Context: an optimization exercise on an open-source flow, tuned for small area, a short achievable clock period and few clock cycles. The choices shown serve that exercise and are no tape-out recipe. Function was checked by simulation only, so behaviour that the tests miss may differ from the original. The series may have gaps, and a smaller design here may also do less where the tests do not look.

--- design/flow/design.v ---
module fmul_core(
    input  [23:0]       mx,
    input  [23:0]       my,
    input  signed [9:0] ex,      
    input  signed [9:0] ey,
    output [23:0]       m,
    output              g,
    output              st,
    output signed [9:0] e,
    output              tiny     
    );
    wire [26:0] yy = {3'b000, my};
    wire [12:0] one, two, neg;
    wire pp0_0, pp0_1, pp0_2, pp0_3, pp0_4, pp0_5, pp0_6, pp0_7, pp0_8, pp0_9, pp0_10, pp0_11;
    wire pp0_12, pp0_13, pp0_14, pp0_15, pp0_16, pp0_17, pp0_18, pp0_19, pp0_20, pp0_21, pp0_22, pp0_23;
    wire pp0_24, pp0_25, pp1_0, pp1_1, pp1_2, pp1_3, pp1_4, pp1_5, pp1_6, pp1_7, pp1_8, pp1_9;
    wire pp1_10, pp1_11, pp1_12, pp1_13, pp1_14, pp1_15, pp1_16, pp1_17, pp1_18, pp1_19, pp1_20, pp1_21;
    wire pp1_22, pp1_23, pp1_24, pp1_25, pp2_0, pp2_1, pp2_2, pp2_3, pp2_4, pp2_5, pp2_6, pp2_7;
    wire pp2_8, pp2_9, pp2_10, pp2_11, pp2_12, pp2_13, pp2_14, pp2_15, pp2_16, pp2_17, pp2_18, pp2_19;
    wire pp2_20, pp2_21, pp2_22, pp2_23, pp2_24, pp2_25, pp3_0, pp3_1, pp3_2, pp3_3, pp3_4, pp3_5;
    wire pp3_6, pp3_7, pp3_8, pp3_9, pp3_10, pp3_11, pp3_12, pp3_13, pp3_14, pp3_15, pp3_16, pp3_17;
    wire pp3_18, pp3_19, pp3_20, pp3_21, pp3_22, pp3_23, pp3_24, pp3_25, pp4_0, pp4_1, pp4_2, pp4_3;
    wire pp4_4, pp4_5, pp4_6, pp4_7, pp4_8, pp4_9, pp4_10, pp4_11, pp4_12, pp4_13, pp4_14, pp4_15;
    wire pp4_16, pp4_17, pp4_18, pp4_19, pp4_20, pp4_21, pp4_22, pp4_23, pp4_24, pp4_25, pp5_0, pp5_1;
    wire pp5_2, pp5_3, pp5_4, pp5_5, pp5_6, pp5_7, pp5_8, pp5_9, pp5_10, pp5_11, pp5_12, pp5_13;
    wire pp5_14, pp5_15, pp5_16, pp5_17, pp5_18, pp5_19, pp5_20, pp5_21, pp5_22, pp5_23, pp5_24, pp5_25;
    wire pp6_0, pp6_1, pp6_2, pp6_3, pp6_4, pp6_5, pp6_6, pp6_7, pp6_8, pp6_9, pp6_10, pp6_11;
    wire pp6_12, pp6_13, pp6_14, pp6_15, pp6_16, pp6_17, pp6_18, pp6_19, pp6_20, pp6_21, pp6_22, pp6_23;
    wire pp6_24, pp6_25, pp7_0, pp7_1, pp7_2, pp7_3, pp7_4, pp7_5, pp7_6, pp7_7, pp7_8, pp7_9;
    wire pp7_10, pp7_11, pp7_12, pp7_13, pp7_14, pp7_15, pp7_16, pp7_17, pp7_18, pp7_19, pp7_20, pp7_21;
    wire pp7_22, pp7_23, pp7_24, pp7_25, pp8_0, pp8_1, pp8_2, pp8_3, pp8_4, pp8_5, pp8_6, pp8_7;
    wire pp8_8, pp8_9, pp8_10, pp8_11, pp8_12, pp8_13, pp8_14, pp8_15, pp8_16, pp8_17, pp8_18, pp8_19;
    wire pp8_20, pp8_21, pp8_22, pp8_23, pp8_24, pp8_25, pp9_0, pp9_1, pp9_2, pp9_3, pp9_4, pp9_5;
    wire pp9_6, pp9_7, pp9_8, pp9_9, pp9_10, pp9_11, pp9_12, pp9_13, pp9_14, pp9_15, pp9_16, pp9_17;
    wire pp9_18, pp9_19, pp9_20, pp9_21, pp9_22, pp9_23, pp9_24, pp9_25, pp10_0, pp10_1, pp10_2, pp10_3;
    wire pp10_4, pp10_5, pp10_6, pp10_7, pp10_8, pp10_9, pp10_10, pp10_11, pp10_12, pp10_13, pp10_14, pp10_15;
    wire pp10_16, pp10_17, pp10_18, pp10_19, pp10_20, pp10_21, pp10_22, pp10_23, pp10_24, pp10_25, pp11_0, pp11_1;
    wire pp11_2, pp11_3, pp11_4, pp11_5, pp11_6, pp11_7, pp11_8, pp11_9, pp11_10, pp11_11, pp11_12, pp11_13;
    wire pp11_14, pp11_15, pp11_16, pp11_17, pp11_18, pp11_19, pp11_20, pp11_21, pp11_22, pp11_23, pp11_24, pp11_25;
    wire pp12_0, pp12_1, pp12_2, pp12_3, pp12_4, pp12_5, pp12_6, pp12_7, pp12_8, pp12_9, pp12_10, pp12_11;
    wire pp12_12, pp12_13, pp12_14, pp12_15, pp12_16, pp12_17, pp12_18, pp12_19, pp12_20, pp12_21, pp12_22, pp12_23;
    wire nneg0, hs0, hc0, hs1, hc1, fs0, fc0, hs2, hc2, fs1, fc1, hs3;
    wire hc3, fs2, fc2, fs3, fc3, hs4, hc4, fs4, fc4, fs5, fc5, hs5;
    wire hc5, fs6, fc6, fs7, fc7, fs8, fc8, hs6, hc6, fs9, fc9, fs10;
    wire fc10, fs11, fc11, hs7, hc7, fs12, fc12, fs13, fc13, fs14, fc14, fs15;
    wire fc15, fs16, fc16, fs17, fc17, fs18, fc18, fs19, fc19, fs20, fc20, fs21;
    wire fc21, fs22, fc22, fs23, fc23, fs24, fc24, fs25, fc25, fs26, fc26, fs27;
    wire fc27, fs28, fc28, fs29, fc29, fs30, fc30, hs8, hc8, fs31, fc31, fs32;
    wire fc32, fs33, fc33, fs34, fc34, fs35, fc35, hs9, hc9, fs36, fc36, fs37;
    wire fc37, fs38, fc38, hs10, hc10, fs39, fc39, hs11, hc11, hs12, hc12, hs13;
    wire hc13, fs40, fc40, hs14, hc14, fs41, fc41, hs15, hc15, fs42, fc42, fs43;
    wire fc43, hs16, hc16, fs44, fc44, fs45, fc45, hs17, hc17, fs46, fc46, fs47;
    wire fc47, fs48, fc48, fs49, fc49, fs50, fc50, fs51, fc51, fs52, fc52, fs53;
    wire fc53, fs54, fc54, fs55, fc55, fs56, fc56, fs57, fc57, fs58, fc58, fs59;
    wire fc59, fs60, fc60, fs61, fc61, fs62, fc62, fs63, fc63, fs64, fc64, fs65;
    wire fc65, fs66, fc66, fs67, fc67, fs68, fc68, fs69, fc69, fs70, fc70, fs71;
    wire fc71, fs72, fc72, fs73, fc73, fs74, fc74, fs75, fc75, fs76, fc76, fs77;
    wire fc77, fs78, fc78, fs79, fc79, fs80, fc80, fs81, fc81, fs82, fc82, fs83;
    wire fc83, fs84, fc84, fs85, fc85, fs86, fc86, fs87, fc87, fs88, fc88, fs89;
    wire fc89, fs90, fc90, fs91, fc91, fs92, fc92, fs93, fc93, fs94, fc94, fs95;
    wire fc95, fs96, fc96, fs97, fc97, fs98, fc98, fs99, fc99, fs100, fc100, fs101;
    wire fc101, fs102, fc102, fs103, fc103, fs104, fc104, fs105, fc105, fs106, fc106, fs107;
    wire fc107, hs18, hc18, fs108, fc108, fs109, fc109, fs110, fc110, hs19, hc19, fs111;
    wire fc111, hs20, hc20, hs21, hc21, hs22, hc22, fs112, fc112, hs23, hc23, fs113;
    wire fc113, hs24, hc24, fs114, fc114, fs115, fc115, fs116, fc116, fs117, fc117, fs118;
    wire fc118, fs119, fc119, fs120, fc120, fs121, fc121, fs122, fc122, fs123, fc123, fs124;
    wire fc124, fs125, fc125, fs126, fc126, fs127, fc127, fs128, fc128, fs129, fc129, fs130;
    wire fc130, fs131, fc131, fs132, fc132, fs133, fc133, fs134, fc134, fs135, fc135, fs136;
    wire fc136, fs137, fc137, fs138, fc138, fs139, fc139, fs140, fc140, fs141, fc141, fs142;
    wire fc142, fs143, fc143, fs144, fc144, fs145, fc145, fs146, fc146, fs147, fc147, fs148;
    wire fc148, fs149, fc149, fs150, fc150, fs151, fc151, fs152, fc152, fs153, fc153, fs154;
    wire fc154, fs155, fc155, fs156, fc156, fs157, fc157, fs158, fc158, fs159, fc159, fs160;
    wire fc160, fs161, fc161, fs162, fc162, fs163, fc163, fs164, fc164, fs165, fc165, fs166;
    wire fc166, fs167, fc167, fs168, fc168, fs169, fc169, fs170, fc170, fs171, fc171, fs172;
    wire fc172, fs173, fc173, fs174, fc174, fs175, fc175, fs176, fc176, fs177, fc177, fs178;
    wire fc178, hs25, hc25, fs179, fc179, hs26, hc26, hs27, hc27, hs28, hc28, fs180;
    wire fc180, fs181, fc181, fs182, fc182, fs183, fc183, fs184, fc184, fs185, fc185, fs186;
    wire fc186, fs187, fc187, fs188, fc188, fs189, fc189, fs190, fc190, fs191, fc191, fs192;
    wire fc192, fs193, fc193, fs194, fc194, fs195, fc195, fs196, fc196, fs197, fc197, fs198;
    wire fc198, fs199, fc199, fs200, fc200, fs201, fc201, fs202, fc202, fs203, fc203, fs204;
    wire fc204, fs205, fc205, fs206, fc206, fs207, fc207, fs208, fc208, fs209, fc209, fs210;
    wire fc210, fs211, fc211, fs212, fc212, fs213, fc213, fs214, fc214, fs215, fc215, fs216;
    wire fc216, fs217, fc217, fs218, fc218, fs219, fc219, hs29, hc29, hs30, hc30, hs31;
    wire hc31, fs220, fc220, fs221, fc221, fs222, fc222, fs223, fc223, fs224, fc224, fs225;
    wire fc225, fs226, fc226, fs227, fc227, fs228, fc228, fs229, fc229, fs230, fc230, fs231;
    wire fc231, fs232, fc232, fs233, fc233, fs234, fc234, fs235, fc235, fs236, fc236, fs237;
    wire fc237, fs238, fc238, fs239, fc239, fs240, fc240, fs241, fc241, fs242, fc242, fs243;
    wire fc243, fs244, fc244, fs245, fc245, fs246, fc246, fs247, fc247, fs248, fc248, fs249;
    wire fc249, fs250, fc250, fs251, fc251, fs252, fc252, fs253, fc253, fs254, fc254, fs255;
    wire fc255, fs256, fc256, fs257, fc257, fs258, fc258, fs259, fc259, fs260, fc260, fs261;
    wire fc261, fs262, fc262, fs263, fc263;
    assign one[0] = yy[0] ^ 1'b0;
    assign two[0] = (yy[1] & ~yy[0] & ~1'b0) | (~yy[1] & yy[0] & 1'b0);
    assign neg[0] = yy[1];
    assign pp0_0 = ((one[0] & mx[0]) | 1'b0) ^ neg[0];
    assign pp0_1 = ((one[0] & mx[1]) | (two[0] & mx[0])) ^ neg[0];
    assign pp0_2 = ((one[0] & mx[2]) | (two[0] & mx[1])) ^ neg[0];
    assign pp0_3 = ((one[0] & mx[3]) | (two[0] & mx[2])) ^ neg[0];
    assign pp0_4 = ((one[0] & mx[4]) | (two[0] & mx[3])) ^ neg[0];
    assign pp0_5 = ((one[0] & mx[5]) | (two[0] & mx[4])) ^ neg[0];
    assign pp0_6 = ((one[0] & mx[6]) | (two[0] & mx[5])) ^ neg[0];
    assign pp0_7 = ((one[0] & mx[7]) | (two[0] & mx[6])) ^ neg[0];
    assign pp0_8 = ((one[0] & mx[8]) | (two[0] & mx[7])) ^ neg[0];
    assign pp0_9 = ((one[0] & mx[9]) | (two[0] & mx[8])) ^ neg[0];
    assign pp0_10 = ((one[0] & mx[10]) | (two[0] & mx[9])) ^ neg[0];
    assign pp0_11 = ((one[0] & mx[11]) | (two[0] & mx[10])) ^ neg[0];
    assign pp0_12 = ((one[0] & mx[12]) | (two[0] & mx[11])) ^ neg[0];
    assign pp0_13 = ((one[0] & mx[13]) | (two[0] & mx[12])) ^ neg[0];
    assign pp0_14 = ((one[0] & mx[14]) | (two[0] & mx[13])) ^ neg[0];
    assign pp0_15 = ((one[0] & mx[15]) | (two[0] & mx[14])) ^ neg[0];
    assign pp0_16 = ((one[0] & mx[16]) | (two[0] & mx[15])) ^ neg[0];
    assign pp0_17 = ((one[0] & mx[17]) | (two[0] & mx[16])) ^ neg[0];
    assign pp0_18 = ((one[0] & mx[18]) | (two[0] & mx[17])) ^ neg[0];
    assign pp0_19 = ((one[0] & mx[19]) | (two[0] & mx[18])) ^ neg[0];
    assign pp0_20 = ((one[0] & mx[20]) | (two[0] & mx[19])) ^ neg[0];
    assign pp0_21 = ((one[0] & mx[21]) | (two[0] & mx[20])) ^ neg[0];
    assign pp0_22 = ((one[0] & mx[22]) | (two[0] & mx[21])) ^ neg[0];
    assign pp0_23 = ((one[0] & mx[23]) | (two[0] & mx[22])) ^ neg[0];
    assign pp0_24 = (1'b0 | (two[0] & mx[23])) ^ neg[0];
    assign pp0_25 = ~neg[0];
    assign one[1] = yy[2] ^ yy[1];
    assign two[1] = (yy[3] & ~yy[2] & ~yy[1]) | (~yy[3] & yy[2] & yy[1]);
    assign neg[1] = yy[3];
    assign pp1_0 = ((one[1] & mx[0]) | 1'b0) ^ neg[1];
    assign pp1_1 = ((one[1] & mx[1]) | (two[1] & mx[0])) ^ neg[1];
    assign pp1_2 = ((one[1] & mx[2]) | (two[1] & mx[1])) ^ neg[1];
    assign pp1_3 = ((one[1] & mx[3]) | (two[1] & mx[2])) ^ neg[1];
    assign pp1_4 = ((one[1] & mx[4]) | (two[1] & mx[3])) ^ neg[1];
    assign pp1_5 = ((one[1] & mx[5]) | (two[1] & mx[4])) ^ neg[1];
    assign pp1_6 = ((one[1] & mx[6]) | (two[1] & mx[5])) ^ neg[1];
    assign pp1_7 = ((one[1] & mx[7]) | (two[1] & mx[6])) ^ neg[1];
    assign pp1_8 = ((one[1] & mx[8]) | (two[1] & mx[7])) ^ neg[1];
    assign pp1_9 = ((one[1] & mx[9]) | (two[1] & mx[8])) ^ neg[1];
    assign pp1_10 = ((one[1] & mx[10]) | (two[1] & mx[9])) ^ neg[1];
    assign pp1_11 = ((one[1] & mx[11]) | (two[1] & mx[10])) ^ neg[1];
    assign pp1_12 = ((one[1] & mx[12]) | (two[1] & mx[11])) ^ neg[1];
    assign pp1_13 = ((one[1] & mx[13]) | (two[1] & mx[12])) ^ neg[1];
    assign pp1_14 = ((one[1] & mx[14]) | (two[1] & mx[13])) ^ neg[1];
    assign pp1_15 = ((one[1] & mx[15]) | (two[1] & mx[14])) ^ neg[1];
    assign pp1_16 = ((one[1] & mx[16]) | (two[1] & mx[15])) ^ neg[1];
    assign pp1_17 = ((one[1] & mx[17]) | (two[1] & mx[16])) ^ neg[1];
    assign pp1_18 = ((one[1] & mx[18]) | (two[1] & mx[17])) ^ neg[1];
    assign pp1_19 = ((one[1] & mx[19]) | (two[1] & mx[18])) ^ neg[1];
    assign pp1_20 = ((one[1] & mx[20]) | (two[1] & mx[19])) ^ neg[1];
    assign pp1_21 = ((one[1] & mx[21]) | (two[1] & mx[20])) ^ neg[1];
    assign pp1_22 = ((one[1] & mx[22]) | (two[1] & mx[21])) ^ neg[1];
    assign pp1_23 = ((one[1] & mx[23]) | (two[1] & mx[22])) ^ neg[1];
    assign pp1_24 = (1'b0 | (two[1] & mx[23])) ^ neg[1];
    assign pp1_25 = ~neg[1];
    assign one[2] = yy[4] ^ yy[3];
    assign two[2] = (yy[5] & ~yy[4] & ~yy[3]) | (~yy[5] & yy[4] & yy[3]);
    assign neg[2] = yy[5];
    assign pp2_0 = ((one[2] & mx[0]) | 1'b0) ^ neg[2];
    assign pp2_1 = ((one[2] & mx[1]) | (two[2] & mx[0])) ^ neg[2];
    assign pp2_2 = ((one[2] & mx[2]) | (two[2] & mx[1])) ^ neg[2];
    assign pp2_3 = ((one[2] & mx[3]) | (two[2] & mx[2])) ^ neg[2];
    assign pp2_4 = ((one[2] & mx[4]) | (two[2] & mx[3])) ^ neg[2];
    assign pp2_5 = ((one[2] & mx[5]) | (two[2] & mx[4])) ^ neg[2];
    assign pp2_6 = ((one[2] & mx[6]) | (two[2] & mx[5])) ^ neg[2];
    assign pp2_7 = ((one[2] & mx[7]) | (two[2] & mx[6])) ^ neg[2];
    assign pp2_8 = ((one[2] & mx[8]) | (two[2] & mx[7])) ^ neg[2];
    assign pp2_9 = ((one[2] & mx[9]) | (two[2] & mx[8])) ^ neg[2];
    assign pp2_10 = ((one[2] & mx[10]) | (two[2] & mx[9])) ^ neg[2];
    assign pp2_11 = ((one[2] & mx[11]) | (two[2] & mx[10])) ^ neg[2];
    assign pp2_12 = ((one[2] & mx[12]) | (two[2] & mx[11])) ^ neg[2];
    assign pp2_13 = ((one[2] & mx[13]) | (two[2] & mx[12])) ^ neg[2];
    assign pp2_14 = ((one[2] & mx[14]) | (two[2] & mx[13])) ^ neg[2];
    assign pp2_15 = ((one[2] & mx[15]) | (two[2] & mx[14])) ^ neg[2];
    assign pp2_16 = ((one[2] & mx[16]) | (two[2] & mx[15])) ^ neg[2];
    assign pp2_17 = ((one[2] & mx[17]) | (two[2] & mx[16])) ^ neg[2];
    assign pp2_18 = ((one[2] & mx[18]) | (two[2] & mx[17])) ^ neg[2];
    assign pp2_19 = ((one[2] & mx[19]) | (two[2] & mx[18])) ^ neg[2];
    assign pp2_20 = ((one[2] & mx[20]) | (two[2] & mx[19])) ^ neg[2];
    assign pp2_21 = ((one[2] & mx[21]) | (two[2] & mx[20])) ^ neg[2];
    assign pp2_22 = ((one[2] & mx[22]) | (two[2] & mx[21])) ^ neg[2];
    assign pp2_23 = ((one[2] & mx[23]) | (two[2] & mx[22])) ^ neg[2];
    assign pp2_24 = (1'b0 | (two[2] & mx[23])) ^ neg[2];
    assign pp2_25 = ~neg[2];
    assign one[3] = yy[6] ^ yy[5];
    assign two[3] = (yy[7] & ~yy[6] & ~yy[5]) | (~yy[7] & yy[6] & yy[5]);
    assign neg[3] = yy[7];
    assign pp3_0 = ((one[3] & mx[0]) | 1'b0) ^ neg[3];
    assign pp3_1 = ((one[3] & mx[1]) | (two[3] & mx[0])) ^ neg[3];
    assign pp3_2 = ((one[3] & mx[2]) | (two[3] & mx[1])) ^ neg[3];
    assign pp3_3 = ((one[3] & mx[3]) | (two[3] & mx[2])) ^ neg[3];
    assign pp3_4 = ((one[3] & mx[4]) | (two[3] & mx[3])) ^ neg[3];
    assign pp3_5 = ((one[3] & mx[5]) | (two[3] & mx[4])) ^ neg[3];
    assign pp3_6 = ((one[3] & mx[6]) | (two[3] & mx[5])) ^ neg[3];
    assign pp3_7 = ((one[3] & mx[7]) | (two[3] & mx[6])) ^ neg[3];
    assign pp3_8 = ((one[3] & mx[8]) | (two[3] & mx[7])) ^ neg[3];
    assign pp3_9 = ((one[3] & mx[9]) | (two[3] & mx[8])) ^ neg[3];
    assign pp3_10 = ((one[3] & mx[10]) | (two[3] & mx[9])) ^ neg[3];
    assign pp3_11 = ((one[3] & mx[11]) | (two[3] & mx[10])) ^ neg[3];
    assign pp3_12 = ((one[3] & mx[12]) | (two[3] & mx[11])) ^ neg[3];
    assign pp3_13 = ((one[3] & mx[13]) | (two[3] & mx[12])) ^ neg[3];
    assign pp3_14 = ((one[3] & mx[14]) | (two[3] & mx[13])) ^ neg[3];
    assign pp3_15 = ((one[3] & mx[15]) | (two[3] & mx[14])) ^ neg[3];
    assign pp3_16 = ((one[3] & mx[16]) | (two[3] & mx[15])) ^ neg[3];
    assign pp3_17 = ((one[3] & mx[17]) | (two[3] & mx[16])) ^ neg[3];
    assign pp3_18 = ((one[3] & mx[18]) | (two[3] & mx[17])) ^ neg[3];
    assign pp3_19 = ((one[3] & mx[19]) | (two[3] & mx[18])) ^ neg[3];
    assign pp3_20 = ((one[3] & mx[20]) | (two[3] & mx[19])) ^ neg[3];
    assign pp3_21 = ((one[3] & mx[21]) | (two[3] & mx[20])) ^ neg[3];
    assign pp3_22 = ((one[3] & mx[22]) | (two[3] & mx[21])) ^ neg[3];
    assign pp3_23 = ((one[3] & mx[23]) | (two[3] & mx[22])) ^ neg[3];
    assign pp3_24 = (1'b0 | (two[3] & mx[23])) ^ neg[3];
    assign pp3_25 = ~neg[3];
    assign one[4] = yy[8] ^ yy[7];
    assign two[4] = (yy[9] & ~yy[8] & ~yy[7]) | (~yy[9] & yy[8] & yy[7]);
    assign neg[4] = yy[9];
    assign pp4_0 = ((one[4] & mx[0]) | 1'b0) ^ neg[4];
    assign pp4_1 = ((one[4] & mx[1]) | (two[4] & mx[0])) ^ neg[4];
    assign pp4_2 = ((one[4] & mx[2]) | (two[4] & mx[1])) ^ neg[4];
    assign pp4_3 = ((one[4] & mx[3]) | (two[4] & mx[2])) ^ neg[4];
    assign pp4_4 = ((one[4] & mx[4]) | (two[4] & mx[3])) ^ neg[4];
    assign pp4_5 = ((one[4] & mx[5]) | (two[4] & mx[4])) ^ neg[4];
    assign pp4_6 = ((one[4] & mx[6]) | (two[4] & mx[5])) ^ neg[4];
    assign pp4_7 = ((one[4] & mx[7]) | (two[4] & mx[6])) ^ neg[4];
    assign pp4_8 = ((one[4] & mx[8]) | (two[4] & mx[7])) ^ neg[4];
    assign pp4_9 = ((one[4] & mx[9]) | (two[4] & mx[8])) ^ neg[4];
    assign pp4_10 = ((one[4] & mx[10]) | (two[4] & mx[9])) ^ neg[4];
    assign pp4_11 = ((one[4] & mx[11]) | (two[4] & mx[10])) ^ neg[4];
    assign pp4_12 = ((one[4] & mx[12]) | (two[4] & mx[11])) ^ neg[4];
    assign pp4_13 = ((one[4] & mx[13]) | (two[4] & mx[12])) ^ neg[4];
    assign pp4_14 = ((one[4] & mx[14]) | (two[4] & mx[13])) ^ neg[4];
    assign pp4_15 = ((one[4] & mx[15]) | (two[4] & mx[14])) ^ neg[4];
    assign pp4_16 = ((one[4] & mx[16]) | (two[4] & mx[15])) ^ neg[4];
    assign pp4_17 = ((one[4] & mx[17]) | (two[4] & mx[16])) ^ neg[4];
    assign pp4_18 = ((one[4] & mx[18]) | (two[4] & mx[17])) ^ neg[4];
    assign pp4_19 = ((one[4] & mx[19]) | (two[4] & mx[18])) ^ neg[4];
    assign pp4_20 = ((one[4] & mx[20]) | (two[4] & mx[19])) ^ neg[4];
    assign pp4_21 = ((one[4] & mx[21]) | (two[4] & mx[20])) ^ neg[4];
    assign pp4_22 = ((one[4] & mx[22]) | (two[4] & mx[21])) ^ neg[4];
    assign pp4_23 = ((one[4] & mx[23]) | (two[4] & mx[22])) ^ neg[4];
    assign pp4_24 = (1'b0 | (two[4] & mx[23])) ^ neg[4];
    assign pp4_25 = ~neg[4];
    assign one[5] = yy[10] ^ yy[9];
    assign two[5] = (yy[11] & ~yy[10] & ~yy[9]) | (~yy[11] & yy[10] & yy[9]);
    assign neg[5] = yy[11];
    assign pp5_0 = ((one[5] & mx[0]) | 1'b0) ^ neg[5];
    assign pp5_1 = ((one[5] & mx[1]) | (two[5] & mx[0])) ^ neg[5];
    assign pp5_2 = ((one[5] & mx[2]) | (two[5] & mx[1])) ^ neg[5];
    assign pp5_3 = ((one[5] & mx[3]) | (two[5] & mx[2])) ^ neg[5];
    assign pp5_4 = ((one[5] & mx[4]) | (two[5] & mx[3])) ^ neg[5];
    assign pp5_5 = ((one[5] & mx[5]) | (two[5] & mx[4])) ^ neg[5];
    assign pp5_6 = ((one[5] & mx[6]) | (two[5] & mx[5])) ^ neg[5];
    assign pp5_7 = ((one[5] & mx[7]) | (two[5] & mx[6])) ^ neg[5];
    assign pp5_8 = ((one[5] & mx[8]) | (two[5] & mx[7])) ^ neg[5];
    assign pp5_9 = ((one[5] & mx[9]) | (two[5] & mx[8])) ^ neg[5];
    assign pp5_10 = ((one[5] & mx[10]) | (two[5] & mx[9])) ^ neg[5];
    assign pp5_11 = ((one[5] & mx[11]) | (two[5] & mx[10])) ^ neg[5];
    assign pp5_12 = ((one[5] & mx[12]) | (two[5] & mx[11])) ^ neg[5];
    assign pp5_13 = ((one[5] & mx[13]) | (two[5] & mx[12])) ^ neg[5];
    assign pp5_14 = ((one[5] & mx[14]) | (two[5] & mx[13])) ^ neg[5];
    assign pp5_15 = ((one[5] & mx[15]) | (two[5] & mx[14])) ^ neg[5];
    assign pp5_16 = ((one[5] & mx[16]) | (two[5] & mx[15])) ^ neg[5];
    assign pp5_17 = ((one[5] & mx[17]) | (two[5] & mx[16])) ^ neg[5];
    assign pp5_18 = ((one[5] & mx[18]) | (two[5] & mx[17])) ^ neg[5];
    assign pp5_19 = ((one[5] & mx[19]) | (two[5] & mx[18])) ^ neg[5];
    assign pp5_20 = ((one[5] & mx[20]) | (two[5] & mx[19])) ^ neg[5];
    assign pp5_21 = ((one[5] & mx[21]) | (two[5] & mx[20])) ^ neg[5];
    assign pp5_22 = ((one[5] & mx[22]) | (two[5] & mx[21])) ^ neg[5];
    assign pp5_23 = ((one[5] & mx[23]) | (two[5] & mx[22])) ^ neg[5];
    assign pp5_24 = (1'b0 | (two[5] & mx[23])) ^ neg[5];
    assign pp5_25 = ~neg[5];
    assign one[6] = yy[12] ^ yy[11];
    assign two[6] = (yy[13] & ~yy[12] & ~yy[11]) | (~yy[13] & yy[12] & yy[11]);
    assign neg[6] = yy[13];
    assign pp6_0 = ((one[6] & mx[0]) | 1'b0) ^ neg[6];
    assign pp6_1 = ((one[6] & mx[1]) | (two[6] & mx[0])) ^ neg[6];
    assign pp6_2 = ((one[6] & mx[2]) | (two[6] & mx[1])) ^ neg[6];
    assign pp6_3 = ((one[6] & mx[3]) | (two[6] & mx[2])) ^ neg[6];
    assign pp6_4 = ((one[6] & mx[4]) | (two[6] & mx[3])) ^ neg[6];
    assign pp6_5 = ((one[6] & mx[5]) | (two[6] & mx[4])) ^ neg[6];
    assign pp6_6 = ((one[6] & mx[6]) | (two[6] & mx[5])) ^ neg[6];
    assign pp6_7 = ((one[6] & mx[7]) | (two[6] & mx[6])) ^ neg[6];
    assign pp6_8 = ((one[6] & mx[8]) | (two[6] & mx[7])) ^ neg[6];
    assign pp6_9 = ((one[6] & mx[9]) | (two[6] & mx[8])) ^ neg[6];
    assign pp6_10 = ((one[6] & mx[10]) | (two[6] & mx[9])) ^ neg[6];
    assign pp6_11 = ((one[6] & mx[11]) | (two[6] & mx[10])) ^ neg[6];
    assign pp6_12 = ((one[6] & mx[12]) | (two[6] & mx[11])) ^ neg[6];
    assign pp6_13 = ((one[6] & mx[13]) | (two[6] & mx[12])) ^ neg[6];
    assign pp6_14 = ((one[6] & mx[14]) | (two[6] & mx[13])) ^ neg[6];
    assign pp6_15 = ((one[6] & mx[15]) | (two[6] & mx[14])) ^ neg[6];
    assign pp6_16 = ((one[6] & mx[16]) | (two[6] & mx[15])) ^ neg[6];
    assign pp6_17 = ((one[6] & mx[17]) | (two[6] & mx[16])) ^ neg[6];
    assign pp6_18 = ((one[6] & mx[18]) | (two[6] & mx[17])) ^ neg[6];
    assign pp6_19 = ((one[6] & mx[19]) | (two[6] & mx[18])) ^ neg[6];
    assign pp6_20 = ((one[6] & mx[20]) | (two[6] & mx[19])) ^ neg[6];
    assign pp6_21 = ((one[6] & mx[21]) | (two[6] & mx[20])) ^ neg[6];
    assign pp6_22 = ((one[6] & mx[22]) | (two[6] & mx[21])) ^ neg[6];
    assign pp6_23 = ((one[6] & mx[23]) | (two[6] & mx[22])) ^ neg[6];
    assign pp6_24 = (1'b0 | (two[6] & mx[23])) ^ neg[6];
    assign pp6_25 = ~neg[6];
    assign one[7] = yy[14] ^ yy[13];
    assign two[7] = (yy[15] & ~yy[14] & ~yy[13]) | (~yy[15] & yy[14] & yy[13]);
    assign neg[7] = yy[15];
    assign pp7_0 = ((one[7] & mx[0]) | 1'b0) ^ neg[7];
    assign pp7_1 = ((one[7] & mx[1]) | (two[7] & mx[0])) ^ neg[7];
    assign pp7_2 = ((one[7] & mx[2]) | (two[7] & mx[1])) ^ neg[7];
    assign pp7_3 = ((one[7] & mx[3]) | (two[7] & mx[2])) ^ neg[7];
    assign pp7_4 = ((one[7] & mx[4]) | (two[7] & mx[3])) ^ neg[7];
    assign pp7_5 = ((one[7] & mx[5]) | (two[7] & mx[4])) ^ neg[7];
    assign pp7_6 = ((one[7] & mx[6]) | (two[7] & mx[5])) ^ neg[7];
    assign pp7_7 = ((one[7] & mx[7]) | (two[7] & mx[6])) ^ neg[7];
    assign pp7_8 = ((one[7] & mx[8]) | (two[7] & mx[7])) ^ neg[7];
    assign pp7_9 = ((one[7] & mx[9]) | (two[7] & mx[8])) ^ neg[7];
    assign pp7_10 = ((one[7] & mx[10]) | (two[7] & mx[9])) ^ neg[7];
    assign pp7_11 = ((one[7] & mx[11]) | (two[7] & mx[10])) ^ neg[7];
    assign pp7_12 = ((one[7] & mx[12]) | (two[7] & mx[11])) ^ neg[7];
    assign pp7_13 = ((one[7] & mx[13]) | (two[7] & mx[12])) ^ neg[7];
    assign pp7_14 = ((one[7] & mx[14]) | (two[7] & mx[13])) ^ neg[7];
    assign pp7_15 = ((one[7] & mx[15]) | (two[7] & mx[14])) ^ neg[7];
    assign pp7_16 = ((one[7] & mx[16]) | (two[7] & mx[15])) ^ neg[7];
    assign pp7_17 = ((one[7] & mx[17]) | (two[7] & mx[16])) ^ neg[7];
    assign pp7_18 = ((one[7] & mx[18]) | (two[7] & mx[17])) ^ neg[7];
    assign pp7_19 = ((one[7] & mx[19]) | (two[7] & mx[18])) ^ neg[7];
    assign pp7_20 = ((one[7] & mx[20]) | (two[7] & mx[19])) ^ neg[7];
    assign pp7_21 = ((one[7] & mx[21]) | (two[7] & mx[20])) ^ neg[7];
    assign pp7_22 = ((one[7] & mx[22]) | (two[7] & mx[21])) ^ neg[7];
    assign pp7_23 = ((one[7] & mx[23]) | (two[7] & mx[22])) ^ neg[7];
    assign pp7_24 = (1'b0 | (two[7] & mx[23])) ^ neg[7];
    assign pp7_25 = ~neg[7];
    assign one[8] = yy[16] ^ yy[15];
    assign two[8] = (yy[17] & ~yy[16] & ~yy[15]) | (~yy[17] & yy[16] & yy[15]);
    assign neg[8] = yy[17];
    assign pp8_0 = ((one[8] & mx[0]) | 1'b0) ^ neg[8];
    assign pp8_1 = ((one[8] & mx[1]) | (two[8] & mx[0])) ^ neg[8];
    assign pp8_2 = ((one[8] & mx[2]) | (two[8] & mx[1])) ^ neg[8];
    assign pp8_3 = ((one[8] & mx[3]) | (two[8] & mx[2])) ^ neg[8];
    assign pp8_4 = ((one[8] & mx[4]) | (two[8] & mx[3])) ^ neg[8];
    assign pp8_5 = ((one[8] & mx[5]) | (two[8] & mx[4])) ^ neg[8];
    assign pp8_6 = ((one[8] & mx[6]) | (two[8] & mx[5])) ^ neg[8];
    assign pp8_7 = ((one[8] & mx[7]) | (two[8] & mx[6])) ^ neg[8];
    assign pp8_8 = ((one[8] & mx[8]) | (two[8] & mx[7])) ^ neg[8];
    assign pp8_9 = ((one[8] & mx[9]) | (two[8] & mx[8])) ^ neg[8];
    assign pp8_10 = ((one[8] & mx[10]) | (two[8] & mx[9])) ^ neg[8];
    assign pp8_11 = ((one[8] & mx[11]) | (two[8] & mx[10])) ^ neg[8];
    assign pp8_12 = ((one[8] & mx[12]) | (two[8] & mx[11])) ^ neg[8];
    assign pp8_13 = ((one[8] & mx[13]) | (two[8] & mx[12])) ^ neg[8];
    assign pp8_14 = ((one[8] & mx[14]) | (two[8] & mx[13])) ^ neg[8];
    assign pp8_15 = ((one[8] & mx[15]) | (two[8] & mx[14])) ^ neg[8];
    assign pp8_16 = ((one[8] & mx[16]) | (two[8] & mx[15])) ^ neg[8];
    assign pp8_17 = ((one[8] & mx[17]) | (two[8] & mx[16])) ^ neg[8];
    assign pp8_18 = ((one[8] & mx[18]) | (two[8] & mx[17])) ^ neg[8];
    assign pp8_19 = ((one[8] & mx[19]) | (two[8] & mx[18])) ^ neg[8];
    assign pp8_20 = ((one[8] & mx[20]) | (two[8] & mx[19])) ^ neg[8];
    assign pp8_21 = ((one[8] & mx[21]) | (two[8] & mx[20])) ^ neg[8];
    assign pp8_22 = ((one[8] & mx[22]) | (two[8] & mx[21])) ^ neg[8];
    assign pp8_23 = ((one[8] & mx[23]) | (two[8] & mx[22])) ^ neg[8];
    assign pp8_24 = (1'b0 | (two[8] & mx[23])) ^ neg[8];
    assign pp8_25 = ~neg[8];
    assign one[9] = yy[18] ^ yy[17];
    assign two[9] = (yy[19] & ~yy[18] & ~yy[17]) | (~yy[19] & yy[18] & yy[17]);
    assign neg[9] = yy[19];
    assign pp9_0 = ((one[9] & mx[0]) | 1'b0) ^ neg[9];
    assign pp9_1 = ((one[9] & mx[1]) | (two[9] & mx[0])) ^ neg[9];
    assign pp9_2 = ((one[9] & mx[2]) | (two[9] & mx[1])) ^ neg[9];
    assign pp9_3 = ((one[9] & mx[3]) | (two[9] & mx[2])) ^ neg[9];
    assign pp9_4 = ((one[9] & mx[4]) | (two[9] & mx[3])) ^ neg[9];
    assign pp9_5 = ((one[9] & mx[5]) | (two[9] & mx[4])) ^ neg[9];
    assign pp9_6 = ((one[9] & mx[6]) | (two[9] & mx[5])) ^ neg[9];
    assign pp9_7 = ((one[9] & mx[7]) | (two[9] & mx[6])) ^ neg[9];
    assign pp9_8 = ((one[9] & mx[8]) | (two[9] & mx[7])) ^ neg[9];
    assign pp9_9 = ((one[9] & mx[9]) | (two[9] & mx[8])) ^ neg[9];
    assign pp9_10 = ((one[9] & mx[10]) | (two[9] & mx[9])) ^ neg[9];
    assign pp9_11 = ((one[9] & mx[11]) | (two[9] & mx[10])) ^ neg[9];
    assign pp9_12 = ((one[9] & mx[12]) | (two[9] & mx[11])) ^ neg[9];
    assign pp9_13 = ((one[9] & mx[13]) | (two[9] & mx[12])) ^ neg[9];
    assign pp9_14 = ((one[9] & mx[14]) | (two[9] & mx[13])) ^ neg[9];
    assign pp9_15 = ((one[9] & mx[15]) | (two[9] & mx[14])) ^ neg[9];
    assign pp9_16 = ((one[9] & mx[16]) | (two[9] & mx[15])) ^ neg[9];
    assign pp9_17 = ((one[9] & mx[17]) | (two[9] & mx[16])) ^ neg[9];
    assign pp9_18 = ((one[9] & mx[18]) | (two[9] & mx[17])) ^ neg[9];
    assign pp9_19 = ((one[9] & mx[19]) | (two[9] & mx[18])) ^ neg[9];
    assign pp9_20 = ((one[9] & mx[20]) | (two[9] & mx[19])) ^ neg[9];
    assign pp9_21 = ((one[9] & mx[21]) | (two[9] & mx[20])) ^ neg[9];
    assign pp9_22 = ((one[9] & mx[22]) | (two[9] & mx[21])) ^ neg[9];
    assign pp9_23 = ((one[9] & mx[23]) | (two[9] & mx[22])) ^ neg[9];
    assign pp9_24 = (1'b0 | (two[9] & mx[23])) ^ neg[9];
    assign pp9_25 = ~neg[9];
    assign one[10] = yy[20] ^ yy[19];
    assign two[10] = (yy[21] & ~yy[20] & ~yy[19]) | (~yy[21] & yy[20] & yy[19]);
    assign neg[10] = yy[21];
    assign pp10_0 = ((one[10] & mx[0]) | 1'b0) ^ neg[10];
    assign pp10_1 = ((one[10] & mx[1]) | (two[10] & mx[0])) ^ neg[10];
    assign pp10_2 = ((one[10] & mx[2]) | (two[10] & mx[1])) ^ neg[10];
    assign pp10_3 = ((one[10] & mx[3]) | (two[10] & mx[2])) ^ neg[10];
    assign pp10_4 = ((one[10] & mx[4]) | (two[10] & mx[3])) ^ neg[10];
    assign pp10_5 = ((one[10] & mx[5]) | (two[10] & mx[4])) ^ neg[10];
    assign pp10_6 = ((one[10] & mx[6]) | (two[10] & mx[5])) ^ neg[10];
    assign pp10_7 = ((one[10] & mx[7]) | (two[10] & mx[6])) ^ neg[10];
    assign pp10_8 = ((one[10] & mx[8]) | (two[10] & mx[7])) ^ neg[10];
    assign pp10_9 = ((one[10] & mx[9]) | (two[10] & mx[8])) ^ neg[10];
    assign pp10_10 = ((one[10] & mx[10]) | (two[10] & mx[9])) ^ neg[10];
    assign pp10_11 = ((one[10] & mx[11]) | (two[10] & mx[10])) ^ neg[10];
    assign pp10_12 = ((one[10] & mx[12]) | (two[10] & mx[11])) ^ neg[10];
    assign pp10_13 = ((one[10] & mx[13]) | (two[10] & mx[12])) ^ neg[10];
    assign pp10_14 = ((one[10] & mx[14]) | (two[10] & mx[13])) ^ neg[10];
    assign pp10_15 = ((one[10] & mx[15]) | (two[10] & mx[14])) ^ neg[10];
    assign pp10_16 = ((one[10] & mx[16]) | (two[10] & mx[15])) ^ neg[10];
    assign pp10_17 = ((one[10] & mx[17]) | (two[10] & mx[16])) ^ neg[10];
    assign pp10_18 = ((one[10] & mx[18]) | (two[10] & mx[17])) ^ neg[10];
    assign pp10_19 = ((one[10] & mx[19]) | (two[10] & mx[18])) ^ neg[10];
    assign pp10_20 = ((one[10] & mx[20]) | (two[10] & mx[19])) ^ neg[10];
    assign pp10_21 = ((one[10] & mx[21]) | (two[10] & mx[20])) ^ neg[10];
    assign pp10_22 = ((one[10] & mx[22]) | (two[10] & mx[21])) ^ neg[10];
    assign pp10_23 = ((one[10] & mx[23]) | (two[10] & mx[22])) ^ neg[10];
    assign pp10_24 = (1'b0 | (two[10] & mx[23])) ^ neg[10];
    assign pp10_25 = ~neg[10];
    assign one[11] = yy[22] ^ yy[21];
    assign two[11] = (yy[23] & ~yy[22] & ~yy[21]) | (~yy[23] & yy[22] & yy[21]);
    assign neg[11] = yy[23];
    assign pp11_0 = ((one[11] & mx[0]) | 1'b0) ^ neg[11];
    assign pp11_1 = ((one[11] & mx[1]) | (two[11] & mx[0])) ^ neg[11];
    assign pp11_2 = ((one[11] & mx[2]) | (two[11] & mx[1])) ^ neg[11];
    assign pp11_3 = ((one[11] & mx[3]) | (two[11] & mx[2])) ^ neg[11];
    assign pp11_4 = ((one[11] & mx[4]) | (two[11] & mx[3])) ^ neg[11];
    assign pp11_5 = ((one[11] & mx[5]) | (two[11] & mx[4])) ^ neg[11];
    assign pp11_6 = ((one[11] & mx[6]) | (two[11] & mx[5])) ^ neg[11];
    assign pp11_7 = ((one[11] & mx[7]) | (two[11] & mx[6])) ^ neg[11];
    assign pp11_8 = ((one[11] & mx[8]) | (two[11] & mx[7])) ^ neg[11];
    assign pp11_9 = ((one[11] & mx[9]) | (two[11] & mx[8])) ^ neg[11];
    assign pp11_10 = ((one[11] & mx[10]) | (two[11] & mx[9])) ^ neg[11];
    assign pp11_11 = ((one[11] & mx[11]) | (two[11] & mx[10])) ^ neg[11];
    assign pp11_12 = ((one[11] & mx[12]) | (two[11] & mx[11])) ^ neg[11];
    assign pp11_13 = ((one[11] & mx[13]) | (two[11] & mx[12])) ^ neg[11];
    assign pp11_14 = ((one[11] & mx[14]) | (two[11] & mx[13])) ^ neg[11];
    assign pp11_15 = ((one[11] & mx[15]) | (two[11] & mx[14])) ^ neg[11];
    assign pp11_16 = ((one[11] & mx[16]) | (two[11] & mx[15])) ^ neg[11];
    assign pp11_17 = ((one[11] & mx[17]) | (two[11] & mx[16])) ^ neg[11];
    assign pp11_18 = ((one[11] & mx[18]) | (two[11] & mx[17])) ^ neg[11];
    assign pp11_19 = ((one[11] & mx[19]) | (two[11] & mx[18])) ^ neg[11];
    assign pp11_20 = ((one[11] & mx[20]) | (two[11] & mx[19])) ^ neg[11];
    assign pp11_21 = ((one[11] & mx[21]) | (two[11] & mx[20])) ^ neg[11];
    assign pp11_22 = ((one[11] & mx[22]) | (two[11] & mx[21])) ^ neg[11];
    assign pp11_23 = ((one[11] & mx[23]) | (two[11] & mx[22])) ^ neg[11];
    assign pp11_24 = (1'b0 | (two[11] & mx[23])) ^ neg[11];
    assign pp11_25 = ~neg[11];
    assign one[12] = yy[24] ^ yy[23];
    assign two[12] = (yy[25] & ~yy[24] & ~yy[23]) | (~yy[25] & yy[24] & yy[23]);
    assign neg[12] = yy[25];
    assign pp12_0 = ((one[12] & mx[0]) | 1'b0) ^ neg[12];
    assign pp12_1 = ((one[12] & mx[1]) | (two[12] & mx[0])) ^ neg[12];
    assign pp12_2 = ((one[12] & mx[2]) | (two[12] & mx[1])) ^ neg[12];
    assign pp12_3 = ((one[12] & mx[3]) | (two[12] & mx[2])) ^ neg[12];
    assign pp12_4 = ((one[12] & mx[4]) | (two[12] & mx[3])) ^ neg[12];
    assign pp12_5 = ((one[12] & mx[5]) | (two[12] & mx[4])) ^ neg[12];
    assign pp12_6 = ((one[12] & mx[6]) | (two[12] & mx[5])) ^ neg[12];
    assign pp12_7 = ((one[12] & mx[7]) | (two[12] & mx[6])) ^ neg[12];
    assign pp12_8 = ((one[12] & mx[8]) | (two[12] & mx[7])) ^ neg[12];
    assign pp12_9 = ((one[12] & mx[9]) | (two[12] & mx[8])) ^ neg[12];
    assign pp12_10 = ((one[12] & mx[10]) | (two[12] & mx[9])) ^ neg[12];
    assign pp12_11 = ((one[12] & mx[11]) | (two[12] & mx[10])) ^ neg[12];
    assign pp12_12 = ((one[12] & mx[12]) | (two[12] & mx[11])) ^ neg[12];
    assign pp12_13 = ((one[12] & mx[13]) | (two[12] & mx[12])) ^ neg[12];
    assign pp12_14 = ((one[12] & mx[14]) | (two[12] & mx[13])) ^ neg[12];
    assign pp12_15 = ((one[12] & mx[15]) | (two[12] & mx[14])) ^ neg[12];
    assign pp12_16 = ((one[12] & mx[16]) | (two[12] & mx[15])) ^ neg[12];
    assign pp12_17 = ((one[12] & mx[17]) | (two[12] & mx[16])) ^ neg[12];
    assign pp12_18 = ((one[12] & mx[18]) | (two[12] & mx[17])) ^ neg[12];
    assign pp12_19 = ((one[12] & mx[19]) | (two[12] & mx[18])) ^ neg[12];
    assign pp12_20 = ((one[12] & mx[20]) | (two[12] & mx[19])) ^ neg[12];
    assign pp12_21 = ((one[12] & mx[21]) | (two[12] & mx[20])) ^ neg[12];
    assign pp12_22 = ((one[12] & mx[22]) | (two[12] & mx[21])) ^ neg[12];
    assign pp12_23 = ((one[12] & mx[23]) | (two[12] & mx[22])) ^ neg[12];
    assign nneg0 = ~neg[0];
    assign {hc0, hs0} = pp0_16 + pp1_14;
    assign {hc1, hs1} = pp0_17 + pp1_15;
    assign {fc0, fs0} = pp0_18 + pp1_16 + pp2_14;
    assign {hc2, hs2} = pp3_12 + pp4_10;
    assign {fc1, fs1} = pp0_19 + pp1_17 + pp2_15;
    assign {hc3, hs3} = pp3_13 + pp4_11;
    assign {fc2, fs2} = pp0_20 + pp1_18 + pp2_16;
    assign {fc3, fs3} = pp3_14 + pp4_12 + pp5_10;
    assign {hc4, hs4} = pp6_8 + pp7_6;
    assign {fc4, fs4} = pp0_21 + pp1_19 + pp2_17;
    assign {fc5, fs5} = pp3_15 + pp4_13 + pp5_11;
    assign {hc5, hs5} = pp6_9 + pp7_7;
    assign {fc6, fs6} = pp0_22 + pp1_20 + pp2_18;
    assign {fc7, fs7} = pp3_16 + pp4_14 + pp5_12;
    assign {fc8, fs8} = pp6_10 + pp7_8 + pp8_6;
    assign {hc6, hs6} = pp9_4 + pp10_2;
    assign {fc9, fs9} = pp0_23 + pp1_21 + pp2_19;
    assign {fc10, fs10} = pp3_17 + pp4_15 + pp5_13;
    assign {fc11, fs11} = pp6_11 + pp7_9 + pp8_7;
    assign {hc7, hs7} = pp9_5 + pp10_3;
    assign {fc12, fs12} = pp0_24 + pp1_22 + pp2_20;
    assign {fc13, fs13} = pp3_18 + pp4_16 + pp5_14;
    assign {fc14, fs14} = pp6_12 + pp7_10 + pp8_8;
    assign {fc15, fs15} = pp9_6 + pp10_4 + pp11_2;
    assign {fc16, fs16} = pp1_23 + pp2_21 + pp3_19;
    assign {fc17, fs17} = pp4_17 + pp5_15 + pp6_13;
    assign {fc18, fs18} = pp7_11 + pp8_9 + pp9_7;
    assign {fc19, fs19} = pp10_5 + pp11_3 + pp12_1;
    assign {fc20, fs20} = pp1_24 + pp2_22 + pp3_20;
    assign {fc21, fs21} = pp4_18 + pp5_16 + pp6_14;
    assign {fc22, fs22} = pp7_12 + pp8_10 + pp9_8;
    assign {fc23, fs23} = pp10_6 + pp11_4 + pp12_2;
    assign {fc24, fs24} = pp1_25 + pp2_23 + pp3_21;
    assign {fc25, fs25} = pp4_19 + pp5_17 + pp6_15;
    assign {fc26, fs26} = pp7_13 + pp8_11 + pp9_9;
    assign {fc27, fs27} = pp10_7 + pp11_5 + pp12_3;
    assign {fc28, fs28} = pp2_24 + pp3_22 + pp4_20;
    assign {fc29, fs29} = pp5_18 + pp6_16 + pp7_14;
    assign {fc30, fs30} = pp8_12 + pp9_10 + pp10_8;
    assign {hc8, hs8} = pp11_6 + pp12_4;
    assign {fc31, fs31} = pp2_25 + pp3_23 + pp4_21;
    assign {fc32, fs32} = pp5_19 + pp6_17 + pp7_15;
    assign {fc33, fs33} = pp8_13 + pp9_11 + pp10_9;
    assign {fc34, fs34} = pp3_24 + pp4_22 + pp5_20;
    assign {fc35, fs35} = pp6_18 + pp7_16 + pp8_14;
    assign {hc9, hs9} = pp9_12 + pp10_10;
    assign {fc36, fs36} = pp3_25 + pp4_23 + pp5_21;
    assign {fc37, fs37} = pp6_19 + pp7_17 + pp8_15;
    assign {fc38, fs38} = pp4_24 + pp5_22 + pp6_20;
    assign {hc10, hs10} = pp7_18 + pp8_16;
    assign {fc39, fs39} = pp4_25 + pp5_23 + pp6_21;
    assign {hc11, hs11} = pp5_24 + pp6_22;
    assign {hc12, hs12} = pp0_10 + pp1_8;
    assign {hc13, hs13} = pp0_11 + pp1_9;
    assign {fc40, fs40} = pp0_12 + pp1_10 + pp2_8;
    assign {hc14, hs14} = pp3_6 + pp4_4;
    assign {fc41, fs41} = pp0_13 + pp1_11 + pp2_9;
    assign {hc15, hs15} = pp3_7 + pp4_5;
    assign {fc42, fs42} = pp0_14 + pp1_12 + pp2_10;
    assign {fc43, fs43} = pp3_8 + pp4_6 + pp5_4;
    assign {hc16, hs16} = pp6_2 + pp7_0;
    assign {fc44, fs44} = pp0_15 + pp1_13 + pp2_11;
    assign {fc45, fs45} = pp3_9 + pp4_7 + pp5_5;
    assign {hc17, hs17} = pp6_3 + pp7_1;
    assign {fc46, fs46} = hs0 + pp2_12 + pp3_10;
    assign {fc47, fs47} = pp4_8 + pp5_6 + pp6_4;
    assign {fc48, fs48} = pp7_2 + pp8_0 + neg[8];
    assign {fc49, fs49} = hs1 + pp2_13 + pp3_11;
    assign {fc50, fs50} = pp4_9 + pp5_7 + pp6_5;
    assign {fc51, fs51} = pp7_3 + pp8_1 + hc0;
    assign {fc52, fs52} = fs0 + hs2 + pp5_8;
    assign {fc53, fs53} = pp6_6 + pp7_4 + pp8_2;
    assign {fc54, fs54} = pp9_0 + neg[9] + hc1;
    assign {fc55, fs55} = fs1 + hs3 + pp5_9;
    assign {fc56, fs56} = pp6_7 + pp7_5 + pp8_3;
    assign {fc57, fs57} = pp9_1 + fc0 + hc2;
    assign {fc58, fs58} = fs2 + fs3 + hs4;
    assign {fc59, fs59} = pp8_4 + pp9_2 + pp10_0;
    assign {fc60, fs60} = neg[10] + fc1 + hc3;
    assign {fc61, fs61} = fs4 + fs5 + hs5;
    assign {fc62, fs62} = pp8_5 + pp9_3 + pp10_1;
    assign {fc63, fs63} = fc2 + fc3 + hc4;
    assign {fc64, fs64} = fs6 + fs7 + fs8;
    assign {fc65, fs65} = hs6 + pp11_0 + neg[11];
    assign {fc66, fs66} = fc4 + fc5 + hc5;
    assign {fc67, fs67} = fs9 + fs10 + fs11;
    assign {fc68, fs68} = hs7 + pp11_1 + fc6;
    assign {fc69, fs69} = fc7 + fc8 + hc6;
    assign {fc70, fs70} = fs12 + fs13 + fs14;
    assign {fc71, fs71} = fs15 + pp12_0 + fc9;
    assign {fc72, fs72} = fc10 + fc11 + hc7;
    assign {fc73, fs73} = fs16 + fs17 + fs18;
    assign {fc74, fs74} = fs19 + neg[0] + fc12;
    assign {fc75, fs75} = fc13 + fc14 + fc15;
    assign {fc76, fs76} = fs20 + fs21 + fs22;
    assign {fc77, fs77} = fs23 + neg[0] + fc16;
    assign {fc78, fs78} = fc17 + fc18 + fc19;
    assign {fc79, fs79} = fs24 + fs25 + fs26;
    assign {fc80, fs80} = fs27 + nneg0 + fc20;
    assign {fc81, fs81} = fc21 + fc22 + fc23;
    assign {fc82, fs82} = fs28 + fs29 + fs30;
    assign {fc83, fs83} = hs8 + 1'b1 + fc24;
    assign {fc84, fs84} = fc25 + fc26 + fc27;
    assign {fc85, fs85} = fs31 + fs32 + fs33;
    assign {fc86, fs86} = pp11_7 + pp12_5 + fc28;
    assign {fc87, fs87} = fc29 + fc30 + hc8;
    assign {fc88, fs88} = fs34 + fs35 + hs9;
    assign {fc89, fs89} = pp11_8 + pp12_6 + 1'b1;
    assign {fc90, fs90} = fc31 + fc32 + fc33;
    assign {fc91, fs91} = fs36 + fs37 + pp9_13;
    assign {fc92, fs92} = pp10_11 + pp11_9 + pp12_7;
    assign {fc93, fs93} = fc34 + fc35 + hc9;
    assign {fc94, fs94} = fs38 + hs10 + pp9_14;
    assign {fc95, fs95} = pp10_12 + pp11_10 + pp12_8;
    assign {fc96, fs96} = 1'b1 + fc36 + fc37;
    assign {fc97, fs97} = fs39 + pp7_19 + pp8_17;
    assign {fc98, fs98} = pp9_15 + pp10_13 + pp11_11;
    assign {fc99, fs99} = pp12_9 + fc38 + hc10;
    assign {fc100, fs100} = hs11 + pp7_20 + pp8_18;
    assign {fc101, fs101} = pp9_16 + pp10_14 + pp11_12;
    assign {fc102, fs102} = pp12_10 + 1'b1 + fc39;
    assign {fc103, fs103} = pp5_25 + pp6_23 + pp7_21;
    assign {fc104, fs104} = pp8_19 + pp9_17 + pp10_15;
    assign {fc105, fs105} = pp11_13 + pp12_11 + hc11;
    assign {fc106, fs106} = pp6_24 + pp7_22 + pp8_20;
    assign {fc107, fs107} = pp9_18 + pp10_16 + pp11_14;
    assign {hc18, hs18} = pp12_12 + 1'b1;
    assign {fc108, fs108} = pp6_25 + pp7_23 + pp8_21;
    assign {fc109, fs109} = pp9_19 + pp10_17 + pp11_15;
    assign {fc110, fs110} = pp7_24 + pp8_22 + pp9_20;
    assign {hc19, hs19} = pp10_18 + pp11_16;
    assign {fc111, fs111} = pp7_25 + pp8_23 + pp9_21;
    assign {hc20, hs20} = pp8_24 + pp9_22;
    assign {hc21, hs21} = pp0_6 + pp1_4;
    assign {hc22, hs22} = pp0_7 + pp1_5;
    assign {fc112, fs112} = pp0_8 + pp1_6 + pp2_4;
    assign {hc23, hs23} = pp3_2 + pp4_0;
    assign {fc113, fs113} = pp0_9 + pp1_7 + pp2_5;
    assign {hc24, hs24} = pp3_3 + pp4_1;
    assign {fc114, fs114} = hs12 + pp2_6 + pp3_4;
    assign {fc115, fs115} = pp4_2 + pp5_0 + neg[5];
    assign {fc116, fs116} = hs13 + pp2_7 + pp3_5;
    assign {fc117, fs117} = pp4_3 + pp5_1 + hc12;
    assign {fc118, fs118} = fs40 + hs14 + pp5_2;
    assign {fc119, fs119} = pp6_0 + neg[6] + hc13;
    assign {fc120, fs120} = fs41 + hs15 + pp5_3;
    assign {fc121, fs121} = pp6_1 + fc40 + hc14;
    assign {fc122, fs122} = fs42 + fs43 + hs16;
    assign {fc123, fs123} = neg[7] + fc41 + hc15;
    assign {fc124, fs124} = fs44 + fs45 + hs17;
    assign {fc125, fs125} = fc42 + fc43 + hc16;
    assign {fc126, fs126} = fs46 + fs47 + fs48;
    assign {fc127, fs127} = fc44 + fc45 + hc17;
    assign {fc128, fs128} = fs49 + fs50 + fs51;
    assign {fc129, fs129} = fc46 + fc47 + fc48;
    assign {fc130, fs130} = fs52 + fs53 + fs54;
    assign {fc131, fs131} = fc49 + fc50 + fc51;
    assign {fc132, fs132} = fs55 + fs56 + fs57;
    assign {fc133, fs133} = fc52 + fc53 + fc54;
    assign {fc134, fs134} = fs58 + fs59 + fs60;
    assign {fc135, fs135} = fc55 + fc56 + fc57;
    assign {fc136, fs136} = fs61 + fs62 + fs63;
    assign {fc137, fs137} = fc58 + fc59 + fc60;
    assign {fc138, fs138} = fs64 + fs65 + fs66;
    assign {fc139, fs139} = fc61 + fc62 + fc63;
    assign {fc140, fs140} = fs67 + fs68 + fs69;
    assign {fc141, fs141} = fc64 + fc65 + fc66;
    assign {fc142, fs142} = fs70 + fs71 + fs72;
    assign {fc143, fs143} = fc67 + fc68 + fc69;
    assign {fc144, fs144} = fs73 + fs74 + fs75;
    assign {fc145, fs145} = fc70 + fc71 + fc72;
    assign {fc146, fs146} = fs76 + fs77 + fs78;
    assign {fc147, fs147} = fc73 + fc74 + fc75;
    assign {fc148, fs148} = fs79 + fs80 + fs81;
    assign {fc149, fs149} = fc76 + fc77 + fc78;
    assign {fc150, fs150} = fs82 + fs83 + fs84;
    assign {fc151, fs151} = fc79 + fc80 + fc81;
    assign {fc152, fs152} = fs85 + fs86 + fs87;
    assign {fc153, fs153} = fc82 + fc83 + fc84;
    assign {fc154, fs154} = fs88 + fs89 + fs90;
    assign {fc155, fs155} = fc85 + fc86 + fc87;
    assign {fc156, fs156} = fs91 + fs92 + fs93;
    assign {fc157, fs157} = fc88 + fc89 + fc90;
    assign {fc158, fs158} = fs94 + fs95 + fs96;
    assign {fc159, fs159} = fc91 + fc92 + fc93;
    assign {fc160, fs160} = fs97 + fs98 + fs99;
    assign {fc161, fs161} = fc94 + fc95 + fc96;
    assign {fc162, fs162} = fs100 + fs101 + fs102;
    assign {fc163, fs163} = fc97 + fc98 + fc99;
    assign {fc164, fs164} = fs103 + fs104 + fs105;
    assign {fc165, fs165} = fc100 + fc101 + fc102;
    assign {fc166, fs166} = fs106 + fs107 + hs18;
    assign {fc167, fs167} = fc103 + fc104 + fc105;
    assign {fc168, fs168} = fs108 + fs109 + pp12_13;
    assign {fc169, fs169} = fc106 + fc107 + hc18;
    assign {fc170, fs170} = fs110 + hs19 + pp12_14;
    assign {fc171, fs171} = 1'b1 + fc108 + fc109;
    assign {fc172, fs172} = fs111 + pp10_19 + pp11_17;
    assign {fc173, fs173} = pp12_15 + fc110 + hc19;
    assign {fc174, fs174} = hs20 + pp10_20 + pp11_18;
    assign {fc175, fs175} = pp12_16 + 1'b1 + fc111;
    assign {fc176, fs176} = pp8_25 + pp9_23 + pp10_21;
    assign {fc177, fs177} = pp11_19 + pp12_17 + hc20;
    assign {fc178, fs178} = pp9_24 + pp10_22 + pp11_20;
    assign {hc25, hs25} = pp12_18 + 1'b1;
    assign {fc179, fs179} = pp9_25 + pp10_23 + pp11_21;
    assign {hc26, hs26} = pp10_24 + pp11_22;
    assign {hc27, hs27} = pp0_4 + pp1_2;
    assign {hc28, hs28} = pp0_5 + pp1_3;
    assign {fc180, fs180} = hs21 + pp2_2 + pp3_0;
    assign {fc181, fs181} = hs22 + pp2_3 + pp3_1;
    assign {fc182, fs182} = fs112 + hs23 + neg[4];
    assign {fc183, fs183} = fs113 + hs24 + fc112;
    assign {fc184, fs184} = fs114 + fs115 + fc113;
    assign {fc185, fs185} = fs116 + fs117 + fc114;
    assign {fc186, fs186} = fs118 + fs119 + fc116;
    assign {fc187, fs187} = fs120 + fs121 + fc118;
    assign {fc188, fs188} = fs122 + fs123 + fc120;
    assign {fc189, fs189} = fs124 + fs125 + fc122;
    assign {fc190, fs190} = fs126 + fs127 + fc124;
    assign {fc191, fs191} = fs128 + fs129 + fc126;
    assign {fc192, fs192} = fs130 + fs131 + fc128;
    assign {fc193, fs193} = fs132 + fs133 + fc130;
    assign {fc194, fs194} = fs134 + fs135 + fc132;
    assign {fc195, fs195} = fs136 + fs137 + fc134;
    assign {fc196, fs196} = fs138 + fs139 + fc136;
    assign {fc197, fs197} = fs140 + fs141 + fc138;
    assign {fc198, fs198} = fs142 + fs143 + fc140;
    assign {fc199, fs199} = fs144 + fs145 + fc142;
    assign {fc200, fs200} = fs146 + fs147 + fc144;
    assign {fc201, fs201} = fs148 + fs149 + fc146;
    assign {fc202, fs202} = fs150 + fs151 + fc148;
    assign {fc203, fs203} = fs152 + fs153 + fc150;
    assign {fc204, fs204} = fs154 + fs155 + fc152;
    assign {fc205, fs205} = fs156 + fs157 + fc154;
    assign {fc206, fs206} = fs158 + fs159 + fc156;
    assign {fc207, fs207} = fs160 + fs161 + fc158;
    assign {fc208, fs208} = fs162 + fs163 + fc160;
    assign {fc209, fs209} = fs164 + fs165 + fc162;
    assign {fc210, fs210} = fs166 + fs167 + fc164;
    assign {fc211, fs211} = fs168 + fs169 + fc166;
    assign {fc212, fs212} = fs170 + fs171 + fc168;
    assign {fc213, fs213} = fs172 + fs173 + fc170;
    assign {fc214, fs214} = fs174 + fs175 + fc172;
    assign {fc215, fs215} = fs176 + fs177 + fc174;
    assign {fc216, fs216} = fs178 + hs25 + fc176;
    assign {fc217, fs217} = fs179 + pp12_19 + fc178;
    assign {fc218, fs218} = hs26 + pp12_20 + 1'b1;
    assign {fc219, fs219} = pp10_25 + pp11_23 + pp12_21;
    assign {hc29, hs29} = pp11_24 + pp12_22;
    assign {hc30, hs30} = pp0_2 + pp1_0;
    assign {hc31, hs31} = pp0_3 + pp1_1;
    assign {fc220, fs220} = hs27 + pp2_0 + neg[2];
    assign {fc221, fs221} = hs28 + pp2_1 + hc27;
    assign {fc222, fs222} = fs180 + neg[3] + hc28;
    assign {fc223, fs223} = fs181 + hc21 + fc180;
    assign {fc224, fs224} = fs182 + hc22 + fc181;
    assign {fc225, fs225} = fs183 + hc23 + fc182;
    assign {fc226, fs226} = fs184 + hc24 + fc183;
    assign {fc227, fs227} = fs185 + fc115 + fc184;
    assign {fc228, fs228} = fs186 + fc117 + fc185;
    assign {fc229, fs229} = fs187 + fc119 + fc186;
    assign {fc230, fs230} = fs188 + fc121 + fc187;
    assign {fc231, fs231} = fs189 + fc123 + fc188;
    assign {fc232, fs232} = fs190 + fc125 + fc189;
    assign {fc233, fs233} = fs191 + fc127 + fc190;
    assign {fc234, fs234} = fs192 + fc129 + fc191;
    assign {fc235, fs235} = fs193 + fc131 + fc192;
    assign {fc236, fs236} = fs194 + fc133 + fc193;
    assign {fc237, fs237} = fs195 + fc135 + fc194;
    assign {fc238, fs238} = fs196 + fc137 + fc195;
    assign {fc239, fs239} = fs197 + fc139 + fc196;
    assign {fc240, fs240} = fs198 + fc141 + fc197;
    assign {fc241, fs241} = fs199 + fc143 + fc198;
    assign {fc242, fs242} = fs200 + fc145 + fc199;
    assign {fc243, fs243} = fs201 + fc147 + fc200;
    assign {fc244, fs244} = fs202 + fc149 + fc201;
    assign {fc245, fs245} = fs203 + fc151 + fc202;
    assign {fc246, fs246} = fs204 + fc153 + fc203;
    assign {fc247, fs247} = fs205 + fc155 + fc204;
    assign {fc248, fs248} = fs206 + fc157 + fc205;
    assign {fc249, fs249} = fs207 + fc159 + fc206;
    assign {fc250, fs250} = fs208 + fc161 + fc207;
    assign {fc251, fs251} = fs209 + fc163 + fc208;
    assign {fc252, fs252} = fs210 + fc165 + fc209;
    assign {fc253, fs253} = fs211 + fc167 + fc210;
    assign {fc254, fs254} = fs212 + fc169 + fc211;
    assign {fc255, fs255} = fs213 + fc171 + fc212;
    assign {fc256, fs256} = fs214 + fc173 + fc213;
    assign {fc257, fs257} = fs215 + fc175 + fc214;
    assign {fc258, fs258} = fs216 + fc177 + fc215;
    assign {fc259, fs259} = fs217 + hc25 + fc216;
    assign {fc260, fs260} = fs218 + fc179 + fc217;
    assign {fc261, fs261} = fs219 + hc26 + fc218;
    assign {fc262, fs262} = hs29 + 1'b1 + fc219;
    assign {fc263, fs263} = pp11_25 + pp12_23 + hc29;
    wire [47:0] ra = {fs263, fs262, fs261, fs260, fs259, fs258, fs257, fs256, fs255, fs254, fs253, fs252, fs251, fs250, fs249, fs248, fs247, fs246, fs245, fs244, fs243, fs242, fs241, fs240, fs239, fs238, fs237, fs236, fs235, fs234, fs233, fs232, fs231, fs230, fs229, fs228, fs227, fs226, fs225, fs224, fs223, fs222, fs221, fs220, hs31, hs30, pp0_1, pp0_0};
    wire [47:0] rb = {fc262, fc261, fc260, fc259, fc258, fc257, fc256, fc255, fc254, fc253, fc252, fc251, fc250, fc249, fc248, fc247, fc246, fc245, fc244, fc243, fc242, fc241, fc240, fc239, fc238, fc237, fc236, fc235, fc234, fc233, fc232, fc231, fc230, fc229, fc228, fc227, fc226, fc225, fc224, fc223, fc222, fc221, fc220, hc31, hc30, neg[1], 1'b0, neg[0]};
    wire [47:0] p = ra + rb;
    assign m  = p[47] ? p[47:24] : p[46:23];
    assign g  = p[47] ? p[23]    : p[22];
    reg [4:0] tx, ty;
    integer j;
    always @* begin
        tx = 0;
        ty = 0;
        for (j = 23; j >= 0; j = j - 1) begin
            if (mx[j]) tx = j;
            if (my[j]) ty = j;
        end
    end
    wire [5:0] tz = {1'b0, tx} + {1'b0, ty};
    assign st = p[47] ? (tz <= 6'd22) : (tz <= 6'd21);
    wire signed [9:0] es  = ex + ey - 10'sd126;    
    wire signed [9:0] es1 = ex + ey - 10'sd127;
    assign e    = p[47] ? es : es1;
    assign tiny = p[47] ? (es < 10'sd1) : (es < 10'sd2);
endmodule
module finc #(parameter W = 24) (
    input  [W-1:0] x,
    input          c,
    output [W:0]   z
    );
    genvar i;
    generate
        for (i = 0; i <= W; i = i + 1) begin : b
            if (i == 0) begin : l
                assign z[i] = x[0] ^ c;
            end else if (i == W) begin : t
                assign z[i] = c & (&x);
            end else begin : m
                assign z[i] = x[i] ^ (c & (&x[i-1:0]));
            end
        end
    endgenerate
endmodule
module fadd_front(
    input         xs,
    input  [30:0] xa,
    input         xu,
    input         ys,
    input  [30:0] ya,
    input         yu,
    output [27:0] sum,
    output [7:0]  eb,      
    output        sign
    );
    wire [31:0] px, py;
    finc #(31) ix(.x(xa), .c(xu), .z(px));
    finc #(31) iy(.x(ya), .c(yu), .z(py));
    wire [30:0] rx = px[30:0];
    wire [30:0] ry = py[30:0];
    wire [31:0] xa1 = {1'b0, xa} + 32'd1;
    wire gt  = ya > xa;
    wire eq  = ya == xa;
    wire eq1 = {1'b0, ya} == xa1;
    wire swap = (gt & ~(eq1 & xu & ~yu)) | (eq & yu & ~xu);
    wire [7:0] fx  = xa[30:23];
    wire [7:0] fy  = ya[30:23];
    wire       fxz = (fx == 8'd0);
    wire       fyz = (fy == 8'd0);
    wire [7:0] fx0 = fxz ? 8'd1 : fx;
    wire [7:0] fy0 = fyz ? 8'd1 : fy;
    wire       cx  = xu & (&xa[22:0]);
    wire       cy  = yu & (&ya[22:0]);
    wire       icx = cx & ~fxz;
    wire       icy = cy & ~fyz;
    wire [7:0] ex  = fx0 + {7'd0, icx};
    wire [7:0] ey  = fy0 + {7'd0, icy};
    wire [8:0] dxy0 = {1'b0, fx0} - {1'b0, fy0};
    wire [8:0] dxyp = {1'b0, fx0} - {1'b0, fy0} + 9'd1;
    wire [8:0] dxym = {1'b0, fx0} - {1'b0, fy0} - 9'd1;
    wire [8:0] dyx0 = {1'b0, fy0} - {1'b0, fx0};
    wire [8:0] dyxp = {1'b0, fy0} - {1'b0, fx0} + 9'd1;
    wire [8:0] dyxm = {1'b0, fy0} - {1'b0, fx0} - 9'd1;
    wire [8:0] dxy = (icx == icy) ? dxy0 : (icx ? dxyp : dxym);
    wire [8:0] dyx = (icx == icy) ? dyx0 : (icy ? dyxp : dyxm);
    wire       ygt = dxy[8];
    wire       expeq = (dxy == 9'd0);
    wire [7:0] d = ygt ? dyx[7:0] : dxy[7:0];
    wire        hx = ~fxz | cx;
    wire        hy = ~fyz | cy;
    wire [23:0] nx = {hx, rx[22:0]};
    wire [23:0] ny = {hy, ry[22:0]};
    reg  [4:0]  tx, ty;
    integer j;
    always @* begin
        tx = 0;
        ty = 0;
        for (j = 23; j >= 0; j = j - 1) begin
            if (nx[j]) tx = j;
            if (ny[j]) ty = j;
        end
    end
    wire [26:0] mx = {nx, 3'b000};
    wire [26:0] my = {ny, 3'b000};
    wire [26:0] ms = ygt ? mx : my;
    wire        msz = ygt ? (nx == 24'd0) : (ny == 24'd0);
    wire [5:0]  tms = (ygt ? {1'b0, tx} : {1'b0, ty}) + 6'd3;
    wire        stk = ~msz & ({2'b00, tms} < d);
    wire [26:0] sh  = ((d > 8'd26) ? 27'd0 : (ms >> d[4:0])) | {26'd0, stk};
    wire [26:0] sa  = expeq ? (swap ? mx : my) : sh;
    wire [26:0] mb  = swap ? my : mx;
    assign eb   = swap ? ey : ex;
    assign sign = swap ? ys : xs;
    wire sub = xs ^ ys;
    assign sum = {1'b0, mb} + ({1'b0, sa} ^ {28{sub}}) + {27'd0, sub};
endmodule
module fadd_back(
    input  [27:0] sum,
    input  [7:0]  eb,
    input         sign,
    output [31:0] z
    );
    wire [7:0]  ebm1  = eb - 8'd1;
    wire [4:0]  lim   = ebm1[4:0];
    wire        nolim = ebm1 > 8'd25;
    wire [9:0]  e0  = {2'b00, eb} + {9'd0, sum[27]};
    wire [25:0] v   = sum[27] ? sum[27:2] : sum[26:1];
    wire        st  = sum[27] ? (sum[1] | sum[0]) : sum[0];
    wire [25:0] cap = nolim ? 26'd0 : (26'h2000000 >> lim);
    wire [25:0] vm  = v | cap;
    reg [4:0] k;
    integer i;
    always @* begin
        k = 0;
        for (i = 0; i < 26; i = i + 1)
            if (vm[i]) k = 25 - i;
    end
    wire [25:0] vn  = v << k;
    wire [9:0]  e1  = (v == 0) ? 10'd1 : e0 - {5'd0, k};
    wire [23:0] m   = vn[25:2];
    wire        g   = vn[1];
    wire        r   = vn[0];
    wire        up  = g & (r | st | m[0]);
    wire [24:0] mr;
    finc #(24) im(.x(m), .c(up), .z(mr));
    wire [9:0]  e2  = e1 + {9'd0, mr[24]};
    wire [7:0]  ef  = (e2 == 10'd1 && !mr[23]) ? 8'd0 : e2[7:0];
    assign z = {sign, ef, mr[22:0]};
endmodule
module relu(
    input  [31:0] x,
    output [31:0] z
    );
    wire clip = x[31] | (x[30:0] == 0);
    assign z = clip ? {x[31], 31'd0} : x;
endmodule
module feedforward(
    input [31:0] x1, x2, x3, x4,
    input [31:0] w1, w2, w3, w4,
    input clk,
    input rst,
    output wire [31:0] result,
    output wire done
    );
    localparam D_SR = 2'd0, D_UA = 2'd1, D_UB = 2'd2, D_RES = 2'd3;
    wire [3:0] nin = {(x4[30:0] != 0) && (w4[30:0] != 0),
                      (x3[30:0] != 0) && (w3[30:0] != 0),
                      (x2[30:0] != 0) && (w2[30:0] != 0),
                      (x1[30:0] != 0) && (w1[30:0] != 0)};
    wire sgn1 = x1[31] ^ w1[31];
    reg [3:0] nz;        
    reg [3:0] t;         
    reg       fin;       
    reg       v1;        
    reg       d1;        
    reg       v3;        
    reg [1:0] d3;        
    wire [7:0] ordr, ordi;
    ff_order oz(.n(nz), .o(ordr));
    ff_order oi(.n(nin), .o(ordi));
    wire [2:0] kk   = {2'b00, nz[0]} + {2'b00, nz[1]} + {2'b00, nz[2]} + {2'b00, nz[3]};
    wire       lf   = nz[0] & nz[1];
    reg       s2_act;
    reg [1:0] s2_dest;
    wire [2:0] ctl_z, ctl_i;
    ff_ctl cz(.n(nz), .tt(t + 4'd1), .c(ctl_z));
    ff_ctl ci(.n(nin), .tt(4'd1), .c(ctl_i));
    wire [2:0] ctl_next = rst ? ctl_i : ctl_z;
    wire d1_next = (t == 4'd2) ? ((kk == 3'd4) ? 1'b0 : lf) : 1'b1;
    wire cpy = (kk == 3'd4) && (t == 4'd6);
    wire clr = (kk == 3'd1) && (t == 4'd1);
    reg [23:0] nx, ny;
    reg signed [9:0] ex, ey;    
    reg        ps;
    reg        ua_s, ub_s;
    reg [9:0]  ua_e, ub_e;
    reg [23:0] ua_m, ub_m;
    reg        ua_g, ub_g, ua_st, ub_st, ua_t, ub_t;
    reg [27:0] as_sum;
    reg [7:0]  as_eb;
    reg        as_sign, as_za;
    reg [31:0] sr;
    reg        sg1;      
    reg        za_fin;   
    wire qa = ~ua_m[23] & (&ua_m[22:0]) & ua_g;
    wire qb = ~ub_m[23] & (&ub_m[22:0]) & ub_g;
    wire oa = (&ua_e[7:0]) & (&ua_m[22:0]) & ua_g & (ua_st | ua_m[0]);
    wire ob = (&ub_e[7:0]) & (&ub_m[22:0]) & ub_g & (ub_st | ub_m[0]);
    wire stall_n = v1 & (~nx[23] | ~ny[23]);
    wire stall_t = s2_act & (ua_t | qa | oa | ub_t | qb | ob);
    wire adv     = !fin && !(stall_n | stall_t);
    reg [1:0] sel;
    always @* begin
        if (rst)
            sel = ordi[1:0];
        else case (t[1:0])
            2'd1:    sel = ordr[3:2];
            2'd2:    sel = ordr[5:4];
            default: sel = ordr[7:6];
        endcase
    end
    reg [31:0] ox, ow;
    always @* begin
        case (sel)
            2'd0: begin ox = x1; ow = w1; end
            2'd1: begin ox = x2; ow = w2; end
            2'd2: begin ox = x3; ow = w3; end
            default: begin ox = x4; ow = w4; end
        endcase
    end
    wire hx = |ox[30:23];
    wire hw = |ow[30:23];
    wire [23:0] pm;
    wire        pg, pst;
    wire signed [9:0] pe;
    wire        ptiny;
    fmul_core mc(.mx(nx), .my(ny), .ex(ex), .ey(ey), .m(pm), .g(pg), .st(pst), .e(pe), .tiny(ptiny));
    wire ua_u = ua_g & (ua_st | ua_m[0]);
    wire ub_u = ub_g & (ub_st | ub_m[0]);
    wire [30:0] oaa = {ua_e[7:0], ua_m[22:0]};
    wire [30:0] oba = {ub_e[7:0], ub_m[22:0]};
    wire [27:0] fsum;
    wire [7:0]  feb;
    wire        fsign;
    fadd_front ff(.xs(ua_s), .xa(oaa), .xu(ua_u), .ys(ub_s), .ya(oba), .yu(ub_u),
                  .sum(fsum), .eb(feb), .sign(fsign));
    wire opa_zero = ((oaa == 31'd0) & ~ua_u) | ((&oaa) & ua_u);
    wire [31:0] sz;
    fadd_back fb(.sum(as_sum), .eb(as_eb), .sign(as_sign), .z(sz));
    wire outz = (sr[30:0] == 0);
    wire ovr  = !nz[0] && outz && (!nz[1] || za_fin);
    relu rl(.x({ovr ? sg1 : sr[31], sr[30:0]}), .z(result));
    wire w1a = adv && v1 && !d1;
    wire w1b = adv && v1 && d1;
    wire w3a = adv && v3 && (d3 == D_UA);
    wire w3b = adv && v3 && (d3 == D_UB);
    wire wca = adv && cpy;
    wire wcb = adv && clr;
    wire sha = stall_t && ua_t;
    wire shb = stall_t && ub_t;
    wire fxa = stall_t && !ua_t && qa;
    wire fxb = stall_t && !ub_t && qb;
    wire fza = stall_t && !ua_t && oa;
    wire fzb = stall_t && !ub_t && ob;
    wire [31:0] pka = w3a ? sz : sr;
    wire [31:0] pkb = w3b ? sz : 32'd0;
    always @(posedge clk) begin
        if (rst) begin
            nz  <= nin;
            t   <= 4'd1;
            fin <= 1'b0;
            v1  <= |nin;
            d1  <= 1'b0;
            v3  <= 1'b0;
            d3  <= D_SR;
            {s2_act, s2_dest} <= ctl_next;
            sg1 <= sgn1;
            za_fin <= 1'b0;
        end else if (adv) begin
            {s2_act, s2_dest} <= ctl_next;
            if (v3 && d3 == D_RES)
                za_fin <= as_za;
            t  <= t + 4'd1;
            v1 <= ({1'b0, t} < {2'b00, kk});
            d1 <= d1_next;
            v3 <= s2_act;
            d3 <= s2_dest;
            if ((v3 && d3 == D_RES) || kk == 3'd0)
                fin <= 1'b1;
        end
    end
    always @(posedge clk) begin
        if (rst || adv) begin
            nx <= {hx, ox[22:0]};
            ny <= {hw, ow[22:0]};
            ex <= hx ? {2'b00, ox[30:23]} : 10'sd1;
            ey <= hw ? {2'b00, ow[30:23]} : 10'sd1;
            ps <= ox[31] ^ ow[31];
        end else if (stall_n) begin
            if (!nx[23]) begin
                nx <= nx << 1;
                ex <= ex - 10'sd1;
            end
            if (!ny[23]) begin
                ny <= ny << 1;
                ey <= ey - 10'sd1;
            end
        end
    end
    always @(posedge clk) begin
        if (w1a) begin
            ua_s <= ps; ua_e <= pe; ua_m <= pm; ua_g <= pg; ua_st <= pst; ua_t <= ptiny;
        end else if (w3a || wca) begin
            ua_s <= pka[31]; ua_e <= {2'b00, pka[30:23]}; ua_m <= {1'b0, pka[22:0]};
            ua_g <= 1'b0; ua_st <= 1'b0; ua_t <= 1'b0;
        end else if (sha) begin
            ua_m <= ua_m >> 1; ua_g <= ua_m[0]; ua_st <= ua_st | ua_g;
            ua_e <= ua_e + 10'd1; ua_t <= ua_e[9];
        end else if (fxa) begin
            ua_m <= 24'h800000; ua_g <= 1'b0; ua_st <= 1'b0;
        end else if (fza) begin
            ua_e <= 10'd0; ua_m <= 24'd0; ua_g <= 1'b0; ua_st <= 1'b0;
        end
    end
    always @(posedge clk) begin
        if (w1b) begin
            ub_s <= ps; ub_e <= pe; ub_m <= pm; ub_g <= pg; ub_st <= pst; ub_t <= ptiny;
        end else if (w3b || wcb) begin
            ub_s <= pkb[31]; ub_e <= {2'b00, pkb[30:23]}; ub_m <= {1'b0, pkb[22:0]};
            ub_g <= 1'b0; ub_st <= 1'b0; ub_t <= 1'b0;
        end else if (shb) begin
            ub_m <= ub_m >> 1; ub_g <= ub_m[0]; ub_st <= ub_st | ub_g;
            ub_e <= ub_e + 10'd1; ub_t <= ub_e[9];
        end else if (fxb) begin
            ub_m <= 24'h800000; ub_g <= 1'b0; ub_st <= 1'b0;
        end else if (fzb) begin
            ub_e <= 10'd0; ub_m <= 24'd0; ub_g <= 1'b0; ub_st <= 1'b0;
        end
    end
    always @(posedge clk) begin
        if (adv) begin
            as_sum   <= fsum;
            as_eb    <= feb;
            as_sign  <= fsign;
            as_za    <= opa_zero;
        end
    end
    always @(posedge clk) begin
        if (adv && v3 && (d3 == D_SR || d3 == D_RES))
            sr <= sz;
        else if (adv && kk == 3'd0)
            sr <= 32'd0;
    end
    assign done = fin;
endmodule
module ff_order(
    input      [3:0] n,
    output reg [7:0] o
    );
    always @* begin
        case (n)
            4'd0:  o = 8'b00000000;
            4'd1:  o = 8'b00000000;
            4'd2:  o = 8'b00000001;
            4'd3:  o = 8'b00000100;
            4'd4:  o = 8'b00000010;
            4'd5:  o = 8'b00001000;
            4'd6:  o = 8'b00001001;
            4'd7:  o = 8'b00100100;
            4'd8:  o = 8'b00000011;
            4'd9:  o = 8'b00001100;
            4'd10: o = 8'b00001101;
            4'd11: o = 8'b00110100;
            4'd12: o = 8'b00001110;
            4'd13: o = 8'b00001110;
            4'd14: o = 8'b00011110;
            default: o = 8'b11100100;
        endcase
    end
endmodule
module ff_ctl(
    input  [3:0] n,
    input  [3:0] tt,
    output [2:0] c
    );
    wire [2:0] k = {2'b00, n[0]} + {2'b00, n[1]} + {2'b00, n[2]} + {2'b00, n[3]};
    wire act = ((k == 3'd4) && (tt == 4'd3 || tt == 4'd5 || tt == 4'd7)) ||
               ((k == 3'd3) && (tt == 4'd3 || tt == 4'd5)) ||
               ((k == 3'd2) && (tt == 4'd3)) ||
               ((k == 3'd1) && (tt == 4'd2));
    wire [1:0] dst = (k == 3'd4) ? ((tt == 4'd3) ? 2'd0 : (tt == 4'd5) ? 2'd2 : 2'd3) :
                     (k == 3'd3) ? ((tt == 4'd3) ? ((n[0] & n[1]) ? 2'd1 : 2'd2) : 2'd3) : 2'd3;
    assign c = {act, dst};
endmodule
--- design/flow/flow/run.sh ---
#!/bin/bash
# The standard layout (standard.sh: ORFS from synthesis to the final
# layout), except that the buffer put on every input and output port is the
# smallest plain buffer, sky130_fd_sc_hd__buf_1, rather than the default.
set -e
export BUFFER_PORTS_ARGS="-buffer_cell sky130_fd_sc_hd__buf_1"
bash standard.sh > standard_flow.log 2>&1
--- design/flow/standard.sh ---
#!/bin/bash
# synth_recipe.tcl (not shown) runs the flow's synth.tcl, then flattens the netlist and writes it again
# the make line also repeats each setting of config.mk as NAME=value (left out here)
make -C /OpenROAD-flow-scripts/flow DESIGN_CONFIG=/design/flow/config.mk WORK_HOME=/design/flow/orfs CLKGATE_MAP_FILE= SYNTH_SCRIPT=/design/flow/synth_recipe.tcl "${@:-finish}"
--- design/flow/config.mk ---
export PLATFORM = sky130hd
export DESIGN_NAME = feedforward
export DESIGN_NICKNAME = feedforward
export VERILOG_FILES = /design/flow/design.v
export SDC_FILE = /design/flow/constraint.sdc
export NUM_CORES = 4
export LEC_CHECK = 0
export ABC_AREA = 1
export CAP_MARGIN = 20
export CORE_MARGIN = 2
export CORE_UTILIZATION = 50
export SETUP_SLACK_MARGIN = 2.5
export SLEW_MARGIN = 20
--- design/flow/constraint.sdc ---
create_clock -name core_clock -period 10.0 [get_ports {clk}]
set_input_delay 2.0000 -clock core_clock [delete_from_list [all_inputs] [get_ports {clk}]]
set_output_delay 2.0000 -clock core_clock [all_outputs]
set_load 0.01 [all_outputs]
Figure 1. Routed metal per tile (run 1).
The die is cut into 29 by 29 equal tiles; black is low, pale yellow is high, scaled to the fullest tile. Values are wire area over tile area, all layers added.
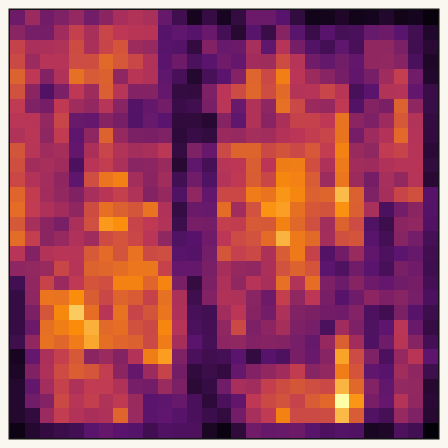
densest ninth of the die: west
fullest tile: 0.90
tiles over half the peak: 30%
mean over tiles: 0.36
nearly empty tiles: 0.20%
Via Count: 44,500
Avg WL per Cell: 24.4 um
All-Layer GR Usage: 39.9%
final wirelength: 178 mm

Figure 2. Wiring by layer (run 1).
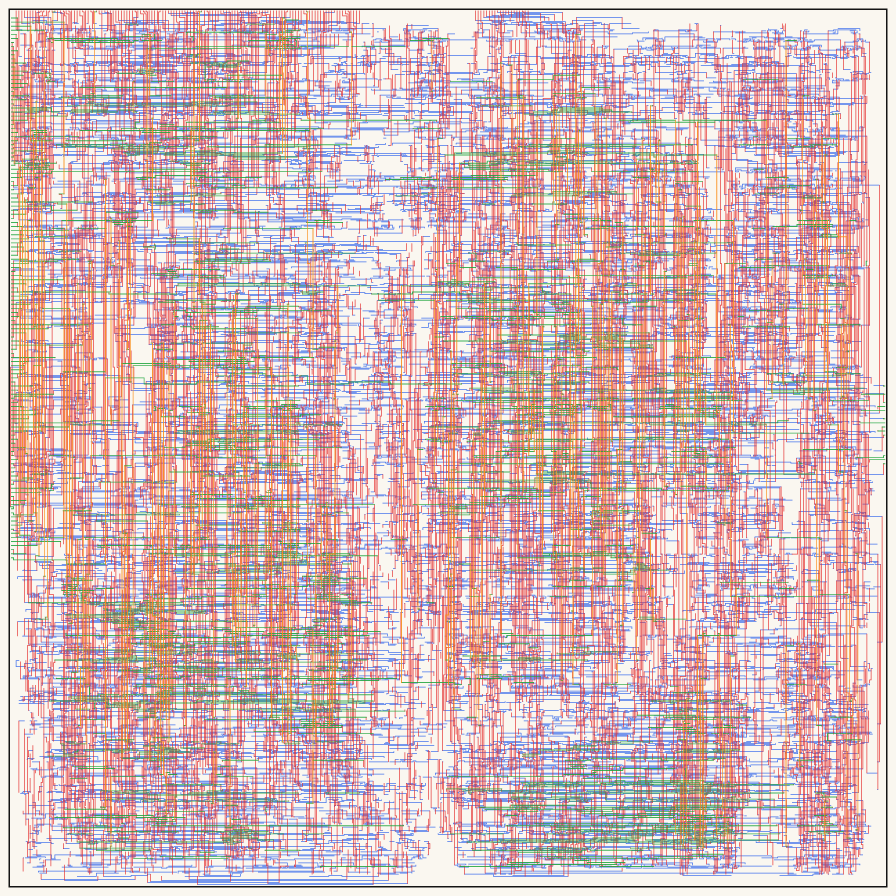
legend:
  red:
    layer: M2
    wire_length: 81.2 mm
  green:
    layer: M3
    wire_length: 16,300 um
  orange:
    layer: M4
    wire_length: 14,200 um
  blue:
    layer: M1
    wire_length: 66.2 mm

Figure 3. Where the registers sit (run 1).
Bar = 100 um. Other sequential cells in the stronger gray, the rest of the logic in the fainter gray.
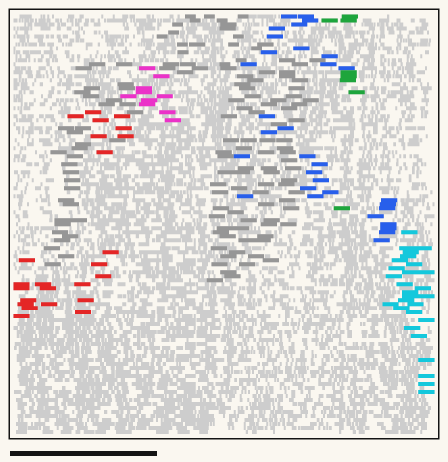
legend:
  red:
    netlist_name: ny
    flops: 24
  green:
    netlist_name: as_eb
    flops: 8
    where: north-east
  blue:
    netlist_name: sr
    flops: 32
  cyan:
    netlist_name: as_sum
    flops: 28
  magenta:
    netlist_name: ex
    flops: 10

Figure 4. Layout detail (run 1).
Bar = 5 um. Region (136, 194) to (156, 214) um. Cells in gray, sequential cells in the stronger gray; small squares are vias.
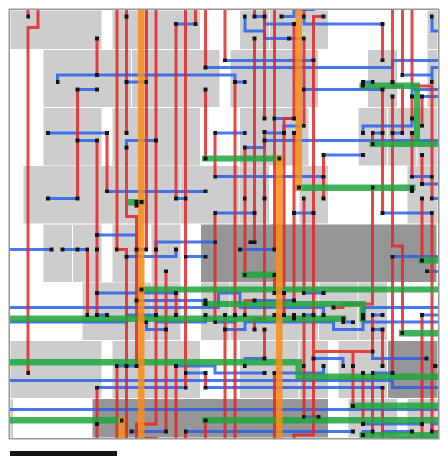
legend:
  blue:
    layer: M1
  orange:
    layer: M4
  red:
    layer: M2
  green:
    layer: M3
cells with their middle in the window: 38
most frequent: nand2_1 (13), buf_6 (6), buf_4 (3)
netlist names of flops here include: ub_m (1), ub_t (1)
sequential cells in the window: 2

==> results.toml, run 1 <==
[hold_path]
min_to = "za_fin"

[synthesis]
synth_compound_gate_area_share_pct = 18.3
synth_fp_nets = 6612
synth_cell_types = 79
yosysWarnings = 5
synth_top_family_by_area = "simple AND/OR/NAND/NOR gates"
synth_edf_count = 224

[setup_path]
critPathCaptureType = "flop"
crit_family = "adder cells"

[timing]
hold_viol = 0
worstMarginPinSlew_ns = 1.13
setup_viol = 0
fin_crit_sh_pct = 74.2
final.setup.worst_slack_ns = 2.58

[run_status]
outcome = "no timing/DRC/antenna violations"

[die]
dieWidth_um = 291
num_rows = 105

[layout]
fin_util_pct = 58.5
multi_input_area_share_pct = 65.4

[clock_network]
postCtsSetupBuffers = 89
cts_max_level = 1
clock_sinks = 239

[global_routing]
grt_pass1_vias = 41800

[placement]
gp_congestion = 1.05
Testbench counts for the RTL of run 1, summed over its fixed seeds: cycles 3,567.
Figure 5. Clock tree branches (run 1).
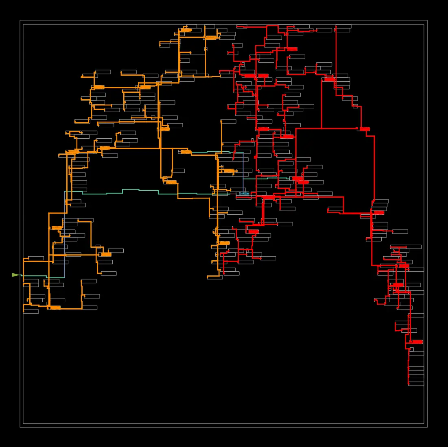

==> run 1 -> run 2 <==
--- a/design/flow/config.mk
+++ b/design/flow/config.mk
@@ -8,6 +8,6 @@
 export ABC_AREA = 1
 export CAP_MARGIN = 20
 export CORE_MARGIN = 2
-export CORE_UTILIZATION = 50
-export SETUP_SLACK_MARGIN = 2.5
+export CORE_UTILIZATION = 45
+export SETUP_SLACK_MARGIN = 2.0
 export SLEW_MARGIN = 20
Figure 6. Clock tree branches (run 2).
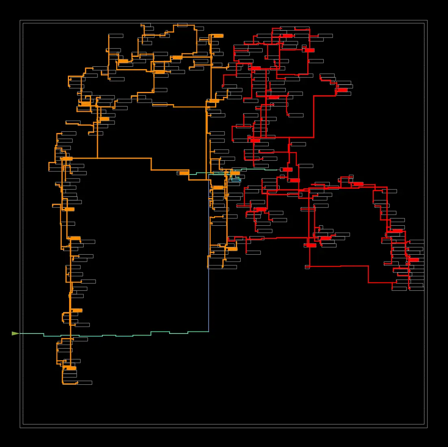
CTS buffer count: 31
H-tree depth: 1
Sink Count: 239
root buffer cell: clkbuf_16

Figure 7. Wiring by layer (run 2).
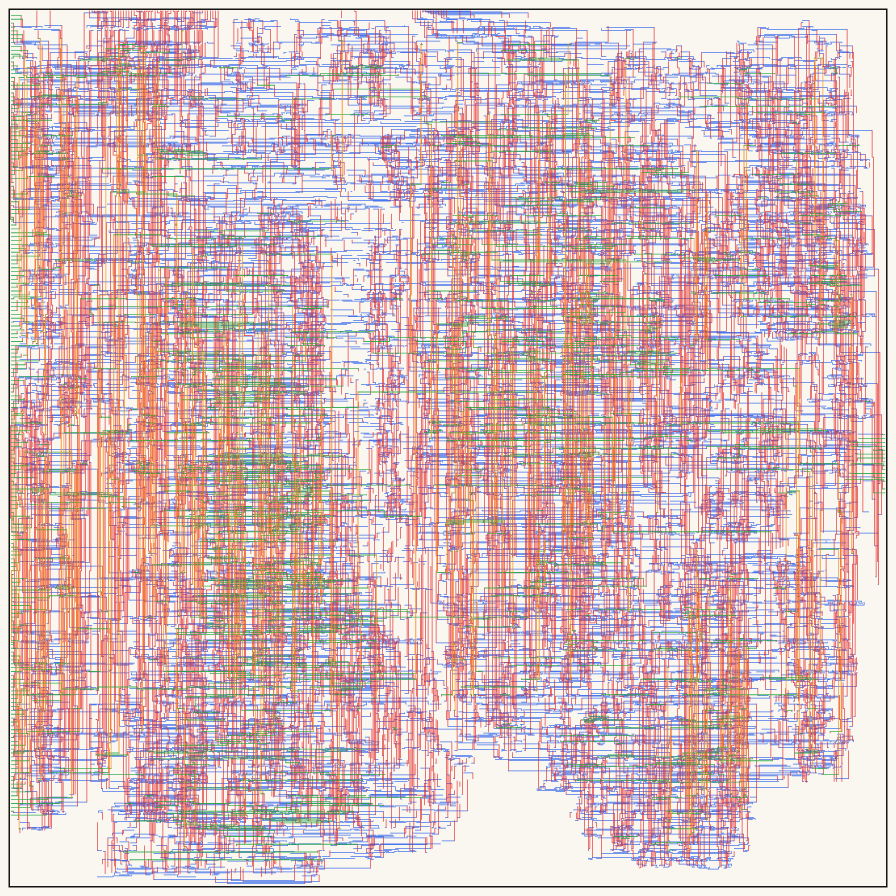
final wirelength: 177 mm
Via Count: 43,200

Figure 8. Routed metal per tile (run 2).
The die is cut into 31 by 31 equal tiles; black is low, pale yellow is high, scaled to the fullest tile. Values are wire area over tile area, all layers added.
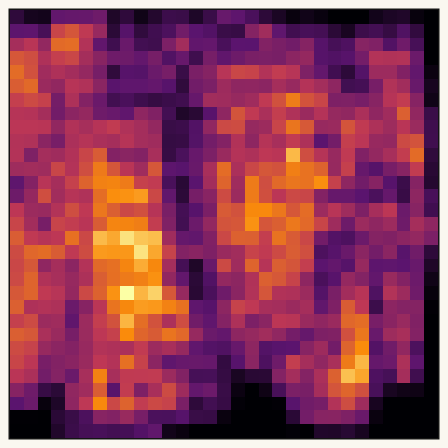
densest ninth of the die: west
tiles over half the peak: 26%
fullest tile: 0.86
mean over tiles: 0.32
All-Layer GR Usage: 36.4%
Avg WL per Cell: 24.2 um

==> run 2 against run 1 <==
Still clean. Sequential cell count is the same. Die area grew 11%.
==> results.toml, run 2 <==
[synthesis]
synth_top_area_cell = "edfxtp_1"
synth_commonest_cells = "nand2_1 (1,105), inv_1 (801), xor2_1 (471), nor2_1 (429), o21ai_0 (352)"
yosys.area_share.simple_pct = 22.8
synth_top_area_share_pct = 16.3
synth_fp_nets = 6612
yosysWarnings = 5
synth_compound_gate_area_share_pct = 18.3
synth_edf_count = 224
synth_cell_types = 79

[timing]
final.setup.worst_slack_ns = 2.26
fin_crit_sh_pct = 77.4
fin_setup_tns_ns = 0
setup_viol = 0
hold_viol = 0
worstMarginPinSlew_ns = 1.26

[clock_network]
postCtsSetupBuffers = 19
clkTransAtPathRegs_ns = 0.06

[placement]
gp_congestion = 1.04
post-place-cells = 7160

[run_status]
outcome = "no timing/DRC/antenna violations"

[detailed_routing]
met3_length_mm = 13.5

[die]
num_rows = 111
dieWidth_um = 307

[global_routing]
grt_pass1_vias = 41300
grt_max_degree = 99
grt_use_met2_pct = 59.8
antenna_found_initial = 5
met3_usage_pct = 5.33

[layout]
multi_input_area_share_pct = 65.9
buf_share_pct = 6.14
layout_commonest_cell = "nand2_1"
fin_util_pct = 50.1

[hold_path]
min_to = "za_fin"

[setup_path]
reg2reg_depth = 37
crit_family = "adder cells"
critPathCaptureType = "flop"
Figure 9. Layout detail (run 2).
Bar = 5 um. Region (143, 205) to (163, 225) um. Cells in gray, sequential cells in the stronger gray; small squares are vias.
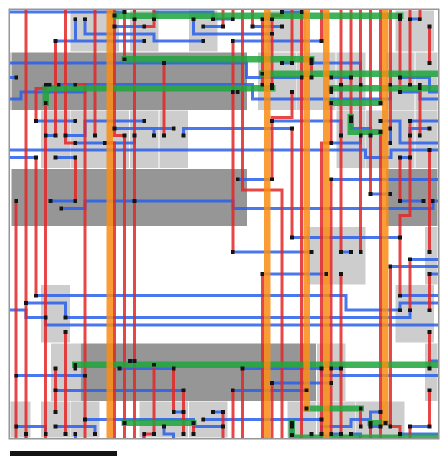

==> run 2 -> run 3 <==
--- a/design/flow/config.mk
+++ b/design/flow/config.mk
@@ -9,5 +9,6 @@
 export CAP_MARGIN = 20
 export CORE_MARGIN = 2
 export CORE_UTILIZATION = 45
-export SETUP_SLACK_MARGIN = 2.0
+export PLACE_DENSITY = 0.7
+export SETUP_SLACK_MARGIN = 2.5
 export SLEW_MARGIN = 20
Figure 10. Layout detail (run 3).
Bar = 5 um. Region (143, 205) to (163, 225) um. Cells in gray, sequential cells in the stronger gray; small squares are vias.
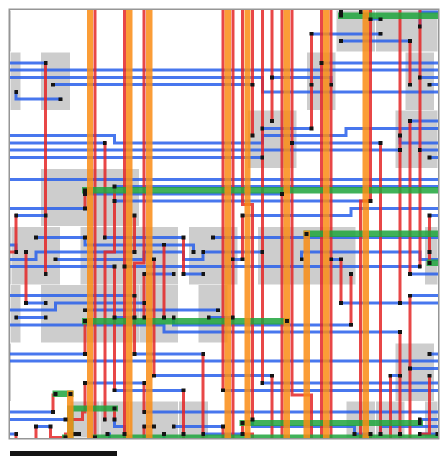

Figure 11. Where the registers sit (run 3).
Bar = 100 um. Other sequential cells in the stronger gray, the rest of the logic in the fainter gray.
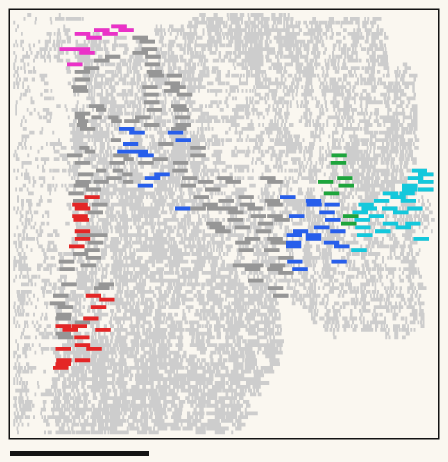
legend:
  red:
    netlist_name: ny
    flops: 24
  magenta:
    netlist_name: ex
    flops: 10
    where: north-west
  blue:
    netlist_name: sr
    flops: 32
  cyan:
    netlist_name: as_sum
    flops: 28
    where: east
  green:
    netlist_name: as_eb
    flops: 8
    where: east
not colored: 137
Final Util: 52.6%
sequential share of cell area: 14.7%
FF/Latch Area: 7030 um^2

==> run 3 against run 2 <==
Global-route usage rose by 0.058 points. Synthesized cell count stayed put. Still clean on timing, DRC and antenna. Count of clock-buffer cells in the layout fell by 13.
==> results.toml, run 3 <==
[run_status]
outcome = "no timing/DRC/antenna violations"

[detailed_routing]
wl_per_cell_um = 24.5
num_vias = 45400
met3_length_mm = 20.8

[clock_network]
cts_max_level = 1
root_buffer = "clkbuf_16"
numCtsBuffers = 27
clock_sinks = 239
postCtsSetupBuffers = 105

[synthesis]
synth_commonest_cells = "nand2_1 (1,105), inv_1 (801), xor2_1 (471), nor2_1 (429), o21ai_0 (352)"
synth_area_leaders = "edfxtp_1 (16%), fa_1 (12%), nand2_1 (10%), xor2_1 (10%), inv_1 (7.3%)"
synth_fp_nets = 6612
synth_edf_count = 224
yosysWarnings = 5
synth_compound_gate_area_share_pct = 18.3
synth_cell_types = 79
synthCells = 5864
syn_avg_cell_area_um2 = 7.04
synth.most_common_cell = "nand2_1"
synth_top_area_share_pct = 16.3
yosys.area_share.simple_pct = 22.8
synth_top_family_by_area = "simple AND/OR/NAND/NOR gates"

[placement]
dp.final_hpwl_mm = 140
gp_congestion = 1.06
post-place-cells = 7132

[setup_path]
regToRegStartpoint = "ny[5]"
critPathCaptureType = "flop"
reg2reg_depth = 39

[timing]
worstMarginPinSlew_ns = 1.20
fin_setup_tns_ns = 0
setup_viol = 0
hold_viol = 0
fin_crit_sh_pct = 74.2
final.setup.worst_slack_ns = 2.58

[global_routing]
met3_usage_pct = 8.32
antenna_found_initial = 12
grt_pass1_vias = 42500
grt_max_degree = 99
grt_use_met2_pct = 58.5

[layout]
multi_input_area_share_pct = 65.5
buf_share_pct = 7.85
largest_reg_flops = 32
layout_commonest_cell = "nand2_1"
final_cell_mix = "nand2_1 (1,080), inv_1 (771), xor2_1 (455)"

[die]
num_rows = 111
start_util_pct = 45.2
dieWidth_um = 307

[hold_path]
min_to = "za_fin"
Figure 12. Wiring by layer (run 3).
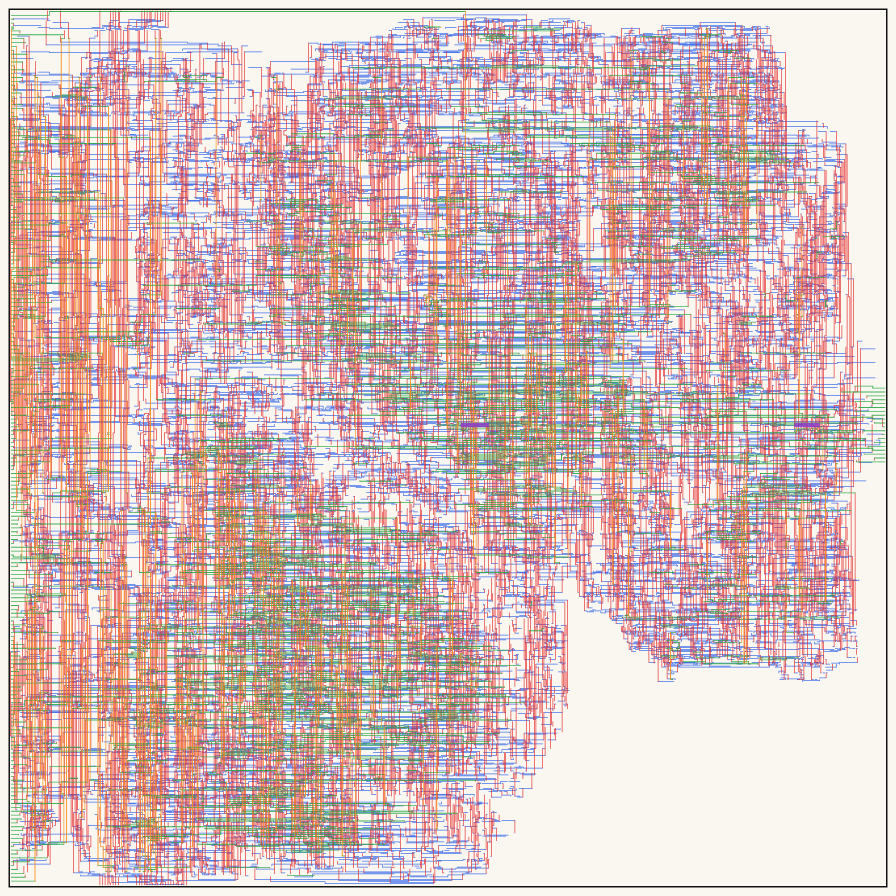
final wirelength: 181 mm
All-Layer GR Usage: 36.5%

Figure 13. Routed metal per tile (run 3).
The die is cut into 31 by 31 equal tiles; black is low, pale yellow is high, scaled to the fullest tile. Values are wire area over tile area, all layers added.
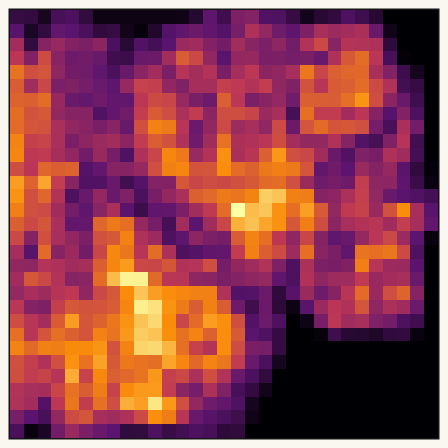

==> run 3 -> run 4 <==
==> design/flow/run.sh (new file) <==
#!/bin/bash
# synth_recipe.tcl (not shown) runs the flow's synth.tcl, then flattens the netlist and writes it again
# the make line also repeats each setting of config.mk as NAME=value (left out here)
make -C /OpenROAD-flow-scripts/flow DESIGN_CONFIG=/design/flow/config.mk WORK_HOME=/design/flow/orfs CLKGATE_MAP_FILE= SYNTH_SCRIPT=/design/flow/synth_recipe.tcl finish
--- a/design/flow/config.mk
+++ b/design/flow/config.mk
@@ -8,7 +8,6 @@
 export ABC_AREA = 1
 export CAP_MARGIN = 20
 export CORE_MARGIN = 2
-export CORE_UTILIZATION = 45
-export PLACE_DENSITY = 0.7
-export SETUP_SLACK_MARGIN = 2.5
+export CORE_UTILIZATION = 55
+export SETUP_SLACK_MARGIN = 1.5
 export SLEW_MARGIN = 20
removed: design/flow/flow/run.sh
removed: design/flow/standard.sh
Figure 14. Routed metal per tile (run 4).
The die is cut into 28 by 28 equal tiles; black is low, pale yellow is high, scaled to the fullest tile. Values are wire area over tile area, all layers added.
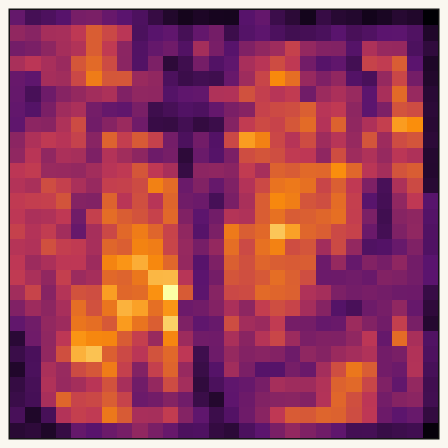
final wirelength: 168 mm
Avg WL per Cell: 23.9 um
Via Count: 43,900
All-Layer GR Usage: 42.4%

Figure 15. Clock tree branches (run 4).
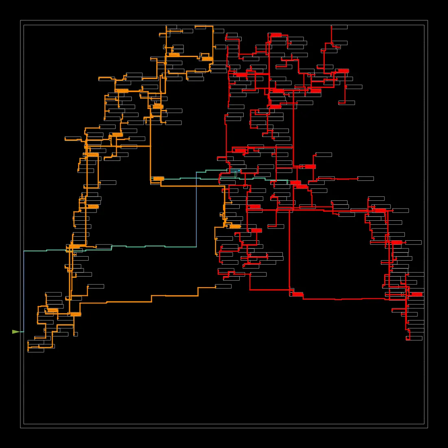
Seq Cell Count: 239
CTS buffer count: 29

==> run 4 against run 3 <==
Still clean on timing, DRC and antenna. Register-to-register slack got worse by 0.78 ns. Global-route usage rose by 5.9 points. Critical path type unchanged.
==> results.toml, run 4 <==
[placement]
dp.final_hpwl_mm = 133
gp_congestion = 1.08

[synthesis]
synth_edf_count = 224
syn_avg_cell_area_um2 = 7.04
synth_cell_types = 79
synth_top_area_share_pct = 16.3
synthCells = 5864
yosys.area_share.simple_pct = 22.8
synth_fp_nets = 6612
synth_compound_gate_area_share_pct = 18.3
synth_top_family_by_area = "simple AND/OR/NAND/NOR gates"
synth_area_leaders = "edfxtp_1 (16%), fa_1 (12%), nand2_1 (10%), xor2_1 (10%), inv_1 (7.3%)"
synth_commonest_cells = "nand2_1 (1,105), inv_1 (801), xor2_1 (471), nor2_1 (429), o21ai_0 (352)"

[setup_path]
reg2reg_depth = 32
crit_family = "adder cells"
regToRegStartpoint = "ny[9]"

[timing]
hold_viol = 0
fin_setup_tns_ns = 0
final.setup.worst_slack_ns = 1.80
setup_viol = 0
worstMarginPinSlew_ns = 1.23

[clock_network]
clkTransAtPathRegs_ns = 0.08
postCtsSetupBuffers = 11
cts_max_level = 1
root_buffer = "clkbuf_16"
clock_sinks = 239

[die]
dieWidth_um = 278
start_util_pct = 55.5
num_rows = 100

[run_status]
outcome = "no timing/DRC/antenna violations"

[global_routing]
grt_use_met2_pct = 69.0
grt_max_degree = 99
antenna_found_initial = 11
met3_usage_pct = 8.16
grt_pass1_vias = 41800

[layout]
nClkBuffers = 34
final_cell_mix = "nand2_1 (1,102), inv_1 (796), xor2_1 (469)"
seqCellArea_um2 = 7030
largest_reg_flops = 32
buf_share_pct = 8.73

[detailed_routing]
met3_length_mm = 17.1
Figure 16. Where the registers sit (run 4).
Bar = 100 um. Other sequential cells in the stronger gray, the rest of the logic in the fainter gray.
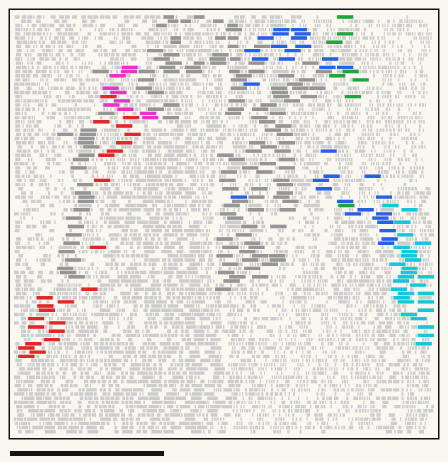
legend:
  blue:
    netlist_name: sr
    flops: 32
  magenta:
    netlist_name: ex
    flops: 10
    where: north-west
  cyan:
    netlist_name: as_sum
    flops: 28
  red:
    netlist_name: ny
    flops: 24
  green:
    netlist_name: as_eb
    flops: 8
    where: north-east
not colored: 137
sequential share of cell area: 15.1%
Final Util: 62.6%

==> afterwards: timing with drivers on the ports <==
The flow's constraints put no driver on any port. The routed layouts listed below were extracted and timed again, unchanged, in two steps. Step 1 assumes that a clkbuf_16 drives the clock port and a buf_2 every other input. Step 2 also shifts input and output timing later by t, the mid clock arrival at the registers, as if the neighbouring blocks saw the same clock. Slacks: ideal ports / drivers / drivers and shift; pairs: ideal ports / drivers.
run | shift t [ns] | setup slack, ns | hold slack, ns | clock arrival spread, ns
run 1 | 0.661 | 2.581 / 2.581 / 2.581 | 0.474 / 0.474 / 0.474 | 0.017 / 0.017
run 2 | 0.681 | 2.256 / 2.256 / 2.256 | 0.477 / 0.477 / 0.477 | 0.024 / 0.023
run 3 | 0.645 | 2.583 / 2.583 / 2.552 | 0.475 / 0.475 / 0.475 | 0.040 / 0.040
run 4 | 0.665 | 1.800 / 1.800 / 1.800 | 0.475 / 0.475 / 0.475 | 0.041 / 0.041
After both steps setup and hold are still met in every run listed. For run 3, which loses most, drivers alone change the setup slack by 0.000 ns; drivers and shift together by -0.031 ns.
